Context: an optimization exercise on an open-source flow, tuned for small area, a short achievable clock period and few clock cycles. The choices shown serve that exercise and are no tape-out recipe. RTL that was checked went through simulation tests only; none was proved equivalent to the original. Not every run is shown, and edits may drop behaviour that the tests do not exercise. Only the layout flow was run in runs 1 to 5 and 10; the RTL was not checked for function there.

==> flow/design.v, too long to show whole: its modules and the start of the top module <==
// module PE: 2858 lines
module PE (
	input clk,
	input rst,
	input PE_en,
	input [13-1:0] i_config,
	input [32-1:0] ifmap,
	input [32-1:0] filter,
	input [32-1:0] ipsum,
	input ifmap_valid,
	input filter_valid,
	input ipsum_valid,
	input opsum_ready,
	output reg [32-1:0] opsum,
	output reg ifmap_ready,
	output reg filter_ready,
	output reg ipsum_ready,
	output reg opsum_valid
);
  // ...
==> flow/flow/run.sh <==
#!/bin/bash
# Layout flow: the standard synthesis, then a netlist pass (fapol.py) that
# re-polarises full adders to drop the inverters synthesis leaves between them,
# then the standard ORFS layout with repair_timing asked for extra setup margin.
set -euo pipefail
RES=$PWD/orfs/results/sky130hd/PE/base
LIB=$FLOW_HOME/platforms/sky130hd/lib/sky130_fd_sc_hd__tt_025C_1v80.lib
bash standard.sh synth > synth.log 2>&1
cp $RES/1_2_yosys.v $RES/1_2_yosys.orig.v
python3 flow/fapol.py $LIB $RES/1_2_yosys.orig.v $RES/1_2_yosys.v > fapol.log 2>&1
rm -f $RES/1_synth.odb
bash standard.sh SETUP_SLACK_MARGIN=8.4 TNS_END_PERCENT=100 'BUFFER_PORTS_ARGS=-buffer_cell sky130_fd_sc_hd__buf_2' finish > standard.log 2>&1
==> flow/flow/fapol.py <==
#!/usr/bin/env python3
"""Re-polarise full adders (and simple gates) in a mapped sky130hd netlist.

A full adder is self-dual: FA(~a, ~b, ~c) = (~cout, ~sum).  Yosys' extract_fa
leaves inverters between chained fa cells.  This pass chooses, for every fa
cell, whether it computes the true or the complemented function, and for some
simple gates whether to use the cell or its complement (nand2 <-> and2, ...),
so that as few inverters as possible are needed.  It then removes every
inverter and adds back one inverter per signal whose complement is still
read.  Flip-flops, ports and all other cells keep their function and names.

usage: fapol.py LIBERTY IN.v OUT.v [report]
"""
import re, sys, random, math
from collections import defaultdict, Counter

lib, fin, fout = sys.argv[1:4]
rng = random.Random(1)

# ---- liberty: pin directions and areas
txt = open(lib).read()
pindir, AREA = {}, {}
for chunk in re.split(r'\n\s*cell\s*\(', txt)[1:]:
    nm = re.match(r'\s*"?(\w+)"?', chunk).group(1)
    am = re.search(r'area\s*:\s*([\d.]+)', chunk)
    if am:
        AREA[nm] = float(am.group(1))
    d = {}
    for pm in re.finditer(r'\bpin\s*\(\s*"?(\w+)"?\s*\)\s*\{[^{}]*?direction\s*:\s*"?(\w+)"?', chunk, re.S):
        d[pm.group(1)] = pm.group(2)
    pindir[nm] = d
INV = AREA["sky130_fd_sc_hd__inv_1"]

# ---- netlist
src = open(fin).read()
inst_re = re.compile(r'^  (sky130_fd_sc_hd__\w+)\s+(\\\S+ |\S+)\s*\((.*?)\);\n', re.M | re.S)
pin_re = re.compile(r'\.(\w+)\(\s*(\\\S+ |[^()]*?)\s*\)')
insts = []
for m in inst_re.finditer(src):
    pins = [(p, n.strip()) for p, n in pin_re.findall(m.group(3))]
    insts.append(dict(typ=m.group(1), name=m.group(2), pins=pins, span=m.span()))
if re.search(r'^\s*assign\s', src, re.M):
    sys.exit("fapol: netlist has assign statements; not handled")
outports = set()
for m in re.finditer(r'^\s*output\s+(\[(\d+):(\d+)\]\s+)?(\w+);', src, re.M):
    if m.group(1):
        hi, lo = int(m.group(2)), int(m.group(3))
        for b in range(min(hi, lo), max(hi, lo) + 1):
            outports.add(f"{m.group(4)}[{b}]")
    else:
        outports.add(m.group(4))

def is_inv(t): return re.fullmatch(r'sky130_fd_sc_hd__(inv|clkinv)_\d+', t) is not None
def is_fa(t): return re.fullmatch(r'sky130_fd_sc_hd__fa_\d+', t) is not None

driver = {}
for i, ins in enumerate(insts):
    for p, n in ins['pins']:
        if pindir[ins['typ']].get(p) == 'output' and n:
            driver[n] = (i, p)

def root(n):
    par = 0
    for _ in range(1000):
        if n in driver and is_inv(insts[driver[n][0]]['typ']):
            n = dict(insts[driver[n][0]]['pins'])['A']
            par ^= 1
        else:
            return n, par
    sys.exit("fapol: inverter loop")

cons = defaultdict(list)          # root -> [(inst or None, pin/port, parity)]
for i, ins in enumerate(insts):
    if is_inv(ins['typ']):
        continue
    for p, n in ins['pins']:
        if pindir[ins['typ']].get(p) == 'input' and n and not n.startswith("1'"):
            r, par = root(n)
            cons[r].append((i, p, par))
for n in outports:
    r, par = root(n)
    cons[r].append((None, n, par))

fas = [i for i, ins in enumerate(insts) if is_fa(ins['typ'])]
s = {i: 0 for i in fas}
fa_of_root = {}
for i in fas:
    for p, n in insts[i]['pins']:
        if p in ('SUM', 'COUT'):
            fa_of_root[n] = i
fa_inroots = defaultdict(set)
for r, lst in cons.items():
    for ci, p, par in lst:
        if ci is not None and ci in s:
            fa_inroots[ci].add(r)

COMP = {}
for a, b in [("nand2_1", "and2_1"), ("nor2_1", "or2_1"), ("xor2_1", "xnor2_1"),
             ("nand3_1", "and3_1"), ("nor3_1", "or3_1"), ("a21oi_1", "a21o_1"),
             ("o21ai_0", "o21a_1"), ("a22oi_1", "a22o_1"), ("o22ai_1", "o22a_1"),
             ("mux2i_1", "mux2_1"), ("a211oi_1", "a211o_1"), ("o211ai_1", "o211a_1"),
             ("nand4_1", "and4_1"), ("nor4_1", "or4_1"), ("a31oi_1", "a31o_1"),
             ("o31ai_1", "o31a_1")]:
    COMP["sky130_fd_sc_hd__" + a] = "sky130_fd_sc_hd__" + b
    COMP["sky130_fd_sc_hd__" + b] = "sky130_fd_sc_hd__" + a
gates = {}
for i, ins in enumerate(insts):
    if ins['typ'] in COMP:
        outs = [n for p, n in ins['pins'] if pindir[ins['typ']].get(p) == 'output']
        if len(outs) == 1 and outs[0] in cons:
            gates[i] = outs[0]
g_of_root = {n: i for i, n in gates.items()}
gs = {i: 0 for i in gates}

def pol(r):
    if r in fa_of_root: return s[fa_of_root[r]]
    if r in g_of_root: return gs[g_of_root[r]]
    return 0
def need_inv(r):
    pi = pol(r)
    for ci, p, par in cons[r]:
        if par ^ (s[ci] if (ci is not None and ci in s) else 0) != pi:
            return 1
    return 0
def affected(i):
    rs = set(fa_inroots[i])
    for p, n in insts[i]['pins']:
        if p in ('SUM', 'COUT') and n in cons:
            rs.add(n)
    return rs
def gdelta(i):
    t0 = insts[i]['typ']
    return AREA[COMP[t0]] - AREA[t0]

ninv_old = sum(1 for ins in insts if is_inv(ins['typ']))
before = sum(need_inv(r) for r in cons)

# ---- simulated annealing over fa polarities and gate types
moves = [("f", i) for i in fas] + [("g", i) for i in gates]
cur = before * INV
best_cost, best = cur, (dict(s), dict(gs))
T0, T1, N = 4.0, 0.02, 400000
for step in range(N):
    T = T0 * (T1 / T0) ** (step / N)
    kind, i = moves[rng.randrange(len(moves))]
    if kind == "f":
        rs = affected(i)
        c0 = sum(need_inv(r) for r in rs) * INV
        s[i] ^= 1
        d = sum(need_inv(r) for r in rs) * INV - c0
        if d <= 0 or rng.random() < math.exp(-d / T):
            cur += d
        else:
            s[i] ^= 1
    else:
        r = gates[i]
        c0 = need_inv(r) * INV
        gs[i] ^= 1
        d = need_inv(r) * INV + (gdelta(i) if gs[i] else -gdelta(i)) - c0
        if d <= 0 or rng.random() < math.exp(-d / T):
            cur += d
        else:
            gs[i] ^= 1
    if cur < best_cost - 1e-9:
        best_cost, best = cur, (dict(s), dict(gs))
s, gs = best
for i in gates:
    if gs[i]:
        old_t = insts[i]['typ']; new_t = COMP[old_t]
        oo = [p for p, dd in pindir[old_t].items() if dd == 'output']
        no = [p for p, dd in pindir[new_t].items() if dd == 'output']
        assert len(oo) == 1 and len(no) == 1
        insts[i]['pins'] = [((no[0] if p == oo[0] else p), n) for p, n in insts[i]['pins']]
        assert set(p for p, n in insts[i]['pins']) <= set(pindir[new_t]), (old_t, new_t)
        insts[i]['typ'] = new_t
after = sum(need_inv(r) for r in cons)

# ---- rebuild
def fmt(n):
    return n.rstrip() + ' ' if n.startswith('\\') else n
newinv, newwires = {}, []
def phys(r, want):
    if want == pol(r):
        return r
    if r not in newinv:
        k = len(newinv)
        newinv[r] = f"fapol_n{k}"
        newwires.append((f"fapol_inv{k}", r, f"fapol_n{k}"))
    return newinv[r]
newpins = {}
for r, lst in cons.items():
    for ci, p, par in lst:
        req = par ^ (s[ci] if (ci is not None and ci in s) else 0)
        newpins[(ci, p)] = phys(r, req)

out, pos = [], 0
for i, ins in enumerate(insts):
    a, b = ins['span']
    out.append(src[pos:a]); pos = b
    if is_inv(ins['typ']):
        continue
    pins = [(p, newpins.get((i, p), n)) for p, n in ins['pins']]
    body = ",\n".join(f"    .{p}({fmt(n)})" for p, n in pins)
    out.append(f"  {ins['typ']} {ins['name']} (\n{body}\n  );\n")
tail = src[pos:]
extra = []
for n in sorted(outports):
    pn = newpins[(None, n)]
    if pn != n:
        extra.append(f"  sky130_fd_sc_hd__buf_1 fapol_obuf{len(extra)} (\n    .A({fmt(pn)}),\n    .X({n})\n  );\n")
decl = "".join(f"  wire {w};\n" for _, _, w in newwires)
invs = "".join(f"  sky130_fd_sc_hd__inv_1 {nm} (\n    .A({fmt(r)}),\n    .Y({w})\n  );\n" for nm, r, w in newwires)
res = "".join(out)
hdr_end = res.index(');\n') + 3
res = res[:hdr_end] + decl + res[hdr_end:]
tail = tail.replace("endmodule", invs + "".join(extra) + "endmodule", 1)
open(fout, "w").write(res + tail)
print(f"fapol: {len(fas)} fa cells, {sum(s.values())} flipped; {sum(gs.values())} gates swapped; "
      f"inverters {ninv_old} -> {len(newwires)}, port buffers {len(extra)}; area change "
      f"{(len(newwires) - ninv_old) * INV + sum(gdelta(i) * 0 for i in gates):.0f} um2 (inverters only)")
if len(sys.argv) > 4:
    c = Counter()
    for nm, r, w in newwires:
        t = (insts[driver[r][0]]['typ'][18:] + "." + driver[r][1]) if r in driver else "port"
        kinds = Counter(insts[ci]['typ'][18:] if ci is not None else 'port' for ci, p, par in cons[r])
        c[(t, tuple(sorted(kinds)))] += 1
    for k, v in c.most_common(15): print(v, k)
==> flow/standard.sh <==
#!/bin/bash
# synth_recipe.tcl (not shown) runs the flow's synth.tcl, then flattens the netlist and writes it again
# the make line also repeats each setting of config.mk as NAME=value (left out here)
make -C /OpenROAD-flow-scripts/flow DESIGN_CONFIG=/design/flow/config.mk WORK_HOME=/design/flow/orfs CLKGATE_MAP_FILE= SYNTH_SCRIPT=/design/flow/synth_recipe.tcl "${@:-finish}"
==> flow/config.mk <==
export PLATFORM = sky130hd
export DESIGN_NAME = PE
export DESIGN_NICKNAME = PE
export VERILOG_FILES = /design/flow/design.v
export SDC_FILE = /design/flow/constraint.sdc
export NUM_CORES = 8
export LEC_CHECK = 0
export CAP_MARGIN = 20
export CORE_MARGIN = 2
export CORE_UTILIZATION = 40
export CTS_CLUSTER_DIAMETER = 80
export CTS_CLUSTER_SIZE = 30
export SLEW_MARGIN = 20
==> flow/constraint.sdc <==
create_clock -name core_clock -period 12.0 [get_ports {clk}]
set_input_delay 2.4000 -clock core_clock [delete_from_list [all_inputs] [get_ports {clk}]]
set_output_delay 2.4000 -clock core_clock [all_outputs]
set_load 0.01 [all_outputs]
Figure 1. Metal 1 (run 1).
The bar under the picture is 100 um long. Cells faint in the background.
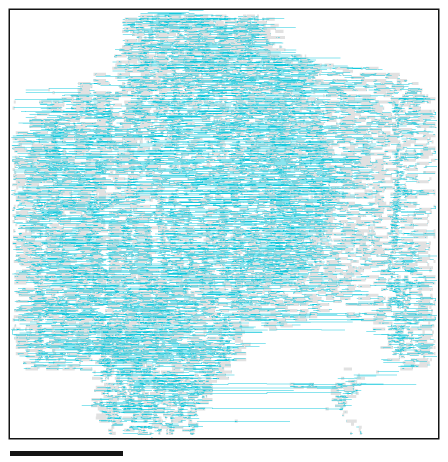
nets with wire on the layer: 4850
wire length on this layer: 75.2 mm
longest straight run: 101 um
main direction: horizontal
share of all routed wire: 40%
vias: 36981
Routed WL: 189000 um
met1 usage: 0.361

Figure 2. Met2 routing (run 1).
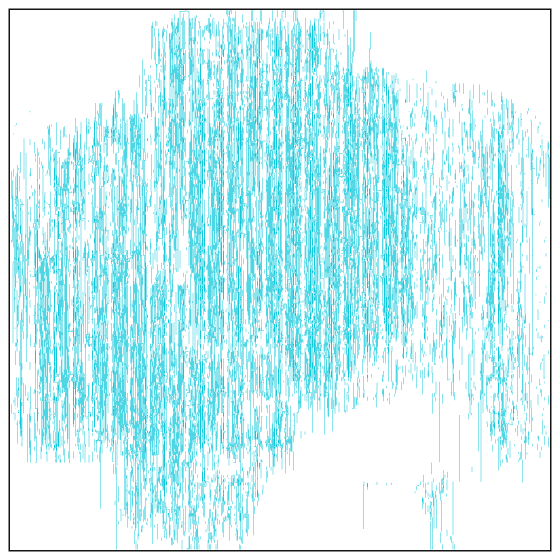
share of all routed wire: 45%
longest straight run: 166 um
wire length on this layer: 85.9 mm
nets with wire on the layer: 4631
grt met2 use: 0.407

Figure 3. Met3 routing (run 1).
The bar under the picture is 100 um long. Cells faint in the background.
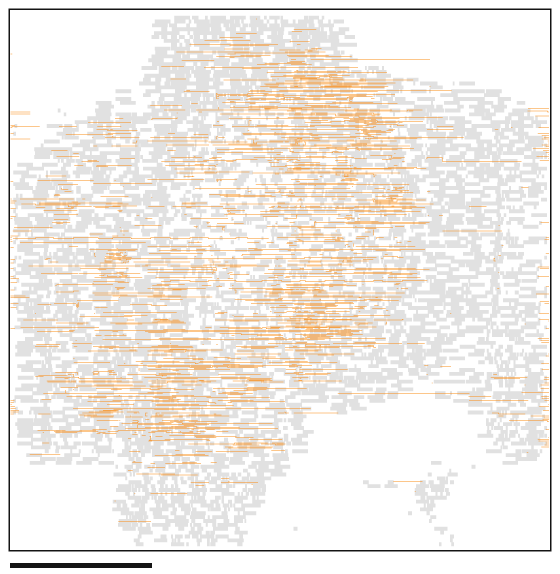
main direction: horizontal
share of all routed wire: 11%
met3 Use GR: 0.0662

==> impl_metrics.ini, run 1 <==
[timing]
finalHoldViolations = 0
skew_ns = 0.0908
post-route-period-util = 0.328
finalSetupTns_ns = 0
slew_headroom = 0.311
worst_slew_pin_slew_ns = 1.03
final-max-slew-violation-count = 0
rsz0062_at_grt = yes
finalSetupViolCount = 0
finalCriticalPeriod_ns = 3.94
max_clock_freq_mhz = 254

[setup_path]
critPathBufInv = 1
cp-start-kind = input pin
critical_path_class = input pin to register
worstPathCellList = buf_8 -> mux2i_4 -> xnor2_2 -> nor3_2 -> ha_2 -> ha_4 -> ha_4 -> nor2b_4 -> o21ai_2 -> nand3_2 -> nand3b_1 -> a21oi_1 -> nand2_1 -> nand4bb_1 -> o21ai_1
crit_path_end_kind = register
cp_max_fo = 2
worstPathRequired_ns = 12.66
cpLargestDelayFamily = simple AND/OR/NAND/NOR gates
max_stage_delay_ns = 0.27
crit_cells = 15
worst_path_most_repeated_cell = ha_4
r2r_cells = 8
rrSetupSlack_ns = 8.30
cp_slowest_cell = ha_4
arrival_ns = 4.59

[drt]
drc = 0
wl_per_cell_um = 29.6
ant_nets = 0
drtIter0Drc = 4054
first_pass_iters = 6
avgViaCountPerCell = 5.79

[floorplanning]
start_util = 0.403
num_io_pins = 152
die_y_um = 379
coreArea_um2 = 140000
rows = 137
die-area_um2 = 144000
die_w_um = 379

[cts]
clock_latency_ns = 0.73
cts-htree-levels = 2
cts_made_buffers = 52
clk_pin_slew_ns = 0.11
clockBufferDepth = 3
cts_tree = yes
cts.sinks = 920
cts-root-buf = clkbuf_16
ctsHoldBuffers = 0

[final_layout]
nFillCells = 12217
fin_nets = 5402
syn_to_final_growth_pct = 17.6
largest_reg_flops = 384
fin_area_um2 = 66300
final_layout_size_suffix_gt1_frac = 0.277

[global_route]
grt.total_usage = 0.263
antenna_found_initial = 10
overflow = 0
grt_pass1_vias = 37579
grt_max_degree = 155
grt_first_pass_wirelength_um = 269000

[worst_hold_path]
hp-class = register to register
holdPathStages = 0

[synth]
yosysWarnings = 1
syn_area_um2 = 56400
avgSynthCellArea_um2 = 13.8
netlist_instances = 4096
syn_nets = 5028

[place]
dp_hpwl_um = 140000
port_buffers = 151
placed_cell_area_um2 = 59500
routabilityCongestion = 1.01

[status]
outcome = finished clean

[run]
maxCapViolations = 0
run 1: per-stage QoR:
step	util	instances	hold WS [ns]	setup WS, ns
after floorplan	-	4096	0.400	6.42
after global placement	0.426	6023	0.410	6.09
after detailed placement	0.426	6023	0.406	5.98
after CTS	0.468	6355	0.435	8.03
after global routing	0.475	6391	0.445	7.98
final	0.475	6391	0.435	8.06
run 1: layout make-up:
type	instances	area, um^2	share of cell area
Sequential cell	920	26600	0.401
Clock inverter	39	584	0.00881
Clock buffer	59	1360	0.0205
Inverter	267	1050	0.0159
Antenna cell	1	2.50	0.0000377
Timing Repair Buffer	436	4260	0.0642
Timing Repair inverter	7	50.0	0.000755
Tap cell	1876	2350	0.0354
Multi-Input combinational cell	2786	30100	0.453
run 1: layer usage:
layer  part of all wire  GRT usage  up-vias
met5            0.00022          0        -
met4              0.039     0.0873        6
met3               0.11     0.0662      408
met2               0.45      0.407     2139
met1               0.40      0.361    19301
li1                   -          -    15127
run 1: worst reg2reg max path, cell delays in order (launching register included):
cell and delay [ns]:
edfxtp_1 0.57, and2_4 0.22, fa_2 0.59, fa_2 0.50
fa_2 0.54, inv_1 0.05, fa_2 0.42, fa_1 0.49
inv_1 0.04
run 1: cells in the final DEF (no fill, tap or decap), drive strengths merged, types with 62 or more instances in the layout:
master  instances
a32oi          65
fa            750
a22o           65
inv           279
edfxtp        762
and2          211
buf           430
nand2         732
o211ai        149
dfrtp          62
ha             66
mux2          162
dfxtp          96
run 1: repair_timing:
action                                  4_1_cts  5_1_grt
gates cloned                                 19        7
gates resized for setup                     416      212
setup buffers                               215       28
endpoints found under the setup margin      625      390
pin swaps                                   167      204
Figure 4. Signal wires on met4 (run 1).
The bar under the picture is 100 um long.
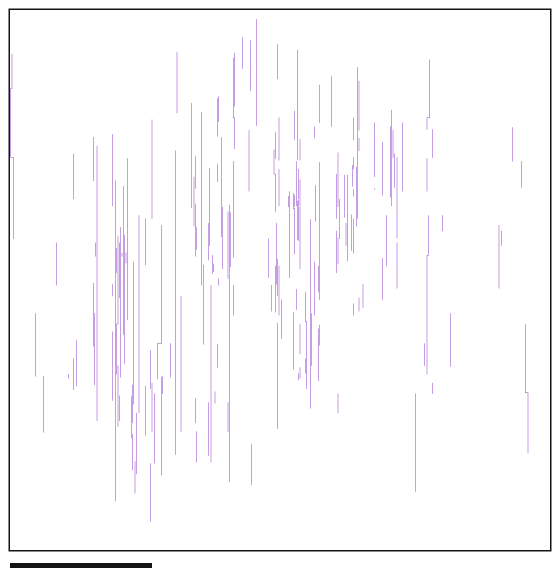

==> inputs of run 2 (changes only) <==
--- a/flow/flow/run.sh
+++ b/flow/flow/run.sh
@@ -11,2 +11,2 @@
 rm -f $RES/1_synth.odb
-bash standard.sh SETUP_SLACK_MARGIN=8.4 TNS_END_PERCENT=100 'BUFFER_PORTS_ARGS=-buffer_cell sky130_fd_sc_hd__buf_2' finish > standard.log 2>&1
+bash standard.sh SETUP_SLACK_MARGIN=8.2 TNS_END_PERCENT=100 'BUFFER_PORTS_ARGS=-buffer_cell sky130_fd_sc_hd__buf_2' finish > standard.log 2>&1
Figure 5. Signal wires on met4 (run 2).
The bar under the picture is 100 um long.
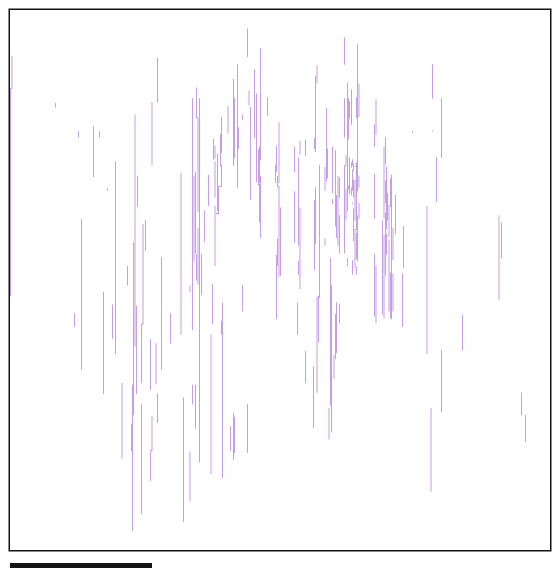
wire length on this layer: 7470 um
longest straight run: 256 um
share of all routed wire: 4.0%
nets with wire on the layer: 129
Routed WL: 186000 um
vias: 36391

Figure 6. Supply voltage drop heat map (run 2).
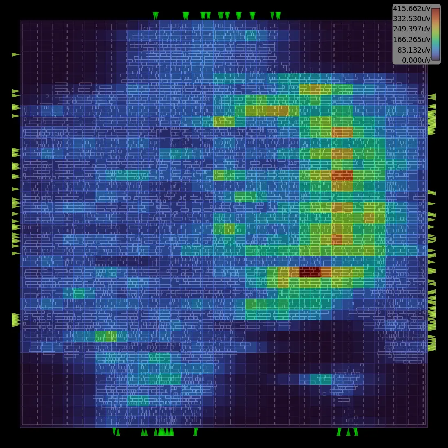

==> impl_metrics.ini, run 2 <==
[drt]
wl_per_cell_um = 29.3
ant_nets = 0
dr_wl_met3_um = 20400
drt-met1-wl_um = 74300
avgViaCountPerCell = 5.74
wl_met2_um = 83400
first_pass_iters = 7
drtIter0Drc = 4231
topRoutingLayerUsed = met5
drc = 0

[synth]
syn_area_um2 = 56400
netlist_instances = 4096
syn_nets = 5028
avgSynthCellArea_um2 = 13.8
yosysWarnings = 1

[final_layout]
fin_nets = 5350
final_common_cell = edfxtp_1
syn_to_final_growth_pct = 14.6
largest_reg_flops = 384
final_layout_size_suffix_gt1_frac = 0.207
final_cell_count_no_fill = 6338
layout_common_cells = edfxtp_1, nand2_1, fa_1
nFillCells = 12436

[floorplanning]
start_util = 0.403
rows = 137
coreArea_um2 = 140000
num_io_pins = 152
die-area_um2 = 144000
die_y_um = 379
die_w_um = 379

[cts]
clk_pin_slew_ns = 0.10
clockBufferDepth = 3
cts_made_buffers = 50
cts.sinks = 920
clock_latency_ns = 0.74
cts-htree-levels = 2
cts_tree = yes
cts-root-buf = clkbuf_16

[setup_path]
worstPathRequired_ns = 12.65
rrSetupSlack_ns = 8.14
critical_path_class = input pin to register
r2r_cells = 8
cp_max_fo = 2
cp-start-kind = input pin
arrival_ns = 4.64
crit_path_end_kind = register

[timing]
hold_ws_ns = 0.418
skew_ns = 0.106
finalSetupViolCount = 0
final-max-slew-violation-count = 0
worst_slew_pin_slew_ns = 1.26
post-route-period-util = 0.332
finalSetupTns_ns = 0
rsz0062_at_grt = yes
slew_headroom = 0.153
finalCriticalPeriod_ns = 3.99
max_clock_freq_mhz = 251
finalHoldViolations = 0

[worst_hold_path]
holdPathStages = 0
hp-class = register to register

[place]
dp.cells = 6030
routabilityCongestion = 0.999
port_buffers = 151
dp_hpwl_um = 141000

[global_route]
grt.total_usage = 0.258
grt_pass1_vias = 37060
grt_first_pass_wirelength_um = 264000
antenna_found_initial = 14
overflow = 0
grt_max_degree = 155

[run]
maxCapViolations = 0

[status]
outcome = finished clean
Figure 7. Met3 routing (run 2).
The bar under the picture is 100 um long. Cells faint in the background.
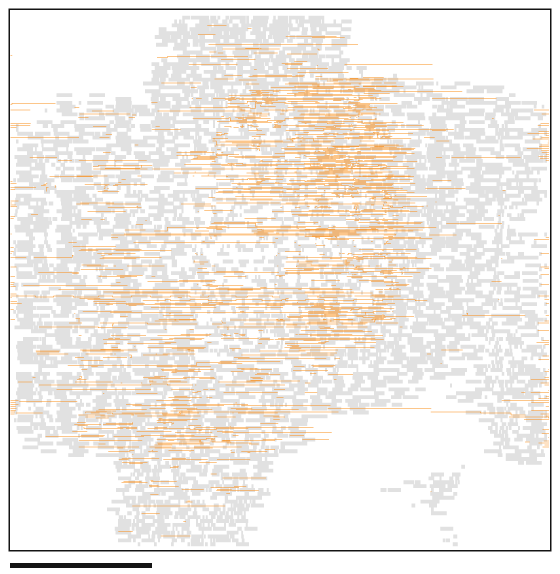
share of all routed wire: 11%
main direction: horizontal
wire length on this layer: 20.4 mm
longest straight run: 185 um
nets with wire on the layer: 666
met3 Use GR: 0.0701

Figure 8. Metal 1 (run 2).
The bar under the picture is 100 um long. Cells faint in the background.
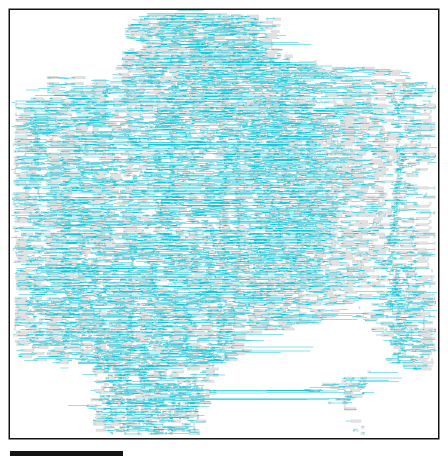
wire length on this layer: 74.3 mm
main direction: horizontal
share of all routed wire: 40%
longest straight run: 133 um
nets with wire on the layer: 4813
met1 usage: 0.351

[run 2: area by class of cell]
type                       instances  area, um^2  share of cell area
antenna                            2        5.00           0.0000775
clock buffer                      57        1320              0.0204
clock inverter                    37         621             0.00960
inverter                         267        1040              0.0160
multi-input combinational       2776       29100               0.451
sequential                       920       26500               0.411
tap                             1876        2350              0.0363
timing repair buffer             397        3590              0.0556
timing repair inverter             6        45.0            0.000697
[run 2: worst max-delay path, stage by stage]
cell       delay [ns]
buf_8            0.10
mux2i_4          0.16
xnor2_2          0.10
nor3_2           0.20
ha_2             0.22
ha_4             0.21
ha_4             0.27
nor2b_4          0.13
o21ai_1          0.06
nand3_1          0.08
nand3b_1         0.11
a21oi_2          0.15
nand2_1          0.08
nand4bb_1        0.20
o21ai_1          0.16
[run 2: timing repair]
item	4_1_cts	5_1_grt
resized for setup	181	108
hold buffers	0	0
endpoints found under the setup margin	539	270
pin swaps	26	39
cloned	10	1
buffers inserted	164	37
hold endpoints to repair	0	0
[run 2: layer usage]
layer	GRT usage	up-vias
li1	-	15000
met1	0.351	18919
met2	0.401	2027
met3	0.0701	431
met4	0.0854	14
met5	0	-
[run 2: metrics by stage]
step                       util  setup slack, ns  cell area [um^2]
final                     0.463             8.01             64600
after global routing      0.463             7.97             64600
after CTS                 0.458             7.99             63900
after detailed placement  0.425             5.98             59400
after global placement    0.425             6.05             59400
after floorplan               -             6.42             56600
Figure 9. Met2 routing (run 2).
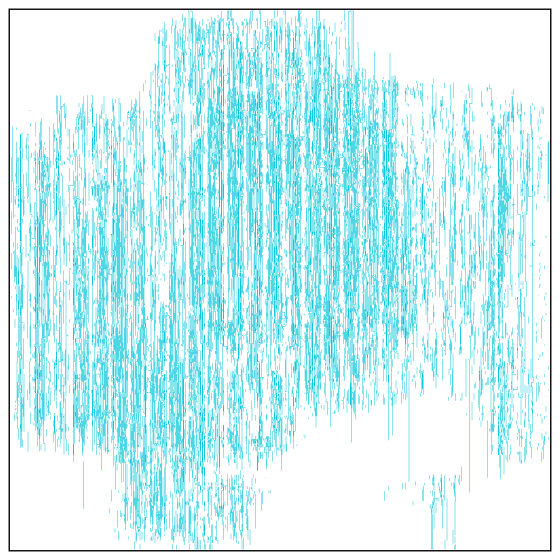

==> inputs of run 3 (changes only) <==
--- a/flow/design.v
+++ b/flow/design.v
@@ -105,10 +105,6 @@
 wire idone_n = idone | (issue & last_in_col & last_col);
-wire fdone_n = fdone | (f_fire & f_last);
 wire lic_n = (ki_n == nout_m1);
 wire lc_n = (ci_n == ccol);
-wire win_ok_n = (nq_next > {1'b0, crs}) & (!lic_n | lc_n | !cst | (nq_next >= 3'd2));
-wire [2:0] kw_n = kw + {2'b0, f_fire & f_rowlast};
-wire filt_ok_n = cdw ? (kw_n != 3'd0) : (kw_n > {1'b0, ki_n});
-wire fin_ok_n = !(lic_n & lc_n) | fdone_n;
-wire pop_n = busy & !job_end & !idone_n & win_ok_n & filt_ok_n & fin_ok_n & adv_n & lic_n & !lc_n;
+wire filt_ok_n = cdw ? (kw != 3'd0) : (kw > {1'b0, ki_n});
+wire pop_n = busy & !job_end & !idone_n & filt_ok_n & adv_n & lic_n & !lc_n;
 always @(posedge clk or posedge rst) begin
Figure 10. Met2 routing (run 3).
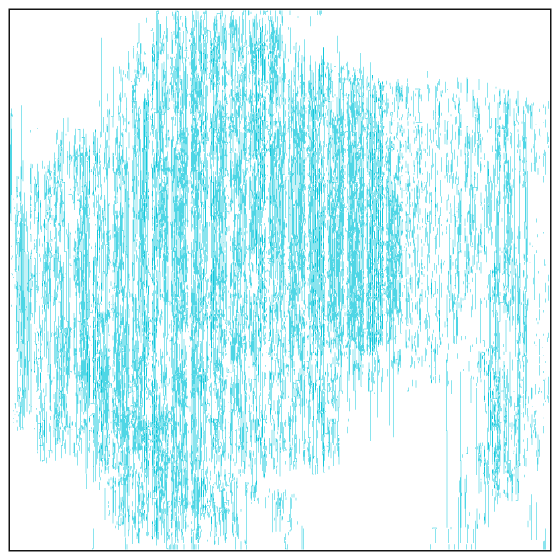
wire length on this layer: 82.0 mm
main direction: vertical
nets with wire on the layer: 4526
longest straight run: 114 um
share of all routed wire: 45%
grt met2 use: 0.399
vias: 35950
Routed WL: 184000 um

Figure 11. Supply voltage drop heat map (run 3).
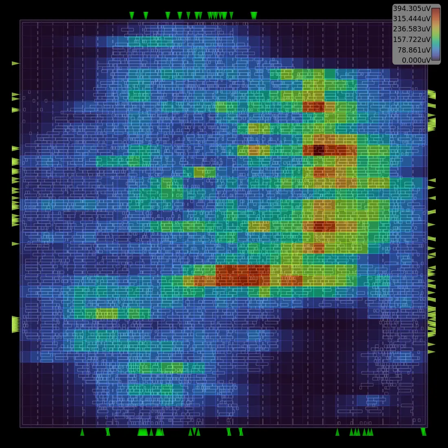

Figure 12. Signal wires on met4 (run 3).
The bar under the picture is 100 um long.
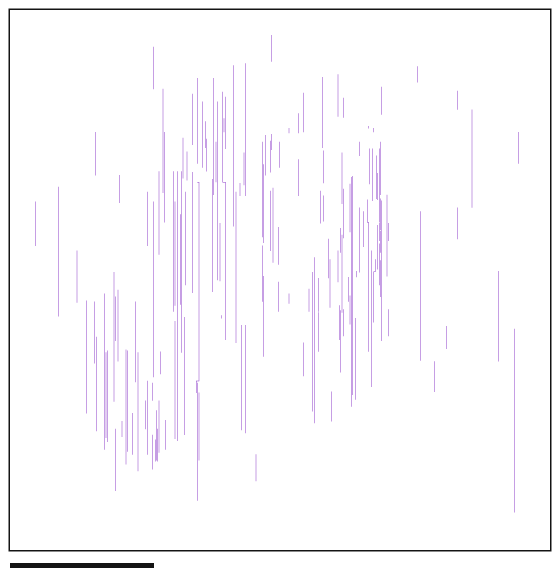
share of all routed wire: 4.0%
wire length on this layer: 7310 um
longest straight run: 187 um
main direction: vertical

Figure 13. Met3 routing (run 3).
The bar under the picture is 100 um long. Cells faint in the background.
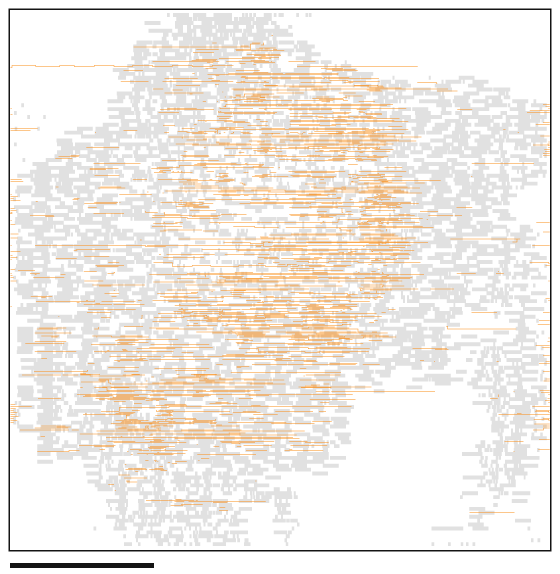
longest straight run: 191 um
wire length on this layer: 21.1 mm
nets with wire on the layer: 684
met3 Use GR: 0.0639

==> impl_metrics.ini, run 3 <==
[drt]
avgViaCountPerCell = 5.78
wl_per_cell_um = 29.6
drc = 0
drtIter0Drc = 4537
first_pass_iters = 9
ant_nets = 0

[setup_path]
cp_max_fo = 8
worst_path_most_repeated_cell = buf_12
arrival_ns = 4.38
worstPathCellList = buf_8 -> and2_4 -> buf_12 -> nand3_4 -> clkinvlp_4 -> a22o_1 -> nand3_1 -> o221ai_2 -> a211oi_4 -> buf_6 -> a21oi_4 -> buf_12 -> a221o_1
cp_slowest_cell = a221o_1
rrSetupSlack_ns = 8.19
critPathBufInv = 5
critical_path_class = input pin to register
worstPathRequired_ns = 12.55
r2r_cells = 8
crit_path_end_kind = register
cpLargestDelayFamily = compound AO/OA/AOI/OAI gates
crit_cells = 13
cp-start-kind = input pin
max_stage_delay_ns = 0.28

[cts]
ctsHoldBuffers = 0
cts_made_buffers = 52
clk_pin_slew_ns = 0.10
cts.sinks = 920
cts_tree = yes
clock_latency_ns = 0.74
clockBufferDepth = 3
cts-htree-levels = 2
cts-root-buf = clkbuf_16

[final_layout]
final_layout_size_suffix_gt1_frac = 0.181
largest_reg_flops = 384
fin_area_um2 = 63500
layout_common_cells = edfxtp_1, fa_1, nand2_1
final_cell_count_no_fill = 6220
final_common_cell = edfxtp_1
syn_to_final_growth_pct = 15.5
fin_nets = 5313

[global_route]
grt_first_pass_wirelength_um = 261000
grt_pass1_vias = 36269
grt_max_degree = 82
antenna_found_initial = 11
grt.total_usage = 0.259
overflow = 0

[floorplanning]
rows = 136
coreArea_um2 = 137000
die-area_um2 = 140000
start_util = 0.402
die_w_um = 375
die_y_um = 375
num_io_pins = 152

[timing]
final-max-slew-violation-count = 0
finalCriticalPeriod_ns = 3.83
rsz0062_at_grt = yes
finalHoldViolations = 0
post-route-period-util = 0.319
slew_headroom = 0.300
hold_ws_ns = 0.437
finalSetupTns_ns = 0
finalSetupViolCount = 0
skew_ns = 0.102
max_clock_freq_mhz = 261
worst_slew_pin_slew_ns = 1.04

[place]
placed_cell_area_um2 = 58300
dp_hpwl_um = 139000
port_buffers = 151
dp.cells = 5907
routabilityCongestion = 1.04

[worst_hold_path]
hp-class = register to register
holdPathStages = 0

[synth]
yosysWarnings = 1
syn_nets = 4986
syn_area_um2 = 55000
netlist_instances = 4056
avgSynthCellArea_um2 = 13.6

[run]
maxCapViolations = 0

[status]
outcome = finished clean
## run 3: changes by cell type in the layout (fill, tap and decap cells not counted), moves of 39 or more
cell | previous run | this run
a32oi_1 | 65 | 0
a222oi_1 | 0 | 72
mux2_2 | 107 | 16
o211ai_1 | 148 | 5
a22o_1 | 65 | 26
and2_1 | 204 | 246
mux2i_1 | 20 | 72
a221o_1 | 0 | 72
nand2_1 | 714 | 675
nor2_1 | 46 | 170
## run 3: metrics by stage
| step | utilization | setup WS [ns] |
|---|---|---|
| floorplan | - | 7.29 |
| global placement | 0.426 | 6.61 |
| detailed placement | 0.426 | 6.57 |
| CTS | 0.457 | 8.19 |
| global route | 0.464 | 8.04 |
| finish | 0.464 | 8.17 |
## run 3: worst register-to-register path: stages (launching register included)
cell and delay, ns:
edfxtp_1 0.57, buf_6 0.19, nand2_1 0.08, fa_1 0.43, fa_1 0.52, fa_2 0.67, inv_1 0.09, fa_1 0.46
fa_1 0.52
## run 3: routing by layer
metal	wire (um)	GRT usage	vias to the layer above
li1	-	-	14719
met1	73800	0.361	18785
met2	82000	0.399	2086
met3	21100	0.0639	356
met4	7310	0.0857	4
met5	34	0	-
## run 3: area by class of cell
cell class / instances / area [um^2]
multi-input cells: 2750 / 28300
repair buffers: 388 / 3450
well taps: 1794 / 2240
clock buffers: 61 / 1390
flip-flops and latches: 920 / 26500
fillers: 12078 / 73400
clock inverters: 35 / 619
diodes: 1 / 2.50
repair inverters: 9 / 45.0
inverters: 262 / 1030
## run 3: timing repair
item / 4_1_cts / 5_1_grt
pin swaps: 14 / 29
resized for setup: 140 / 121
buffers inserted: 150 / 47
cloned: 14 / 5
endpoints found under the setup margin: 412 / 284
Figure 14. Metal 1 (run 3).
The bar under the picture is 100 um long. Cells faint in the background.
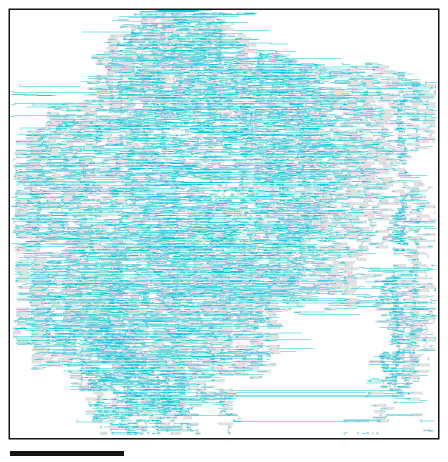

==> inputs of run 4 (changes only) <==
--- a/flow/design.v
+++ b/flow/design.v
@@ -46,10 +46,5 @@
 wire f_last = f_rowlast & (kw[1:0] == e_p);
-reg [11:0] fwen;
-always @(*) begin
-	for (i = 0; i < 12; i = i + 1)
-		fwen[i] = f_fire && kw[1:0] == i / 3 && fr == i % 3;
-end
 always @(posedge clk) begin
 	for (i = 0; i < 12; i = i + 1)
-		if (fwen[i])
+		if (f_fire && kw[1:0] == i / 3 && fr == i % 3)
 			fmem[i*32 +: 32] <= filter;
@@ -58,6 +53,7 @@
 	if (rst) begin
-		kw <= 3'd0; fr <= 2'd0; fdone <= 1'b0; filter_ready <= 1'b0;
+		kw <= 3'd0; fr <= 2'd0; fdone <= 1'b0; filter_ready <= 1'b0; kwd <= 3'd0;
 	end else if (job_end) begin
-		kw <= 3'd0; fr <= 2'd0; fdone <= 1'b0; filter_ready <= 1'b1;
+		kw <= 3'd0; fr <= 2'd0; fdone <= 1'b0; filter_ready <= 1'b1; kwd <= 3'd0;
 	end else if (f_fire) begin
+		kwd <= kw;
 		fr <= f_rowlast ? 2'd0 : fr + 2'd1;
@@ -68,2 +64,3 @@
 		filter_ready <= !fdone;
+		kwd <= kw;
 	end
@@ -82,3 +79,4 @@
 wire win_ok = (nq > {1'b0, crs}) & (!last_in_col | last_col | !cst | (nq >= 3'd2));
-wire filt_ok = cdw ? (kw != 3'd0) : (kw > {1'b0, ki});
+reg [2:0] kwd;     
+wire filt_ok = cdw ? (kwd != 3'd0) : (kwd > {1'b0, ki});
 wire fin_ok = !(last_in_col & last_col) | fdone;
@@ -105,6 +103,9 @@
 wire idone_n = idone | (issue & last_in_col & last_col);
+wire fdone_n = fdone | (f_fire & f_last);
 wire lic_n = (ki_n == nout_m1);
 wire lc_n = (ci_n == ccol);
+wire win_ok_n = (nq_next > {1'b0, crs}) & (!lic_n | lc_n | !cst | (nq_next >= 3'd2));
 wire filt_ok_n = cdw ? (kw != 3'd0) : (kw > {1'b0, ki_n});
-wire pop_n = busy & !job_end & !idone_n & filt_ok_n & adv_n & lic_n & !lc_n;
+wire fin_ok_n = !(lic_n & lc_n) | fdone_n;
+wire pop_n = busy & !job_end & !idone_n & win_ok_n & filt_ok_n & fin_ok_n & adv_n & lic_n & !lc_n;
 always @(posedge clk or posedge rst) begin
@@ -143,3 +144,6 @@
 		sk0 <= sk0_n; sk1 <= sk1_n; sk2 <= sk2_n; sk3 <= sk3_n;
-		xen <= xen_n;
+		if (PE_en && !busy) begin
+			for (i = 0; i < 12; i = i + 1)
+				xen[i] <= (i / 4 <= i_config[11:10]) & (i_config[12] | (i % 4 <= i_config[1:0]));
+		end
 		if (job_end) begin
@@ -175,3 +179,2 @@
 end
-reg [11:0] xen_n;
 reg [3:0] sk0_n;
@@ -180,6 +183,3 @@
 	sk0_n = sk0; sk1_n = sk1; sk2_n = sk2; sk3_n = sk3;
-	xen_n = xen;
 	if (PE_en && !busy) begin
-		for (i = 0; i < 12; i = i + 1)
-			xen_n[i] = (i / 4 <= i_config[11:10]) & (i_config[12] | (i % 4 <= i_config[1:0]));
 		sk0_n = i_config[12] ? 4'b0001 : 4'b1111; sk1_n = 1'b0; sk2_n = 1'b0; sk3_n = 1'b0;
@@ -203,9 +203,7 @@
 		for (fc_i = 0; fc_i < 4; fc_i = fc_i + 1)
-			fsr[fr_i*32 + fc_i*8 +: 8] <= {8{xen_n[fr_i*4 + fc_i]}} & (
-				  ({8{sk0_n[fc_i] & !fwen[0*3 + fr_i]}} & fmem[(0*3 + fr_i)*32 + fc_i*8 +: 8])
-				| ({8{sk1_n & !fwen[1*3 + fr_i]}} & fmem[(1*3 + fr_i)*32 + fc_i*8 +: 8])
-				| ({8{sk2_n & !fwen[2*3 + fr_i]}} & fmem[(2*3 + fr_i)*32 + fc_i*8 +: 8])
-				| ({8{sk3_n & !fwen[3*3 + fr_i]}} & fmem[(3*3 + fr_i)*32 + fc_i*8 +: 8])
-				| ({8{(sk0_n[fc_i] & fwen[0*3 + fr_i]) | (sk1_n & fwen[1*3 + fr_i])
-				    | (sk2_n & fwen[2*3 + fr_i]) | (sk3_n & fwen[3*3 + fr_i])}} & filter[fc_i*8 +: 8]));
+			fsr[fr_i*32 + fc_i*8 +: 8] <=
+				  ({8{sk0_n[fc_i]}} & fmem[(0*3 + fr_i)*32 + fc_i*8 +: 8])
+				| ({8{sk1_n}} & fmem[(1*3 + fr_i)*32 + fc_i*8 +: 8])
+				| ({8{sk2_n}} & fmem[(2*3 + fr_i)*32 + fc_i*8 +: 8])
+				| ({8{sk3_n}} & fmem[(3*3 + fr_i)*32 + fc_i*8 +: 8]);
 end
@@ -214,5 +212,8 @@
 assign {fs23, fs22, fs21, fs20} = fsr[95:64];
-assign {xs03, xs02, xs01, xs00} = q0;
-assign {xs13, xs12, xs11, xs10} = q1;
-assign {xs23, xs22, xs21, xs20} = q2;
+wire [31:0] xm0 = q0 & {{8{xen[3]}}, {8{xen[2]}}, {8{xen[1]}}, {8{xen[0]}}};
+wire [31:0] xm1 = q1 & {{8{xen[7]}}, {8{xen[6]}}, {8{xen[5]}}, {8{xen[4]}}};
+wire [31:0] xm2 = q2 & {{8{xen[11]}}, {8{xen[10]}}, {8{xen[9]}}, {8{xen[8]}}};
+assign {xs03, xs02, xs01, xs00} = xm0;
+assign {xs13, xs12, xs11, xs10} = xm1;
+assign {xs23, xs22, xs21, xs20} = xm2;
 reg ca_0_0;
@@ -341,32 +342,46 @@
 reg cb_3_1;
+reg cb_3_2;
 reg cb_4_0;
 reg cb_4_1;
+reg cb_4_2;
 reg cb_5_0;
 reg cb_5_1;
+reg cb_5_2;
 reg cb_6_0;
 reg cb_6_1;
+reg cb_6_2;
 reg cb_7_0;
 reg cb_7_1;
+reg cb_7_2;
 reg cb_8_0;
 reg cb_8_1;
+reg cb_8_2;
 reg cb_9_0;
 reg cb_9_1;
+reg cb_9_2;
 reg cb_10_0;
 reg cb_10_1;
+reg cb_10_2;
 reg cb_11_0;
 reg cb_11_1;
+reg cb_11_2;
 reg cb_12_0;
 reg cb_12_1;
+reg cb_12_2;
 reg cb_13_0;
 reg cb_13_1;
+reg cb_13_2;
 reg cb_14_0;
 reg cb_14_1;
+reg cb_14_2;
 reg cb_15_0;
 reg cb_15_1;
+reg cb_15_2;
 reg cb_16_0;
 reg cb_16_1;
+reg cb_16_2;
 reg cb_17_0;
 reg cb_17_1;
+reg cb_17_2;
 reg cb_18_0;
-reg cb_18_1;
 wire t_1 = fs00[0] & xs00[0];
@@ -2595,33 +2610,33 @@
 wire t_2224 = ca_17_0 & 1'b1;
-wire t_2225 = ca_3_2 ^ ca_3_3;
-wire t_2226 = ca_3_2 & ca_3_3;
-wire t_2227 = ca_4_3 ^ t_2197 ^ t_2196;
-wire t_2228 = (ca_4_3 & t_2197) | (ca_4_3 & t_2196) | (t_2197 & t_2196);
-wire t_2229 = t_2151 ^ t_2199 ^ t_2198;
-wire t_2230 = (t_2151 & t_2199) | (t_2151 & t_2198) | (t_2199 & t_2198);
-wire t_2231 = t_2152 ^ t_2201 ^ t_2200;
-wire t_2232 = (t_2152 & t_2201) | (t_2152 & t_2200) | (t_2201 & t_2200);
-wire t_2233 = t_2156 ^ t_2203 ^ t_2202;
-wire t_2234 = (t_2156 & t_2203) | (t_2156 & t_2202) | (t_2203 & t_2202);
-wire t_2235 = t_2160 ^ t_2205 ^ t_2204;
-wire t_2236 = (t_2160 & t_2205) | (t_2160 & t_2204) | (t_2205 & t_2204);
-wire t_2237 = t_2164 ^ t_2207 ^ t_2206;
-wire t_2238 = (t_2164 & t_2207) | (t_2164 & t_2206) | (t_2207 & t_2206);
-wire t_2239 = t_2168 ^ t_2209 ^ t_2208;
-wire t_2240 = (t_2168 & t_2209) | (t_2168 & t_2208) | (t_2209 & t_2208);
-wire t_2241 = t_2172 ^ t_2211 ^ t_2210;
-wire t_2242 = (t_2172 & t_2211) | (t_2172 & t_2210) | (t_2211 & t_2210);
-wire t_2243 = t_2176 ^ t_2213 ^ t_2212;
-wire t_2244 = (t_2176 & t_2213) | (t_2176 & t_2212) | (t_2213 & t_2212);
-wire t_2245 = t_2180 ^ t_2215 ^ t_2214;
-wire t_2246 = (t_2180 & t_2215) | (t_2180 & t_2214) | (t_2215 & t_2214);
-wire t_2247 = t_2184 ^ t_2217 ^ t_2216;
-wire t_2248 = (t_2184 & t_2217) | (t_2184 & t_2216) | (t_2217 & t_2216);
-wire t_2249 = t_2188 ^ t_2219 ^ t_2218;
-wire t_2250 = (t_2188 & t_2219) | (t_2188 & t_2218) | (t_2219 & t_2218);
-wire t_2251 = t_2192 ^ t_2221 ^ t_2220;
-wire t_2252 = (t_2192 & t_2221) | (t_2192 & t_2220) | (t_2221 & t_2220);
-wire t_2253 = t_2194 ^ t_2223 ^ t_2222;
-wire t_2254 = (t_2194 & t_2223) | (t_2194 & t_2222) | (t_2223 & t_2222);
 wire [31:0] sum_a, sum_b;
+wire t_2225 = cb_3_0 ^ cb_3_1;
+wire t_2226 = cb_3_0 & cb_3_1;
+wire t_2227 = cb_4_0 ^ cb_4_1 ^ cb_4_2;
+wire t_2228 = (cb_4_0 & cb_4_1) | (cb_4_0 & cb_4_2) | (cb_4_1 & cb_4_2);
+wire t_2229 = cb_5_0 ^ cb_5_1 ^ cb_5_2;
+wire t_2230 = (cb_5_0 & cb_5_1) | (cb_5_0 & cb_5_2) | (cb_5_1 & cb_5_2);
+wire t_2231 = cb_6_0 ^ cb_6_1 ^ cb_6_2;
+wire t_2232 = (cb_6_0 & cb_6_1) | (cb_6_0 & cb_6_2) | (cb_6_1 & cb_6_2);
+wire t_2233 = cb_7_0 ^ cb_7_1 ^ cb_7_2;
+wire t_2234 = (cb_7_0 & cb_7_1) | (cb_7_0 & cb_7_2) | (cb_7_1 & cb_7_2);
+wire t_2235 = cb_8_0 ^ cb_8_1 ^ cb_8_2;
+wire t_2236 = (cb_8_0 & cb_8_1) | (cb_8_0 & cb_8_2) | (cb_8_1 & cb_8_2);
+wire t_2237 = cb_9_0 ^ cb_9_1 ^ cb_9_2;
+wire t_2238 = (cb_9_0 & cb_9_1) | (cb_9_0 & cb_9_2) | (cb_9_1 & cb_9_2);
+wire t_2239 = cb_10_0 ^ cb_10_1 ^ cb_10_2;
+wire t_2240 = (cb_10_0 & cb_10_1) | (cb_10_0 & cb_10_2) | (cb_10_1 & cb_10_2);
+wire t_2241 = cb_11_0 ^ cb_11_1 ^ cb_11_2;
+wire t_2242 = (cb_11_0 & cb_11_1) | (cb_11_0 & cb_11_2) | (cb_11_1 & cb_11_2);
+wire t_2243 = cb_12_0 ^ cb_12_1 ^ cb_12_2;
+wire t_2244 = (cb_12_0 & cb_12_1) | (cb_12_0 & cb_12_2) | (cb_12_1 & cb_12_2);
+wire t_2245 = cb_13_0 ^ cb_13_1 ^ cb_13_2;
+wire t_2246 = (cb_13_0 & cb_13_1) | (cb_13_0 & cb_13_2) | (cb_13_1 & cb_13_2);
+wire t_2247 = cb_14_0 ^ cb_14_1 ^ cb_14_2;
+wire t_2248 = (cb_14_0 & cb_14_1) | (cb_14_0 & cb_14_2) | (cb_14_1 & cb_14_2);
+wire t_2249 = cb_15_0 ^ cb_15_1 ^ cb_15_2;
+wire t_2250 = (cb_15_0 & cb_15_1) | (cb_15_0 & cb_15_2) | (cb_15_1 & cb_15_2);
+wire t_2251 = cb_16_0 ^ cb_16_1 ^ cb_16_2;
+wire t_2252 = (cb_16_0 & cb_16_1) | (cb_16_0 & cb_16_2) | (cb_16_1 & cb_16_2);
+wire t_2253 = cb_17_0 ^ cb_17_1 ^ cb_17_2;
+wire t_2254 = (cb_17_0 & cb_17_1) | (cb_17_0 & cb_17_2) | (cb_17_1 & cb_17_2);
 wire t_2255 = cb_0_0 ^ cb_0_1;
@@ -2632,34 +2647,34 @@
 wire t_2260 = (cb_2_0 & cb_2_1) | (cb_2_0 & p0[2]) | (cb_2_1 & p0[2]);
-wire t_2261 = cb_3_0 ^ cb_3_1 ^ p0[3];
-wire t_2262 = (cb_3_0 & cb_3_1) | (cb_3_0 & p0[3]) | (cb_3_1 & p0[3]);
-wire t_2263 = cb_4_0 ^ cb_4_1 ^ p0[4];
-wire t_2264 = (cb_4_0 & cb_4_1) | (cb_4_0 & p0[4]) | (cb_4_1 & p0[4]);
-wire t_2265 = cb_5_0 ^ cb_5_1 ^ p0[5];
-wire t_2266 = (cb_5_0 & cb_5_1) | (cb_5_0 & p0[5]) | (cb_5_1 & p0[5]);
-wire t_2267 = cb_6_0 ^ cb_6_1 ^ p0[6];
-wire t_2268 = (cb_6_0 & cb_6_1) | (cb_6_0 & p0[6]) | (cb_6_1 & p0[6]);
-wire t_2269 = cb_7_0 ^ cb_7_1 ^ p0[7];
-wire t_2270 = (cb_7_0 & cb_7_1) | (cb_7_0 & p0[7]) | (cb_7_1 & p0[7]);
-wire t_2271 = cb_8_0 ^ cb_8_1 ^ p0[8];
-wire t_2272 = (cb_8_0 & cb_8_1) | (cb_8_0 & p0[8]) | (cb_8_1 & p0[8]);
-wire t_2273 = cb_9_0 ^ cb_9_1 ^ p0[9];
-wire t_2274 = (cb_9_0 & cb_9_1) | (cb_9_0 & p0[9]) | (cb_9_1 & p0[9]);
-wire t_2275 = cb_10_0 ^ cb_10_1 ^ p0[10];
-wire t_2276 = (cb_10_0 & cb_10_1) | (cb_10_0 & p0[10]) | (cb_10_1 & p0[10]);
-wire t_2277 = cb_11_0 ^ cb_11_1 ^ p0[11];
-wire t_2278 = (cb_11_0 & cb_11_1) | (cb_11_0 & p0[11]) | (cb_11_1 & p0[11]);
-wire t_2279 = cb_12_0 ^ cb_12_1 ^ p0[12];
-wire t_2280 = (cb_12_0 & cb_12_1) | (cb_12_0 & p0[12]) | (cb_12_1 & p0[12]);
-wire t_2281 = cb_13_0 ^ cb_13_1 ^ p0[13];
-wire t_2282 = (cb_13_0 & cb_13_1) | (cb_13_0 & p0[13]) | (cb_13_1 & p0[13]);
-wire t_2283 = cb_14_0 ^ cb_14_1 ^ p0[14];
-wire t_2284 = (cb_14_0 & cb_14_1) | (cb_14_0 & p0[14]) | (cb_14_1 & p0[14]);
-wire t_2285 = cb_15_0 ^ cb_15_1 ^ p0[15];
-wire t_2286 = (cb_15_0 & cb_15_1) | (cb_15_0 & p0[15]) | (cb_15_1 & p0[15]);
-wire t_2287 = cb_16_0 ^ cb_16_1 ^ p0[16];
-wire t_2288 = (cb_16_0 & cb_16_1) | (cb_16_0 & p0[16]) | (cb_16_1 & p0[16]);
-wire t_2289 = cb_17_0 ^ cb_17_1 ^ p0[17];
-wire t_2290 = (cb_17_0 & cb_17_1) | (cb_17_0 & p0[17]) | (cb_17_1 & p0[17]);
-wire t_2291 = cb_18_0 ^ cb_18_1 ^ p0[18];
-wire t_2292 = (cb_18_0 & cb_18_1) | (cb_18_0 & p0[18]) | (cb_18_1 & p0[18]);
+wire t_2261 = cb_3_2 ^ p0[3] ^ t_2225;
+wire t_2262 = (cb_3_2 & p0[3]) | (cb_3_2 & t_2225) | (p0[3] & t_2225);
+wire t_2263 = p0[4] ^ t_2227 ^ t_2226;
+wire t_2264 = (p0[4] & t_2227) | (p0[4] & t_2226) | (t_2227 & t_2226);
+wire t_2265 = p0[5] ^ t_2229 ^ t_2228;
+wire t_2266 = (p0[5] & t_2229) | (p0[5] & t_2228) | (t_2229 & t_2228);
+wire t_2267 = p0[6] ^ t_2231 ^ t_2230;
+wire t_2268 = (p0[6] & t_2231) | (p0[6] & t_2230) | (t_2231 & t_2230);
+wire t_2269 = p0[7] ^ t_2233 ^ t_2232;
+wire t_2270 = (p0[7] & t_2233) | (p0[7] & t_2232) | (t_2233 & t_2232);
+wire t_2271 = p0[8] ^ t_2235 ^ t_2234;
+wire t_2272 = (p0[8] & t_2235) | (p0[8] & t_2234) | (t_2235 & t_2234);
+wire t_2273 = p0[9] ^ t_2237 ^ t_2236;
+wire t_2274 = (p0[9] & t_2237) | (p0[9] & t_2236) | (t_2237 & t_2236);
+wire t_2275 = p0[10] ^ t_2239 ^ t_2238;
+wire t_2276 = (p0[10] & t_2239) | (p0[10] & t_2238) | (t_2239 & t_2238);
+wire t_2277 = p0[11] ^ t_2241 ^ t_2240;
+wire t_2278 = (p0[11] & t_2241) | (p0[11] & t_2240) | (t_2241 & t_2240);
+wire t_2279 = p0[12] ^ t_2243 ^ t_2242;
+wire t_2280 = (p0[12] & t_2243) | (p0[12] & t_2242) | (t_2243 & t_2242);
+wire t_2281 = p0[13] ^ t_2245 ^ t_2244;
+wire t_2282 = (p0[13] & t_2245) | (p0[13] & t_2244) | (t_2245 & t_2244);
+wire t_2283 = p0[14] ^ t_2247 ^ t_2246;
+wire t_2284 = (p0[14] & t_2247) | (p0[14] & t_2246) | (t_2247 & t_2246);
+wire t_2285 = p0[15] ^ t_2249 ^ t_2248;
+wire t_2286 = (p0[15] & t_2249) | (p0[15] & t_2248) | (t_2249 & t_2248);
+wire t_2287 = p0[16] ^ t_2251 ^ t_2250;
+wire t_2288 = (p0[16] & t_2251) | (p0[16] & t_2250) | (t_2251 & t_2250);
+wire t_2289 = p0[17] ^ t_2253 ^ t_2252;
+wire t_2290 = (p0[17] & t_2253) | (p0[17] & t_2252) | (t_2253 & t_2252);
+wire t_2291 = cb_18_0 ^ p0[18] ^ t_2254;
+wire t_2292 = (cb_18_0 & p0[18]) | (cb_18_0 & t_2254) | (p0[18] & t_2254);
 wire t_2293 = p0[19] ^ 1'b1;
@@ -2817,34 +2832,48 @@
 		cb_2_1 <= ca_2_1;
-		cb_3_0 <= t_2195;
-		cb_3_1 <= t_2225;
-		cb_4_0 <= t_2227;
-		cb_4_1 <= t_2226;
-		cb_5_0 <= t_2229;
-		cb_5_1 <= t_2228;
-		cb_6_0 <= t_2231;
-		cb_6_1 <= t_2230;
-		cb_7_0 <= t_2233;
-		cb_7_1 <= t_2232;
-		cb_8_0 <= t_2235;
-		cb_8_1 <= t_2234;
-		cb_9_0 <= t_2237;
-		cb_9_1 <= t_2236;
-		cb_10_0 <= t_2239;
-		cb_10_1 <= t_2238;
-		cb_11_0 <= t_2241;
-		cb_11_1 <= t_2240;
-		cb_12_0 <= t_2243;
-		cb_12_1 <= t_2242;
-		cb_13_0 <= t_2245;
-		cb_13_1 <= t_2244;
-		cb_14_0 <= t_2247;
-		cb_14_1 <= t_2246;
-		cb_15_0 <= t_2249;
-		cb_15_1 <= t_2248;
-		cb_16_0 <= t_2251;
-		cb_16_1 <= t_2250;
-		cb_17_0 <= t_2253;
-		cb_17_1 <= t_2252;
+		cb_3_0 <= ca_3_2;
+		cb_3_1 <= ca_3_3;
+		cb_3_2 <= t_2195;
+		cb_4_0 <= ca_4_3;
+		cb_4_1 <= t_2197;
+		cb_4_2 <= t_2196;
+		cb_5_0 <= t_2151;
+		cb_5_1 <= t_2199;
+		cb_5_2 <= t_2198;
+		cb_6_0 <= t_2152;
+		cb_6_1 <= t_2201;
+		cb_6_2 <= t_2200;
+		cb_7_0 <= t_2156;
+		cb_7_1 <= t_2203;
+		cb_7_2 <= t_2202;
+		cb_8_0 <= t_2160;
+		cb_8_1 <= t_2205;
+		cb_8_2 <= t_2204;
+		cb_9_0 <= t_2164;
+		cb_9_1 <= t_2207;
+		cb_9_2 <= t_2206;
+		cb_10_0 <= t_2168;
+		cb_10_1 <= t_2209;
+		cb_10_2 <= t_2208;
+		cb_11_0 <= t_2172;
+		cb_11_1 <= t_2211;
+		cb_11_2 <= t_2210;
+		cb_12_0 <= t_2176;
+		cb_12_1 <= t_2213;
+		cb_12_2 <= t_2212;
+		cb_13_0 <= t_2180;
+		cb_13_1 <= t_2215;
+		cb_13_2 <= t_2214;
+		cb_14_0 <= t_2184;
+		cb_14_1 <= t_2217;
+		cb_14_2 <= t_2216;
+		cb_15_0 <= t_2188;
+		cb_15_1 <= t_2219;
+		cb_15_2 <= t_2218;
+		cb_16_0 <= t_2192;
+		cb_16_1 <= t_2221;
+		cb_16_2 <= t_2220;
+		cb_17_0 <= t_2194;
+		cb_17_1 <= t_2223;
+		cb_17_2 <= t_2222;
 		cb_18_0 <= t_2224;
-		cb_18_1 <= t_2254;
 	end
--- a/flow/flow/run.sh
+++ b/flow/flow/run.sh
@@ -11,2 +11,2 @@
 rm -f $RES/1_synth.odb
-bash standard.sh SETUP_SLACK_MARGIN=8.2 TNS_END_PERCENT=100 'BUFFER_PORTS_ARGS=-buffer_cell sky130_fd_sc_hd__buf_2' finish > standard.log 2>&1
+bash standard.sh SETUP_SLACK_MARGIN=8 TNS_END_PERCENT=100 finish > standard.log 2>&1
--- a/flow/config.mk
+++ b/flow/config.mk
@@ -10,4 +10,2 @@
 export CORE_UTILIZATION = 40
-export CTS_CLUSTER_DIAMETER = 80
-export CTS_CLUSTER_SIZE = 30
 export SLEW_MARGIN = 20
Figure 15. Metal 1 (run 4).
The bar under the picture is 100 um long. Cells faint in the background.
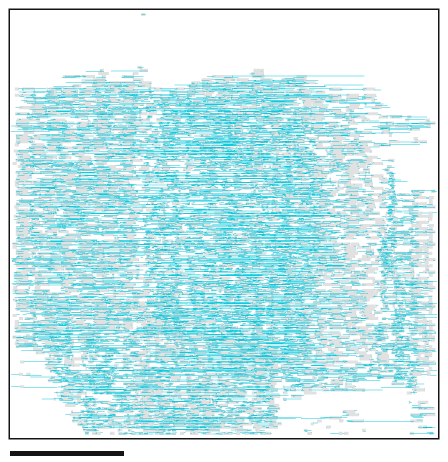
longest straight run: 116 um
nets with wire on the layer: 4472
main direction: horizontal
wire length on this layer: 69.7 mm
share of all routed wire: 39%
Routed WL: 180000 um
vias: 35014
met1 usage: 0.334

Figure 16. Met2 routing (run 4).
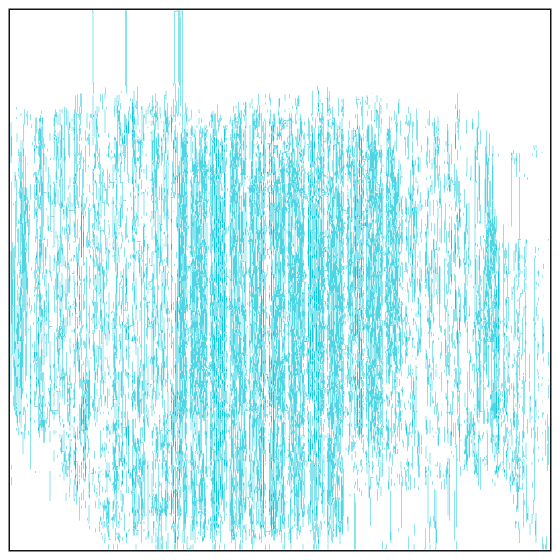
longest straight run: 169 um
share of all routed wire: 45%
main direction: vertical
wire length on this layer: 81.3 mm
nets with wire on the layer: 4282
grt met2 use: 0.391

Figure 17. Finished layout with every layer on (run 4).
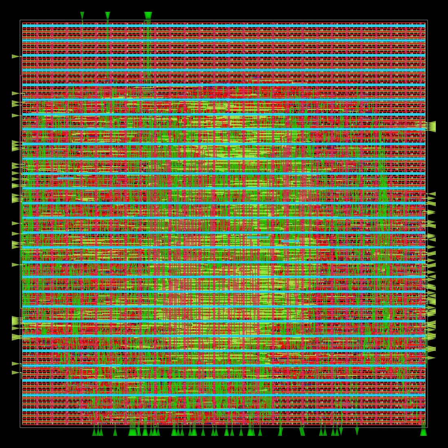
Finished Core Util: 0.466
Die X: 375 um

Figure 18. Met3 routing (run 4).
The bar under the picture is 100 um long. Cells faint in the background.
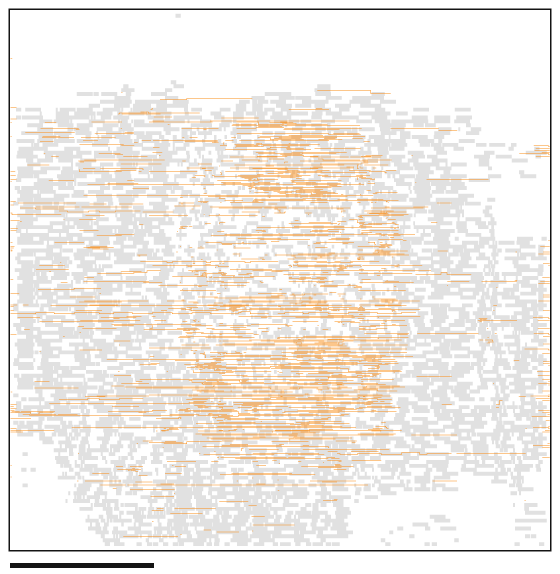
share of all routed wire: 11%
nets with wire on the layer: 621
longest straight run: 209 um
met3 Use GR: 0.0667

==> impl_metrics.ini, run 4 <==
[timing]
finalCriticalPeriod_ns = 4.02
final-max-slew-violation-count = 0
finalHoldViolations = 0
hold_ws_ns = 0.419
post-route-period-util = 0.335
worst_slew_pin_slew_ns = 1.15
setup_ws_ns = 7.98
finalSetupTns_ns = 0
finalSetupViolCount = 0
max_clock_freq_mhz = 249
skew_ns = 0.0559
rsz0062_at_grt = yes
slew_headroom = 0.230

[final_layout]
fin_nets = 4978
layout_common_cells = edfxtp_1, fa_1, and3_1
seq_area_um2 = 26900
final_common_cell = edfxtp_1
nFillCells = 12020
multiInputGateArea_um2 = 27400
fin_area_um2 = 63900
final_layout_size_suffix_gt1_frac = 0.133
largest_reg_flops = 384
syn_to_final_growth_pct = 16.0

[global_route]
grt_first_pass_wirelength_um = 251000
overflow = 0
grt.total_usage = 0.250
antenna_found_initial = 11
grt_max_degree = 77
grt_pass1_vias = 35378

[floorplanning]
start_util = 0.402
die-area_um2 = 141000
rows = 136
coreArea_um2 = 137000
num_io_pins = 152

[setup_path]
cp_slowest_cell = dfxtp_1
cpLargestDelayFamily = adder cells
rrSetupSlack_ns = 7.98
cp_max_fo = 8
crit_path_end_kind = register
cp-start-kind = register
critical_path_class = register to register
worstPathCellList = and3_1 -> fa_1 -> fa_1 -> fa_1 -> fa_1 -> fa_1
worstPathRequired_ns = 12.43
critPathBufInv = 0
arrival_ns = 4.44
max_stage_delay_ns = 0.84
r2r_cells = 6
crit_cells = 6
worst_path_most_repeated_cell = fa_1

[drt]
drtIter0Drc = 4402
dr_wl_met3_um = 19900
wl_per_cell_um = 30.4
drc = 0
avgViaCountPerCell = 5.91
first_pass_iters = 7
topRoutingLayerUsed = met5
drt-met1-wl_um = 69700
ant_nets = 0
wl_met2_um = 81300

[cts]
cts-root-buf = clkbuf_16
clock_latency_ns = 0.74
clockBufferDepth = 3
cts.sinks = 937
cts-htree-levels = 3
cts_tree = yes
ctsHoldBuffers = 0
clk_pin_slew_ns = 0.06
cts_made_buffers = 97

[synth]
yosysWarnings = 1
syn_area_um2 = 55100
syn_nets = 4769
avgSynthCellArea_um2 = 14.4
netlist_instances = 3839

[run]
maxCapViolations = 0

[place]
preCtsSetupSlack_ns = 6.68
routabilityCongestion = 1.03
port_buffers = 151
placed_cell_area_um2 = 58700
dp_hpwl_um = 134000

[status]
outcome = finished clean

[worst_hold_path]
holdPathStages = 0
hp-class = register to register
run 4: final cells by class:
type | instances | share of cell area
repair buffers | 293 | 0.0544
inverters | 150 | 0.00896
flip-flops and latches | 937 | 0.421
diodes | 3 | 0.000117
clock inverters | 44 | 0.00914
clock buffers | 137 | 0.0422
repair inverters | 2 | 0.000157
multi-input cells | 2567 | 0.429
well taps | 1794 | 0.0351
run 4: metrics by stage:
step                cells
finish               5927
global route         5924
CTS                  5863
detailed placement   5640
global placement     5638
floorplan            3839
run 4: repair_timing:
action,in CTS,in global routing
resized for setup,89,91
setup endpoints to repair,509,314
pin swaps,6,22
setup buffers,38,48
hold endpoints to repair,0,0
cloned,4,13
run 4: layer usage:
| metal | up-vias | GRT usage |
|---|---|---|
| li1 | 14211 | - |
| met3 | 497 | 0.0667 |
| met1 | 18266 | 0.334 |
| met5 | - | 0 |
| met2 | 2034 | 0.391 |
| met4 | 6 | 0.0990 |
Figure 19. Signal wires on met4 (run 4).
The bar under the picture is 100 um long.
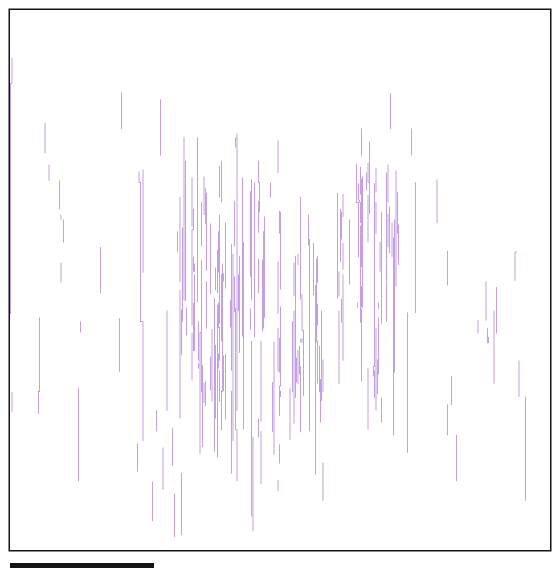

==> inputs of run 5 (changes only) <==
--- a/flow/flow/run.sh
+++ b/flow/flow/run.sh
@@ -11,2 +11,2 @@
 rm -f $RES/1_synth.odb
-bash standard.sh SETUP_SLACK_MARGIN=8 TNS_END_PERCENT=100 finish > standard.log 2>&1
+bash standard.sh SETUP_SLACK_MARGIN=7.8 TNS_END_PERCENT=100 finish > standard.log 2>&1
Figure 20. Signal wires on met4 (run 5).
The bar under the picture is 100 um long.
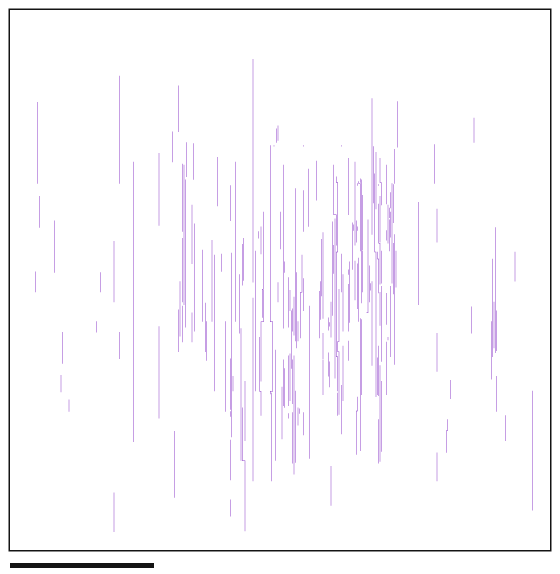
share of all routed wire: 4.7%
main direction: vertical
nets with wire on the layer: 118
longest straight run: 195 um
Routed WL: 176000 um
vias: 34181

Figure 21. Supply voltage drop heat map (run 5).
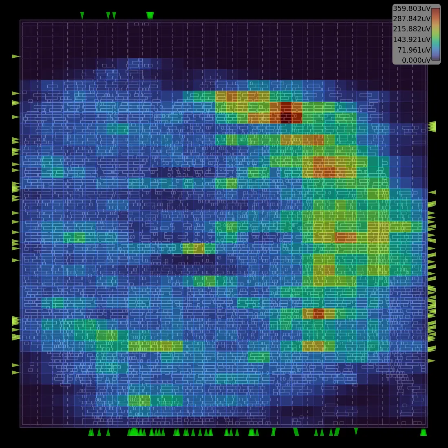

==> impl_metrics.ini, run 5 <==
[setup_path]
worstPathRequired_ns = 12.46
crit_path_end_kind = register
cp_max_fo = 8
rrSetupSlack_ns = 7.72
cp-start-kind = register
r2r_cells = 7
arrival_ns = 4.74
critical_path_class = register to register

[timing]
max_clock_freq_mhz = 234
finalCriticalPeriod_ns = 4.28
rsz0062_at_grt = yes
setup_ws_ns = 7.72
finalSetupViolCount = 0
slew_headroom = 0.279
worst_slew_pin_slew_ns = 1.08
finalHoldViolations = 0
final-max-slew-violation-count = 0
hold_ws_ns = 0.422
skew_ns = 0.0672
post-route-period-util = 0.356
finalSetupTns_ns = 0

[final_layout]
nFillCells = 12212
multiInputGateArea_um2 = 27300
layout_common_cells = edfxtp_1, fa_1, and3_1
fin_nets = 4885
final_cell_count_no_fill = 5837
syn_to_final_growth_pct = 12.9
largest_reg_flops = 384
final_common_cell = edfxtp_1
final_layout_size_suffix_gt1_frac = 0.0971
seq_area_um2 = 26900

[floorplanning]
die_w_um = 375
num_io_pins = 152
die_y_um = 375
coreArea_um2 = 137000
start_util = 0.402
die-area_um2 = 141000

[global_route]
grt_first_pass_wirelength_um = 253000
antenna_found_initial = 16
grt.total_usage = 0.251
overflow = 0
grt_pass1_vias = 35321
grt_max_degree = 79

[drt]
wl_per_cell_um = 30.1
drc = 0
avgViaCountPerCell = 5.86
drtIter0Drc = 4074
ant_nets = 0
first_pass_iters = 9

[place]
dp_hpwl_um = 133000
dp.cells = 5635
port_buffers = 151
placed_cell_area_um2 = 58600
preCtsSetupSlack_ns = 6.62
routabilityCongestion = 1.03

[cts]
cts.sinks = 937
cts-root-buf = clkbuf_16
cts_tree = yes
cts-htree-levels = 3
clk_pin_slew_ns = 0.06
clock_latency_ns = 0.75
cts_made_buffers = 97
clockBufferDepth = 3

[synth]
yosysWarnings = 1
syn_nets = 4769
avgSynthCellArea_um2 = 14.4
syn_area_um2 = 55100
netlist_instances = 3839

[worst_hold_path]
holdPathStages = 0
hp-class = register to register

[run]
maxCapViolations = 0

[status]
outcome = finished clean
Figure 22. Met3 routing (run 5).
The bar under the picture is 100 um long. Cells faint in the background.
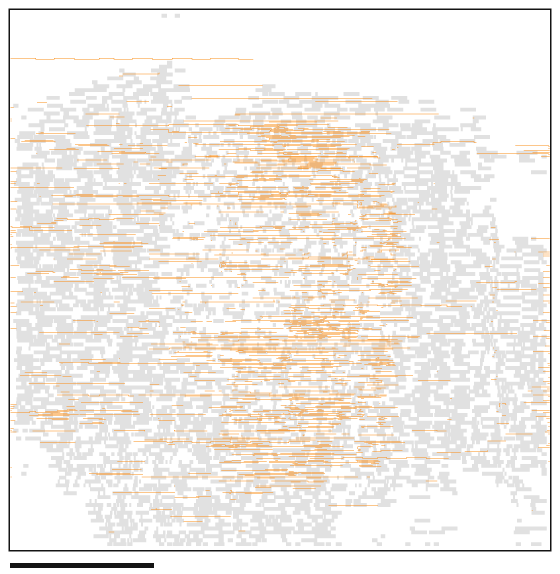
nets with wire on the layer: 535
main direction: horizontal
longest straight run: 212 um
share of all routed wire: 10%
met3 Use GR: 0.0643

Figure 23. Finished layout with every layer on (run 5).
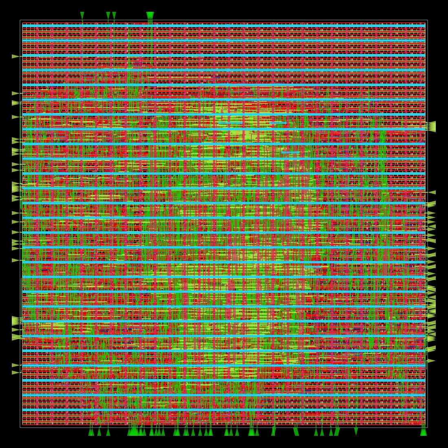
cell area after layout: 62300 um^2
Finished Core Util: 0.454
Site Rows: 136

run 5: metal layers:
layer / up-vias / wire [um] / track usage
li1: 14032 / - / -
met1: 17789 / 71200 / 0.340
met2: 1868 / 78500 / 0.385
met3: 484 / 17800 / 0.0643
met4: 8 / 8240 / 0.104
met5: - / 62 / 0
run 5: timing repair:
item | CTS | global route
endpoints found under the hold margin | 0 | 0
endpoints found under the setup margin | 405 | 227
pin swaps | 3 | 3
buffers inserted | 2 | 7
hold buffers | 0 | 0
resized for setup | 39 | 40
gates cloned | 4 | 1
run 5: worst max-delay path, stage by stage (launching register included):
cell     delay [ns]
dfxtp_1        0.98
nand3_1        0.20
fa_1           0.52
fa_1           0.51
inv_1          0.07
fa_1           0.68
fa_1           0.49
fa_1           0.50
run 5: cell type report:
cell class	count	area share
Sequential cell	937	0.431
Timing Repair inverter	1	0.0000804
Clock inverter	48	0.00920
Clock buffer	134	0.0427
Timing Repair Buffer	199	0.0322
Multi-Input combinational cell	2569	0.439
Antenna cell	5	0.000201
Inverter	150	0.00914
Tap cell	1794	0.0361
run 5: per-stage QoR:
stage                     utilization
after floorplan                     -
after global placement          0.428
after detailed placement        0.428
after CTS                       0.453
after global routing            0.454
final                           0.454
Figure 24. Metal 1 (run 5).
The bar under the picture is 100 um long. Cells faint in the background.
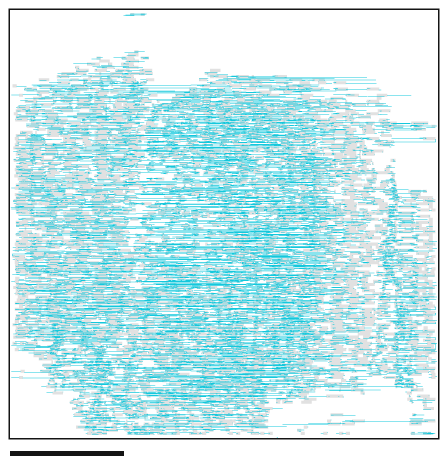

==> inputs of run 6 (changes only) <==
--- a/flow/design.v
+++ b/flow/design.v
@@ -30,3 +30,3 @@
 reg vA, lA, vB, lB, olast;
-reg np;                             
+reg [1:0] np;                       
 reg sfull, slast;                   
@@ -34,3 +34,3 @@
 wire o_take = !opsum_valid | opsum_ready;
-wire hasp = np;
+wire hasp = (np != 2'd0);
 wire c_go = vB & hasp & !sfull;            
@@ -67,3 +67,3 @@
 end
-reg [31:0] q0, q1, q2, q3;
+reg [31:0] q0, q1, q2, q3, q4;
 reg [2:0] nq;
@@ -90,22 +90,7 @@
 	if (i_fire && nq_pop == 3'd1) q1 <= iword; else if (pop) q1 <= cst ? q3 : q2;
-	if (i_fire && nq_pop == 3'd2) q2 <= iword; else if (pop && !cst) q2 <= q3;
-	if (i_fire && nq_pop == 3'd3) q3 <= iword;
+	if (i_fire && nq_pop == 3'd2) q2 <= iword; else if (pop) q2 <= cst ? q4 : q3;
+	if (i_fire && nq_pop == 3'd3) q3 <= iword; else if (pop) q3 <= q4;
+	if (i_fire && nq_pop == 3'd4) q4 <= iword;
 end
 wire [2:0] nq_next = nq_pop + {2'b0, i_fire};
-reg [31:0] p0;
-wire np_next = (np & !c_go) | p_fire;
-wire vB_next = adv ? vA : vB;
-wire sfull_next = !o_take & (sfull | c_go);
-wire c_go_next = vB_next & np_next & !sfull_next;
-wire adv_n = !vB_next | c_go_next;
-wire [1:0] ki_n = issue ? (last_in_col ? 2'd0 : ki + 2'd1) : ki;
-wire [4:0] ci_n = (issue & last_in_col & !last_col) ? ci + 5'd1 : ci;
-wire idone_n = idone | (issue & last_in_col & last_col);
-wire fdone_n = fdone | (f_fire & f_last);
-wire lic_n = (ki_n == nout_m1);
-wire lc_n = (ci_n == ccol);
-wire win_ok_n = (nq_next > {1'b0, crs}) & (!lic_n | lc_n | !cst | (nq_next >= 3'd2));
-wire filt_ok_n = cdw ? (kw != 3'd0) : (kw > {1'b0, ki_n});
-wire fin_ok_n = !(lic_n & lc_n) | fdone_n;
-wire pop_n = busy & !job_end & !idone_n & win_ok_n & filt_ok_n & fin_ok_n & adv_n & lic_n & !lc_n;
 always @(posedge clk or posedge rst) begin
@@ -117,7 +102,11 @@
 		nq <= nq_next;
-		ifmap_ready <= (nq_next != 3'd4) | pop_n;
+		ifmap_ready <= (nq_next != 3'd5);
 	end
 end
+reg [31:0] p0, p1;
+wire [1:0] np_go = np - {1'b0, c_go};
+wire [1:0] np_next = np_go + {1'b0, p_fire};
 always @(posedge clk) begin
-	if (p_fire) p0 <= ipsum;
+	if (p_fire && np_go == 2'd0) p0 <= ipsum; else if (c_go) p0 <= p1;
+	if (p_fire && np_go == 2'd1) p1 <= ipsum;
 end
@@ -125,6 +114,6 @@
 	if (rst) begin
-		np <= 1'b0; ipsum_ready <= 1'b0;
+		np <= 2'd0; ipsum_ready <= 1'b0;
 	end else begin
 		np <= np_next;
-		ipsum_ready <= !np_next | c_go_next;
+		ipsum_ready <= (np_next != 2'd2);
 	end
--- a/flow/flow/run.sh
+++ b/flow/flow/run.sh
@@ -11,2 +11,2 @@
 rm -f $RES/1_synth.odb
-bash standard.sh SETUP_SLACK_MARGIN=7.8 TNS_END_PERCENT=100 finish > standard.log 2>&1
+bash standard.sh SETUP_SLACK_MARGIN=7.5 TNS_END_PERCENT=100 finish > standard.log 2>&1
Figure 25. Metal 1 (run 6).
The bar under the picture is 100 um long. Cells faint in the background.
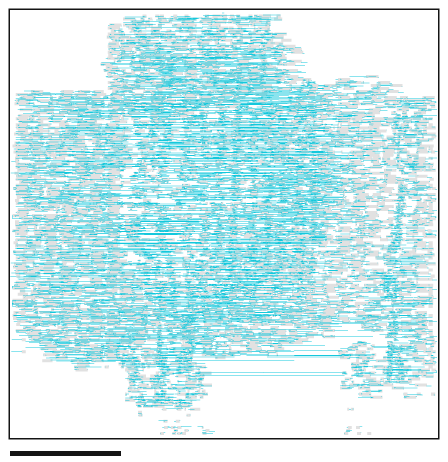
wire length on this layer: 71.1 mm
longest straight run: 126 um
share of all routed wire: 41%
main direction: horizontal
nets with wire on the layer: 4553
vias: 34934
Routed WL: 175000 um

Figure 26. Met3 routing (run 6).
The bar under the picture is 100 um long. Cells faint in the background.
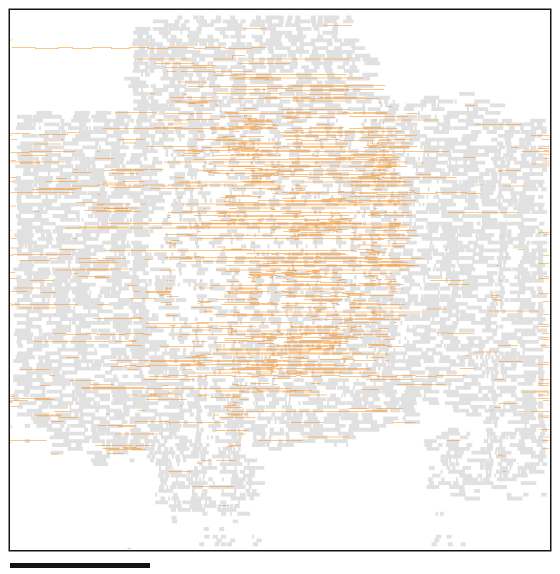
share of all routed wire: 11%
wire length on this layer: 18700 um
met3 Use GR: 0.0771

Figure 27. Signal wires on met4 (run 6).
The bar under the picture is 100 um long.
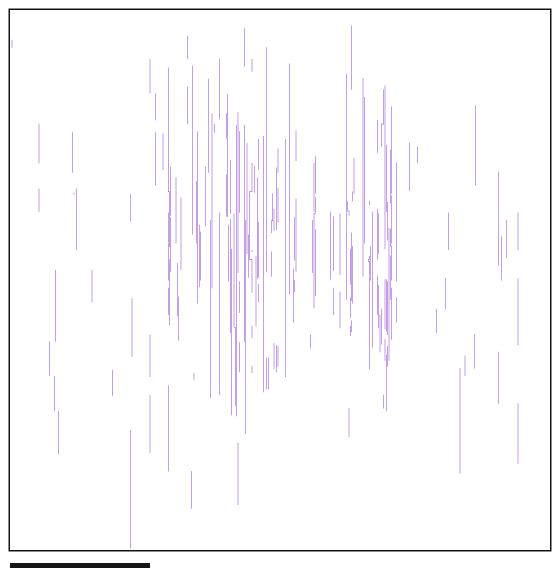
wire length on this layer: 7900 um
share of all routed wire: 4.5%

Figure 28. Supply voltage drop heat map (run 6).
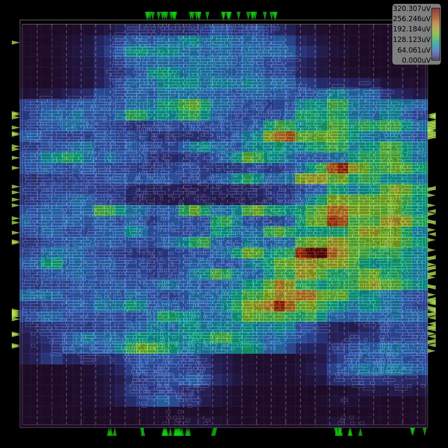

==> impl_metrics.ini, run 6 <==
[global_route]
antenna_found_initial = 11
grt_first_pass_wirelength_um = 252000
grt_pass1_vias = 36188
grt_max_degree = 80
grt.total_usage = 0.239
overflow = 0

[timing]
final-max-slew-violation-count = 0
slew_headroom = 0.361
skew_ns = 0.0650
rsz0062_at_grt = no
finalSetupTns_ns = 0
setup_ws_ns = 7.60
finalCriticalPeriod_ns = 4.40
finalSetupViolCount = 0
finalHoldViolations = 0
hold_ws_ns = 0.421
worst_slew_pin_slew_ns = 0.959
post-route-period-util = 0.367
max_clock_freq_mhz = 227

[floorplanning]
die-area_um2 = 148000
start_util = 0.403
num_io_pins = 152
die_y_um = 385
rows = 139
die_w_um = 385
coreArea_um2 = 144000

[setup_path]
cp-start-kind = input pin
arrival_ns = 4.80
critical_path_class = input pin to register
r2r_cells = 9
cp_max_fo = 34
rrSetupSlack_ns = 7.62
worstPathRequired_ns = 12.40
crit_path_end_kind = register

[run]
maxCapViolations = 0

[synth]
syn_area_um2 = 58000
netlist_instances = 4016
yosysWarnings = 1
avgSynthCellArea_um2 = 14.4
syn_nets = 4945

[final_layout]
final_util = 0.455
nFillCells = 12737
fin_nets = 5065
final_common_cell = edfxtp_1
largest_reg_flops = 384
syn_to_final_growth_pct = 12.8
final_layout_size_suffix_gt1_frac = 0.126
layout_common_cells = edfxtp_1, fa_1, nand3_1

[cts]
clk_pin_slew_ns = 0.06
cts_tree = yes
cts.sinks = 1002
cts_made_buffers = 105
cts-root-buf = clkbuf_16
clockBufferDepth = 3
clock_latency_ns = 0.76
cts-htree-levels = 3

[drt]
drtIter0Drc = 3335
drc = 0
ant_nets = 0
first_pass_iters = 5
wl_per_cell_um = 28.6
avgViaCountPerCell = 5.70

[place]
port_buffers = 151
routabilityCongestion = 1.09
preCtsSetupSlack_ns = 6.65
dp_hpwl_um = 135000

[worst_hold_path]
hp-class = register to register
holdPathStages = 0

[status]
outcome = finished clean
Testbench counts for the RTL of run 6, summed over its fixed seeds: cycles 9,840.
[run 6: metal layers]
metal,part of all wire,GRT usage
met1,0.41,0.318
met2,0.44,0.360
met3,0.11,0.0771
met4,0.045,0.0988
met5,0.00050,0
[run 6: what timing repair did]
action                                  in CTS  in global routing
endpoints found under the setup margin     350                128
pin swaps                                    2                  1
hold buffers                                 0                  0
buffers inserted                             3                  0
gates cloned                                 3                  1
resized for setup                            4                  8
[run 6: stage by stage]
stage,cells,instance area (um^2)
floorplan,4016,58200
global placement,5925,61800
detailed placement,5925,61800
CTS,6129,65400
global route,6131,65400
finish,6134,65400
[run 6: worst max-delay path, cell delays in order]
cell and delay, ns:
clkdlybuf4s50_1 0.46, nand2_1 0.40, inv_1 0.31, nand3_4 0.61
nand2b_4 0.58
[run 6: layout make-up]
cell class / instances / area, um^2 / area share
Inverter: 191 / 718 / 0.0110
Sequential cell: 1002 / 28800 / 0.440
Multi-Input combinational cell: 2628 / 28000 / 0.428
Tap cell: 1903 / 2380 / 0.0364
Clock buffer: 144 / 2930 / 0.0448
Timing Repair Buffer: 208 / 1980 / 0.0302
Antenna cell: 4 / 10.0 / 0.000153
Clock inverter: 54 / 578 / 0.00884
Figure 29. Met2 routing (run 6).
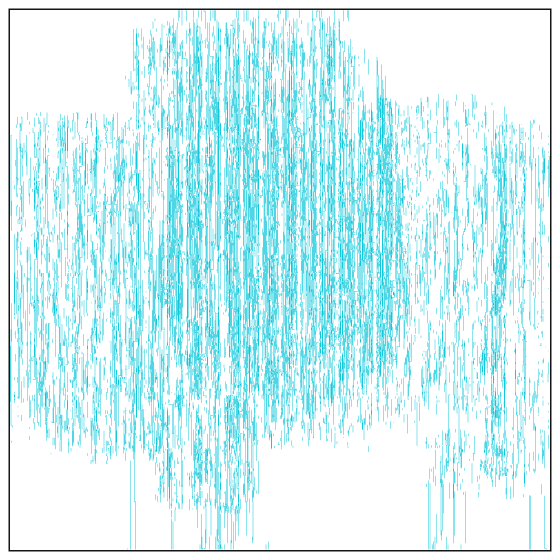

==> inputs of run 7 (changes only) <==
--- a/flow/flow/run.sh
+++ b/flow/flow/run.sh
@@ -11,2 +11,2 @@
 rm -f $RES/1_synth.odb
-bash standard.sh SETUP_SLACK_MARGIN=7.5 TNS_END_PERCENT=100 finish > standard.log 2>&1
+bash standard.sh SETUP_SLACK_MARGIN=8.5 TNS_END_PERCENT=100 finish > standard.log 2>&1
Figure 30. Met2 routing (run 7).
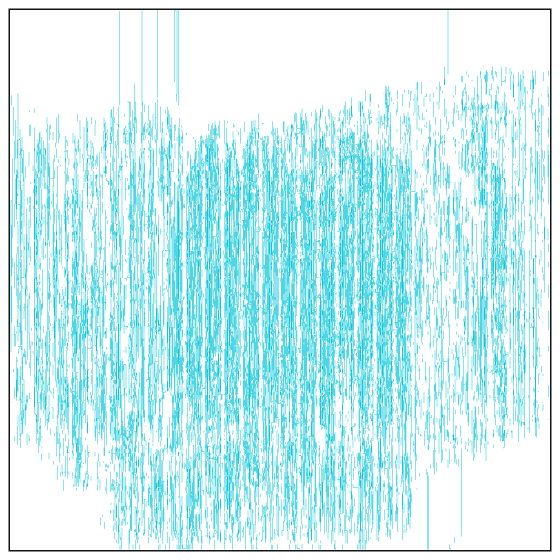
nets with wire on the layer: 4701
main direction: vertical
share of all routed wire: 45%
longest straight run: 177 um
vias: 37852
grt met2 use: 0.421
Routed WL: 205000 um

Figure 31. Finished layout with every layer on (run 7).
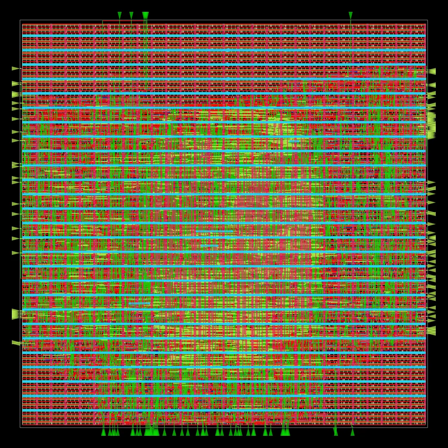
die area: 148000 um^2
io pins: 152
Site Rows: 139
cell area after layout: 73200 um^2

==> impl_metrics.ini, run 7 <==
[cts]
clk_pin_slew_ns = 0.06
clock_latency_ns = 0.76
cts-htree-levels = 3
cts_tree = yes
clockBufferDepth = 3
cts.sinks = 1002
ctsHoldBuffers = 0
cts-root-buf = clkbuf_16
cts_made_buffers = 102

[floorplanning]
die_y_um = 385
start_util = 0.403
coreArea_um2 = 144000
die_w_um = 385

[global_route]
antenna_found_initial = 14
overflow = 0
grt_max_degree = 89
grt.total_usage = 0.272
grt_pass1_vias = 39165
grt_first_pass_wirelength_um = 283000

[synth]
yosysWarnings = 1
avgSynthCellArea_um2 = 14.4
syn_area_um2 = 58000
syn_nets = 4945
netlist_instances = 4016

[setup_path]
critical_path_class = register to register
worst_path_most_repeated_cell = fa_2
cp_slowest_cell = fa_2
max_stage_delay_ns = 0.64
rrSetupSlack_ns = 8.04
critPathBufInv = 1
cp-start-kind = register
arrival_ns = 4.44
crit_cells = 8
worstPathRequired_ns = 12.48
worstPathCellList = buf_12 -> and2_4 -> and2_4 -> fa_2 -> fa_2 -> fa_2 -> fa_2 -> fa_2
r2r_cells = 8
cp_max_fo = 6
cpLargestDelayFamily = adder cells
crit_path_end_kind = register

[place]
routabilityCongestion = 0.998
placed_cell_area_um2 = 61900
dp_hpwl_um = 135000
preCtsSetupSlack_ns = 6.69
port_buffers = 151

[timing]
finalSetupViolCount = 0
skew_ns = 0.0623
final-max-slew-violation-count = 0
slew_headroom = 0.326
finalSetupTns_ns = 0
setup_ws_ns = 8.04
worst_slew_pin_slew_ns = 1.01
finalHoldViolations = 0
rsz0062_at_grt = yes
hold_ws_ns = 0.420
max_clock_freq_mhz = 252
finalCriticalPeriod_ns = 3.96
post-route-period-util = 0.330

[status]
outcome = finished clean

[final_layout]
nFillCells = 11971
fin_nets = 5373
largest_reg_flops = 384
syn_to_final_growth_pct = 26.2
final_layout_size_suffix_gt1_frac = 0.394
multiInputGateArea_um2 = 31100
final_common_cell = edfxtp_1
final_util = 0.509
seq_area_um2 = 28900
layout_common_cells = edfxtp_1, fa_2, nand3_1

[worst_hold_path]
hp-class = register to register
holdPathStages = 0

[drt]
first_pass_iters = 6
drc = 0
drtIter0Drc = 3879
wl_per_cell_um = 31.9
avgViaCountPerCell = 5.88
ant_nets = 0

[run]
maxCapViolations = 0
Figure 32. Supply voltage drop heat map (run 7).
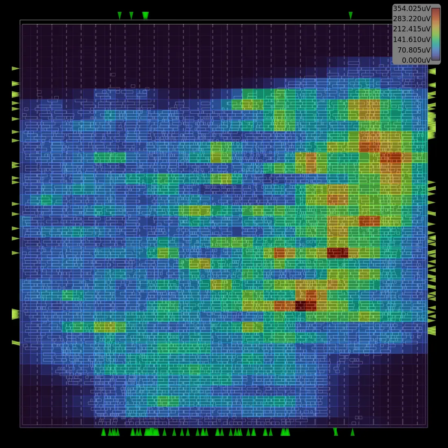

Figure 33. Signal wires on met4 (run 7).
The bar under the picture is 100 um long.
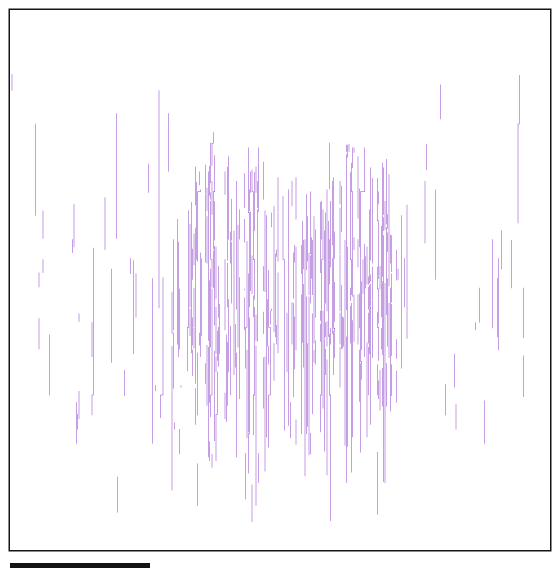
nets with wire on the layer: 217
share of all routed wire: 7.5%

==> run 7: final cells by class <==
type                            count  area share
Multi-Input combinational cell   2647       0.425
Sequential cell                  1002       0.395
Timing Repair Buffer              500      0.0901
Clock buffer                      130      0.0379
Tap cell                         1903      0.0325
Inverter                          191     0.00985
Clock inverter                     58     0.00930
Antenna cell                        3    0.000103
==> run 7: layer usage <==
metal,up-vias,wire (um),track usage
met3,782,20500,0.0797
met4,8,15400,0.158
met2,2261,92300,0.421
met5,-,73,0
li1,15210,-,-
met1,19591,76800,0.340
==> run 7: metrics by stage <==
| step | std cells |
|---|---|
| final | 6434 |
| after CTS | 6356 |
| after global placement | 5907 |
| after detailed placement | 5907 |
| after global routing | 6433 |
| after floorplan | 4016 |
==> run 7: what timing repair did <==
item / in CTS / in global routing
setup endpoints to repair: 1106 / 902
setup buffers: 203 / 57
gates resized for setup: 959 / 325
pin swaps: 370 / 299
cloned: 58 / 18
Figure 34. Metal 1 (run 7).
The bar under the picture is 100 um long. Cells faint in the background.
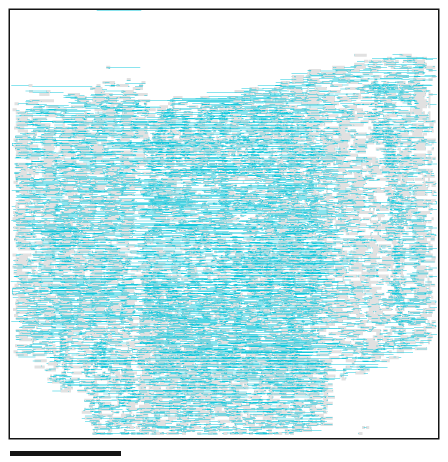

==> inputs of run 8 (changes only) <==
--- a/flow/flow/run.sh
+++ b/flow/flow/run.sh
@@ -11,2 +11,2 @@
 rm -f $RES/1_synth.odb
-bash standard.sh SETUP_SLACK_MARGIN=8.5 TNS_END_PERCENT=100 finish > standard.log 2>&1
+bash standard.sh SETUP_SLACK_MARGIN=8 TNS_END_PERCENT=100 finish > standard.log 2>&1
Figure 35. Metal 1 (run 8).
The bar under the picture is 100 um long. Cells faint in the background.
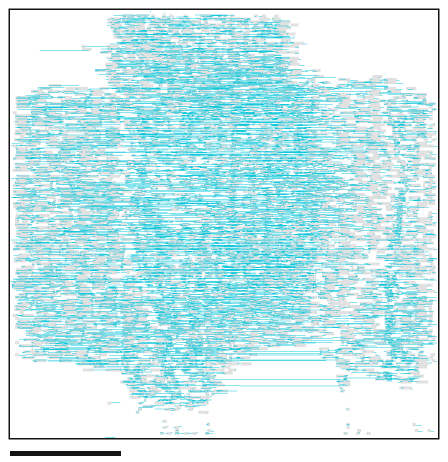
longest straight run: 140 um
share of all routed wire: 40%
vias: 36046
met1 usage: 0.335

Figure 36. Finished layout with every layer on (run 8).
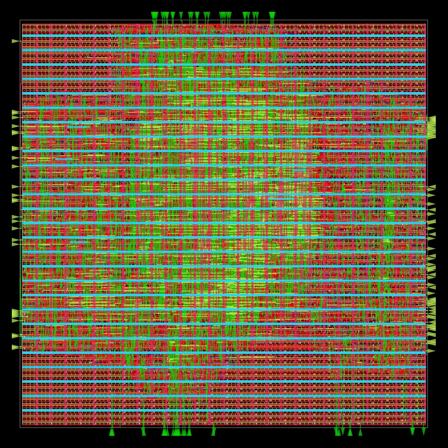
Die X: 385 um
Die Y: 385 um

==> impl_metrics.ini, run 8 <==
[status]
outcome = finished clean

[cts]
cts-root-buf = clkbuf_16
cts_made_buffers = 103
cts_tree = yes
clock_latency_ns = 0.77
cts-htree-levels = 3
cts.sinks = 1002
clk_pin_slew_ns = 0.06
clockBufferDepth = 3
ctsHoldBuffers = 0

[drt]
ant_nets = 0
drc = 0
first_pass_iters = 6
wl_per_cell_um = 29.7
avgViaCountPerCell = 5.78
drtIter0Drc = 3693

[worst_hold_path]
holdPathStages = 0
hp-class = register to register

[global_route]
grt_max_degree = 169
grt_first_pass_wirelength_um = 259000
grt.total_usage = 0.246
antenna_found_initial = 12
overflow = 0
grt_pass1_vias = 36529

[floorplanning]
coreArea_um2 = 144000
rows = 139
start_util = 0.403
die-area_um2 = 148000
num_io_pins = 152

[place]
dp_hpwl_um = 136000
port_buffers = 151
routabilityCongestion = 1.04

[timing]
post-route-period-util = 0.332
final-max-slew-violation-count = 0
hold_ws_ns = 0.419
rsz0062_at_grt = yes
finalSetupTns_ns = 0
skew_ns = 0.0650
finalCriticalPeriod_ns = 3.98
slew_headroom = 0.306
max_clock_freq_mhz = 251
worst_slew_pin_slew_ns = 1.04
finalSetupViolCount = 0
finalHoldViolations = 0

[setup_path]
crit_path_end_kind = register
critical_path_class = register to register
cp_max_fo = 8
worstPathRequired_ns = 12.47
cp-start-kind = register
rrSetupSlack_ns = 8.02
arrival_ns = 4.45
r2r_cells = 7

[synth]
yosysWarnings = 1
avgSynthCellArea_um2 = 14.4
netlist_instances = 4016
syn_area_um2 = 58000
syn_nets = 4945

[final_layout]
multiInputGateArea_um2 = 28400
seq_area_um2 = 28900
final_layout_size_suffix_gt1_frac = 0.180
final_common_cell = edfxtp_1
nFillCells = 12613
layout_common_cells = edfxtp_1, fa_1, nand3_1
syn_to_final_growth_pct = 15.9
largest_reg_flops = 384
fin_nets = 5174

[run]
maxCapViolations = 0
Figure 37. Supply voltage drop heat map (run 8).
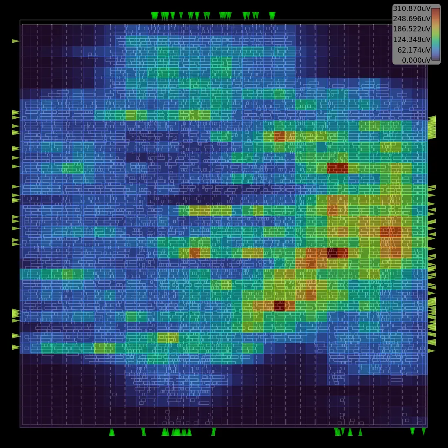

Figure 38. Met3 routing (run 8).
The bar under the picture is 100 um long. Cells faint in the background.
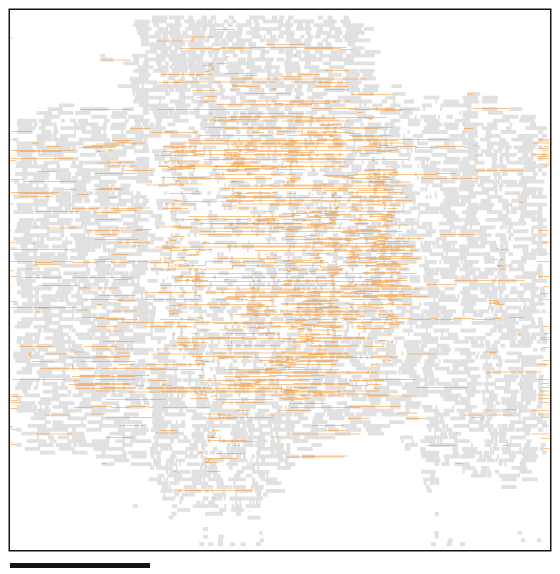
share of all routed wire: 10%
wire length on this layer: 19200 um
nets with wire on the layer: 628
Routed WL: 185000 um
met3 Use GR: 0.0618

run 8: metal layers:
layer / up-vias / GRT usage / part of all wire
met3: 500 / 0.0618 / 0.10
met1: 18773 / 0.335 / 0.40
met5: - / 0 / 0.00042
met4: 10 / 0.108 / 0.053
li1: 14767 / - / -
met2: 1996 / 0.374 / 0.45
run 8: final cells by class:
type / count / share of cell area
Clock buffer: 140 / 0.0416
Multi-Input combinational cell: 2629 / 0.422
Antenna cell: 2 / 0.0000745
Tap cell: 1903 / 0.0354
Clock inverter: 51 / 0.00791
Timing Repair Buffer: 318 / 0.0524
Sequential cell: 1002 / 0.430
Inverter: 191 / 0.0107
run 8: through the flow:
| stage | worst slack, ns | area, um^2 | util | std cells |
|---|---|---|---|---|
| 2_1_floorplan | 6.10 | 58300 | - | 4016 |
| 3_3_place_gp | 6.22 | 61800 | 0.429 | 5921 |
| 3_5_place_dp | 6.70 | 61800 | 0.429 | 5921 |
| 4_1_cts | 8.00 | 66300 | 0.461 | 6189 |
| 5_1_grt | 7.92 | 67200 | 0.467 | 6234 |
| 6_report | 8.02 | 67200 | 0.467 | 6236 |
run 8: timing repair:
item,in CTS,in global routing
pin swaps,13,29
setup buffers,69,35
gates cloned,8,10
setup endpoints to repair,584,335
resized for setup,172,113
run 8: worst max-delay path, cell delays in order (launching register included):
cell	delay [ns]
edfxtp_1	0.84
nand3_1	0.22
fa_1	0.57
inv_1	0.06
fa_1	0.50
fa_1	0.46
fa_1	0.56
fa_1	0.44
Figure 39. Signal wires on met4 (run 8).
The bar under the picture is 100 um long.
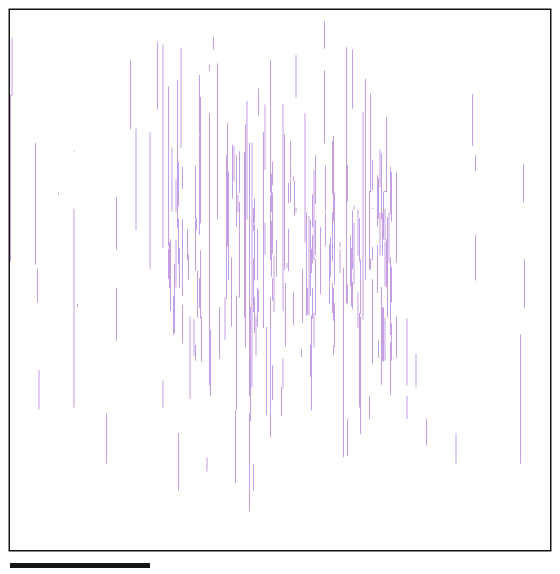

==> inputs of run 9 (changes only) <==
--- a/flow/config.mk
+++ b/flow/config.mk
@@ -7,5 +7,5 @@
 export LEC_CHECK = 0
-export CAP_MARGIN = 20
+export CAP_MARGIN = 5
 export CORE_MARGIN = 2
 export CORE_UTILIZATION = 40
-export SLEW_MARGIN = 20
+export SLEW_MARGIN = 5
Figure 40. Signal wires on met4 (run 9).
The bar under the picture is 100 um long.
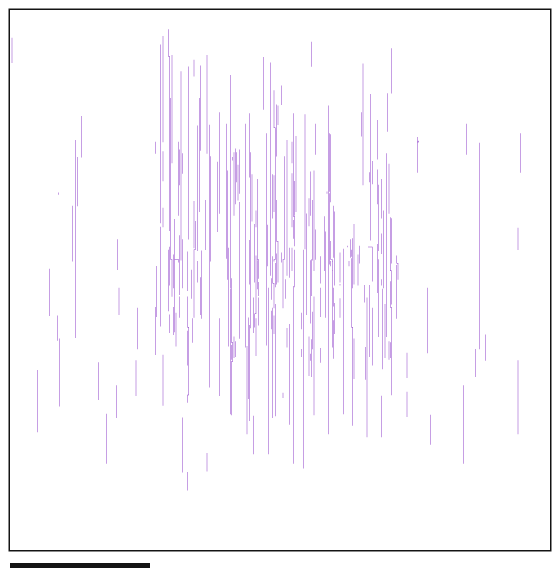
main direction: vertical
share of all routed wire: 5.7%
Routed WL: 187000 um
vias: 36104

Figure 41. Finished layout with every layer on (run 9).
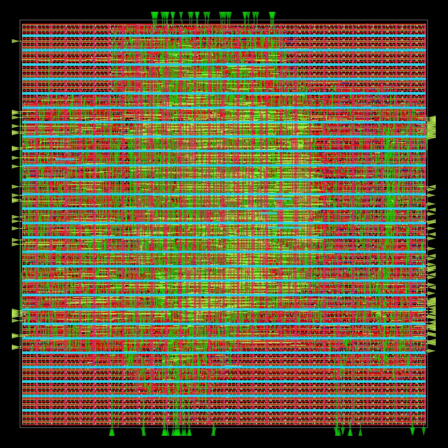
Finished Core Util: 0.468
cell area after layout: 67300 um^2
Finished Layout Cells: 6235

Figure 42. Met3 routing (run 9).
The bar under the picture is 100 um long. Cells faint in the background.
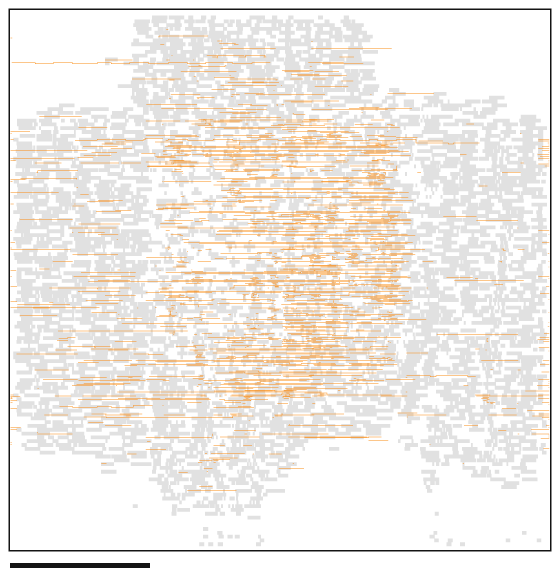
longest straight run: 186 um
wire length on this layer: 19100 um
share of all routed wire: 10%
main direction: horizontal
nets with wire on the layer: 637
met3 Use GR: 0.0620

Figure 43. Met2 routing (run 9).
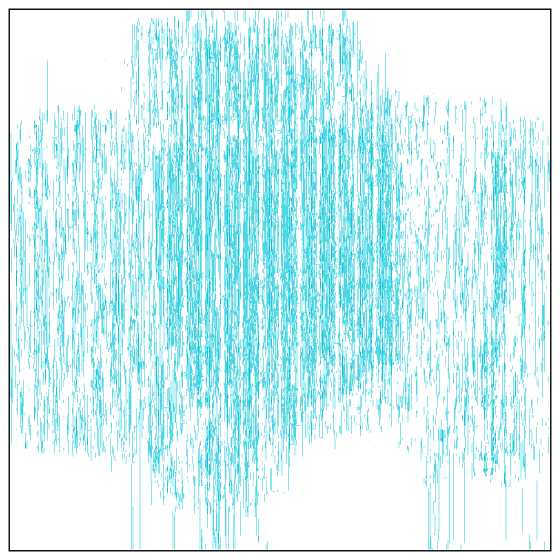
nets with wire on the layer: 4448
longest straight run: 137 um
main direction: vertical
wire length on this layer: 82.9 mm
share of all routed wire: 44%
grt met2 use: 0.380

==> impl_metrics.ini, run 9 <==
[floorplanning]
start_util = 0.403
die_y_um = 385
rows = 139
die_w_um = 385
num_io_pins = 152
coreArea_um2 = 144000
die-area_um2 = 148000

[cts]
cts-htree-levels = 3
cts-root-buf = clkbuf_16
clock_latency_ns = 0.76
cts_tree = yes
clockBufferDepth = 3
ctsHoldBuffers = 0
cts.sinks = 1002
cts_made_buffers = 104
clk_pin_slew_ns = 0.06

[final_layout]
syn_to_final_growth_pct = 16.1
layout_common_cells = edfxtp_1, fa_1, nand3_1
final_layout_size_suffix_gt1_frac = 0.180
largest_reg_flops = 384
fin_nets = 5168
final_common_cell = edfxtp_1

[timing]
rsz0062_at_grt = yes
finalCriticalPeriod_ns = 4.02
hold_ws_ns = 0.418
slew_headroom = 0.348
post-route-period-util = 0.335
max_clock_freq_mhz = 249
worst_slew_pin_slew_ns = 0.978
skew_ns = 0.0553
final-max-slew-violation-count = 0
finalSetupTns_ns = 0
finalHoldViolations = 0
finalSetupViolCount = 0
setup_ws_ns = 7.98

[worst_hold_path]
holdPathStages = 0
hp-class = register to register

[setup_path]
rrSetupSlack_ns = 7.98
worst_path_most_repeated_cell = fa_1
worstPathCellList = nand3_1 -> fa_1 -> fa_1 -> fa_1 -> fa_1 -> inv_1 -> fa_1
cp-start-kind = register
max_stage_delay_ns = 0.80
cpLargestDelayFamily = adder cells
cp_slowest_cell = dfxtp_1
cp_max_fo = 8
critPathBufInv = 1
worstPathRequired_ns = 12.46
crit_path_end_kind = register
critical_path_class = register to register
crit_cells = 7
r2r_cells = 7
arrival_ns = 4.48

[synth]
yosysWarnings = 1
syn_nets = 4945
syn_area_um2 = 58000
netlist_instances = 4016
avgSynthCellArea_um2 = 14.4

[place]
preCtsSetupSlack_ns = 6.18
routabilityCongestion = 1.04
dp.cells = 5921
port_buffers = 151
dp_hpwl_um = 136000

[drt]
first_pass_iters = 6
wl_per_cell_um = 30.0
ant_nets = 0
drc = 0
avgViaCountPerCell = 5.79
drtIter0Drc = 3887

[global_route]
grt_max_degree = 169
grt_pass1_vias = 36577
antenna_found_initial = 15
grt.total_usage = 0.248
overflow = 0
grt_first_pass_wirelength_um = 261000

[run]
maxCapViolations = 0

[status]
outcome = finished clean
-- run 9: per-layer routing --
metal,part of all wire,vias to the layer above,GRT usage
met1,0.40,18850,0.337
met2,0.44,1961,0.380
met3,0.10,542,0.0620
met5,0.00039,-,0
met4,0.057,9,0.107
li1,-,14742,-
-- run 9: worst register-to-register path: cells and delay by family, from the launching register on --
| family | cells | cell delay [ns] |
|---|---|---|
| adder cells (fa/ha/maj) | 5 | 2.60 |
| flip-flops | 1 | 0.80 |
| AND/OR/NAND/NOR | 1 | 0.26 |
| buffers and inverters | 1 | 0.07 |
-- run 9: per-stage QoR --
stage / cell area, um^2
after CTS: 66300
after floorplan: 58300
after global routing: 67300
after global placement: 61800
final: 67300
after detailed placement: 61800
-- run 9: area by class of cell --
class | count | area (um^2)
clock buffers | 138 | 2780
fillers | 12607 | 76500
flip-flops and latches | 1002 | 28900
repair buffers | 311 | 3620
inverters | 191 | 721
diodes | 6 | 15.0
multi-input cells | 2629 | 28400
well taps | 1903 | 2380
clock inverters | 55 | 583
-- run 9: timing repair --
item	in CTS	in global routing
endpoints found under the setup margin	585	321
gates cloned	9	12
pin swaps	19	25
buffers inserted	59	35
resized for setup	176	109
Figure 44. Metal 1 (run 9).
The bar under the picture is 100 um long. Cells faint in the background.
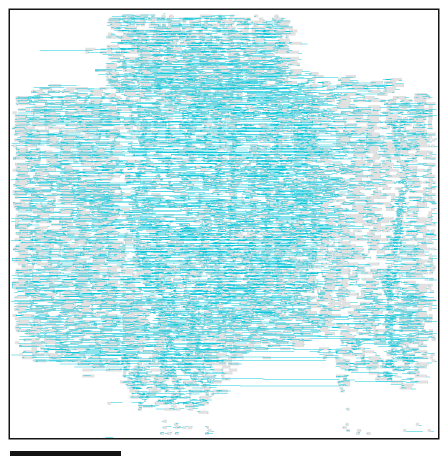

--- run 10: outline of the changes from run 9 ---
flow/design.v: 2872 -> 2787 lines; modules unchanged: 0
  PE: edited, 2872 -> 2787 lines
--- a/flow/config.mk
+++ b/flow/config.mk
@@ -6,6 +6,6 @@
 export NUM_CORES = 8
 export LEC_CHECK = 0
-export CAP_MARGIN = 5
+export CAP_MARGIN = 20
 export CORE_MARGIN = 2
 export CORE_UTILIZATION = 40
-export SLEW_MARGIN = 5
+export SLEW_MARGIN = 20
Figure 45. Metal 1 (run 10).
The bar under the picture is 100 um long. Cells faint in the background.
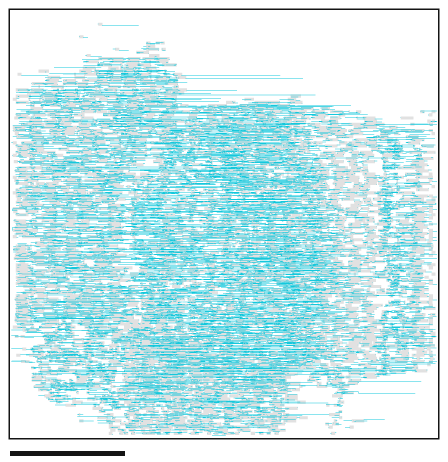
longest straight run: 126 um
nets with wire on the layer: 4637
share of all routed wire: 36%
wire length on this layer: 70.7 mm
vias: 36432
Routed WL: 195000 um

Figure 46. Met3 routing (run 10).
The bar under the picture is 100 um long. Cells faint in the background.
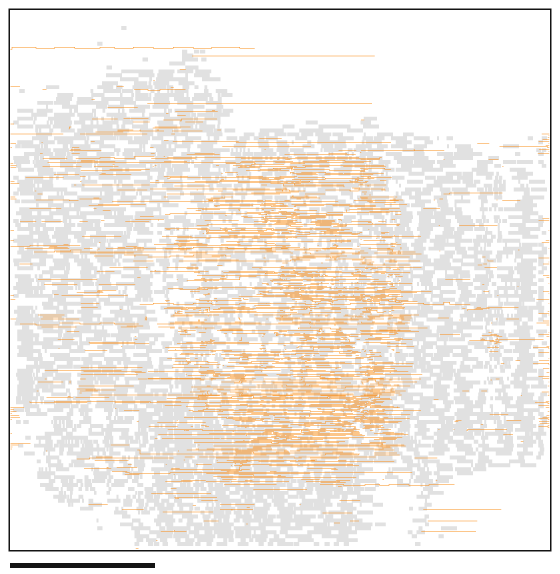
wire length on this layer: 23.6 mm
nets with wire on the layer: 709
met3 Use GR: 0.0863

==> impl_metrics.ini, run 10 <==
[status]
outcome = finished clean

[cts]
cts-htree-levels = 3
clock_latency_ns = 0.74
cts.sinks = 889
clk_pin_slew_ns = 0.06
cts_made_buffers = 94
cts_tree = yes
clockBufferDepth = 3
cts-root-buf = clkbuf_16

[setup_path]
critical_path_class = register to register
worstPathRequired_ns = 12.42
cp_max_fo = 8
cp-start-kind = register
arrival_ns = 4.77
r2r_cells = 8
crit_path_end_kind = register
rrSetupSlack_ns = 7.65

[global_route]
grt.total_usage = 0.268
grt_max_degree = 82
antenna_found_initial = 14
grt_pass1_vias = 36776
grt_first_pass_wirelength_um = 265000
overflow = 0

[timing]
post-route-period-util = 0.362
finalHoldViolations = 0
worst_slew_pin_slew_ns = 1.11
setup_ws_ns = 7.65
final-max-slew-violation-count = 0
finalCriticalPeriod_ns = 4.35
finalSetupTns_ns = 0
rsz0062_at_grt = yes
slew_headroom = 0.261
finalSetupViolCount = 0
max_clock_freq_mhz = 230
skew_ns = 0.0554

[place]
placed_cell_area_um2 = 57700
port_buffers = 151
dp_hpwl_um = 133000
preCtsSetupSlack_ns = 6.86
routabilityCongestion = 1.02

[drt]
first_pass_iters = 8
drtIter0Drc = 4544
drc = 0
drt-met1-wl_um = 70700
avgViaCountPerCell = 5.99
ant_nets = 0
wl_met2_um = 86100
dr_wl_met3_um = 23600
topRoutingLayerUsed = met5
wl_per_cell_um = 32.1

[final_layout]
final_layout_size_suffix_gt1_frac = 0.285
syn_to_final_growth_pct = 21.0
fin_nets = 5150
multiInputGateArea_um2 = 29200
nFillCells = 11632
final_common_cell = edfxtp_1
fin_area_um2 = 65800
largest_reg_flops = 384
seq_area_um2 = 25500
layout_common_cells = edfxtp_1, fa_2, nand3_1

[floorplanning]
die_w_um = 373
start_util = 0.402
die_y_um = 373
die-area_um2 = 139000
num_io_pins = 152
rows = 135
coreArea_um2 = 135000

[synth]
syn_nets = 4853
syn_area_um2 = 54400
avgSynthCellArea_um2 = 13.9
yosysWarnings = 1
netlist_instances = 3923

[worst_hold_path]
hp-class = register to register
holdPathStages = 0

[run]
maxCapViolations = 0
Figure 47. Met2 routing (run 10).
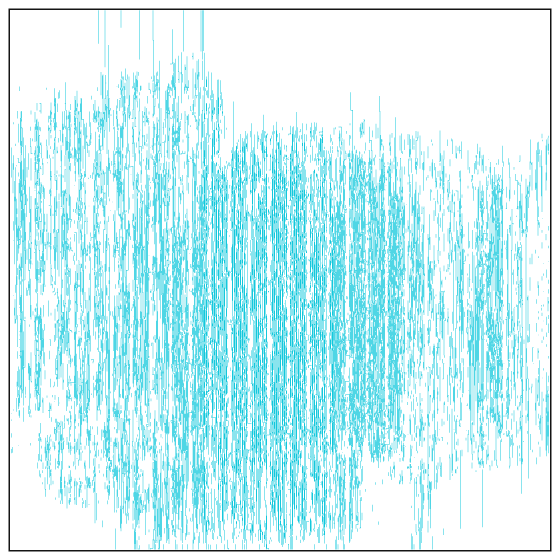
main direction: vertical
longest straight run: 147 um
wire length on this layer: 86.1 mm
grt met2 use: 0.414

Figure 48. Signal wires on met4 (run 10).
The bar under the picture is 100 um long.
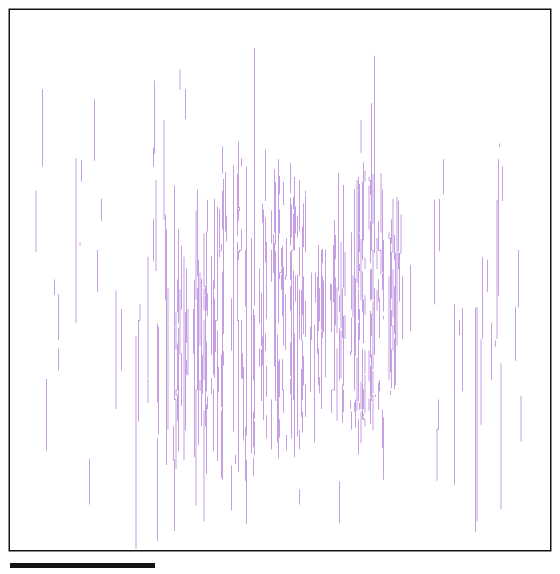
longest straight run: 186 um
wire length on this layer: 14600 um
share of all routed wire: 7.5%

## run 10: per-layer routing
metal  track usage  up-vias
met5             0        -
met4         0.142       10
met3        0.0863      777
met2         0.414     2391
met1         0.336    18687
li1              -    14567
## run 10: stage by stage
step,util,hold WS [ns],cells
global placement,0.427,0.403,5691
CTS,0.471,0.418,6006
floorplan,-,0.400,3923
finish,0.487,0.417,6086
global route,0.487,0.427,6084
detailed placement,0.427,0.405,5691
## run 10: cell type report
cell class | count | share of cell area
Multi-Input combinational cell | 2659 | 0.444
Antenna cell | 5 | 0.000190
Clock inverter | 44 | 0.00580
Timing Repair Buffer | 390 | 0.0786
Inverter | 186 | 0.0107
Clock buffer | 132 | 0.0398
Sequential cell | 889 | 0.388
Tap cell | 1781 | 0.0338
## run 10: repair_timing
action                     4_1_cts  5_1_grt
pin swaps                      151      276
hold buffers                     0        0
setup endpoints to repair      409      303
resized for setup              428      307
setup buffers                  117       43
cloned                          22       32
## run 10: worst max-delay path: stages, from the launching register on
cell,delay (ns)
edfxtp_1,0.75
and3_1,0.29
fa_2,0.48
fa_2,0.38
fa_1,0.60
inv_2,0.06
fa_2,0.47
fa_2,0.59
fa_2,0.43

==> layout pictures side by side <==
Supply voltage drop heat map.
picture 1
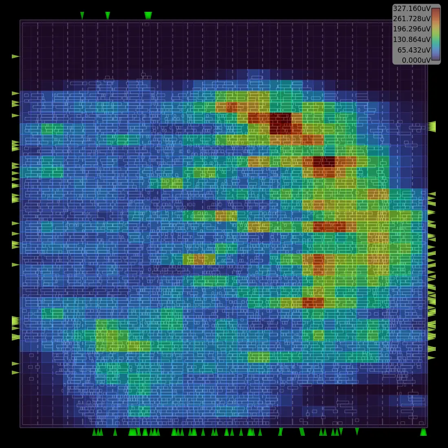
picture 2
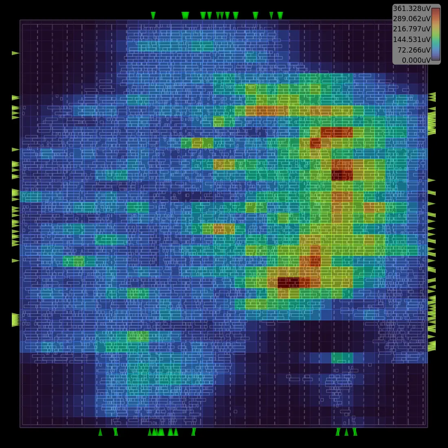
picture 3
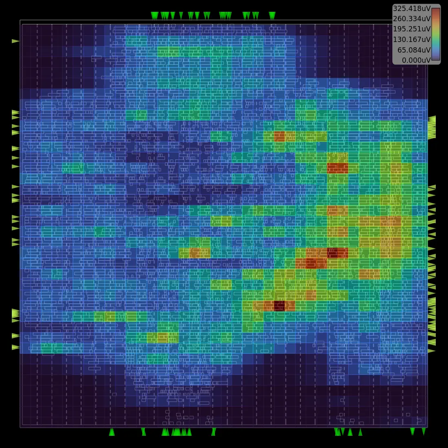
- picture 3 = run 9
- picture 1 = run 4
- picture 2 = run 1

[what the ideal ports hide]
How much do the figures lean on ideal ports? The routed layouts below were timed once more, with nothing changed but the port constraints. Step 1: set_driving_cell puts a clkbuf_16 on clk and a buf_2 on each other input, an assumption about the parent block. Step 2 moves the port delays by t, midway between the first and last clock arrival at a register: inputs arrive t later, outputs are due t later. That takes back most of the time a late clock gives input paths. a / b / c = no drivers / after step 1 / after step 2; a / b = the first two.
run | shift t [ns] | setup slack, ns | clock arrival spread, ns
run 1 | 0.764 | 8.064 / 8.099 / 7.336 | 0.091 / 0.091
run 2 | 0.766 | 8.013 / 8.044 / 7.278 | 0.107 / 0.106
run 3 | 0.771 | 8.168 / 8.168 / 7.437 | 0.102 / 0.102
run 4 | 0.796 | 7.982 / 7.982 / 7.287 | 0.056 / 0.056
run 5 | 0.795 | 7.725 / 7.725 / 7.168 | 0.068 / 0.067
run 6 | 0.815 | 7.599 / 7.621 / 6.841 | 0.065 / 0.065
run 7 | 0.812 | 8.037 / 8.037 / 7.742 | 0.062 / 0.062
run 8 | 0.816 | 8.015 / 8.015 / 7.277 | 0.068 / 0.068
run 9 | 0.821 | 7.983 / 7.983 / 7.278 | 0.056 / 0.055
run 10 | 0.785 | 7.651 / 7.651 / 7.104 | 0.055 / 0.056
After both steps setup and hold are still met in every run listed. The setup slack of run 6, which loses most, moves by +0.022 ns with the drivers and by -0.758 ns with both steps.
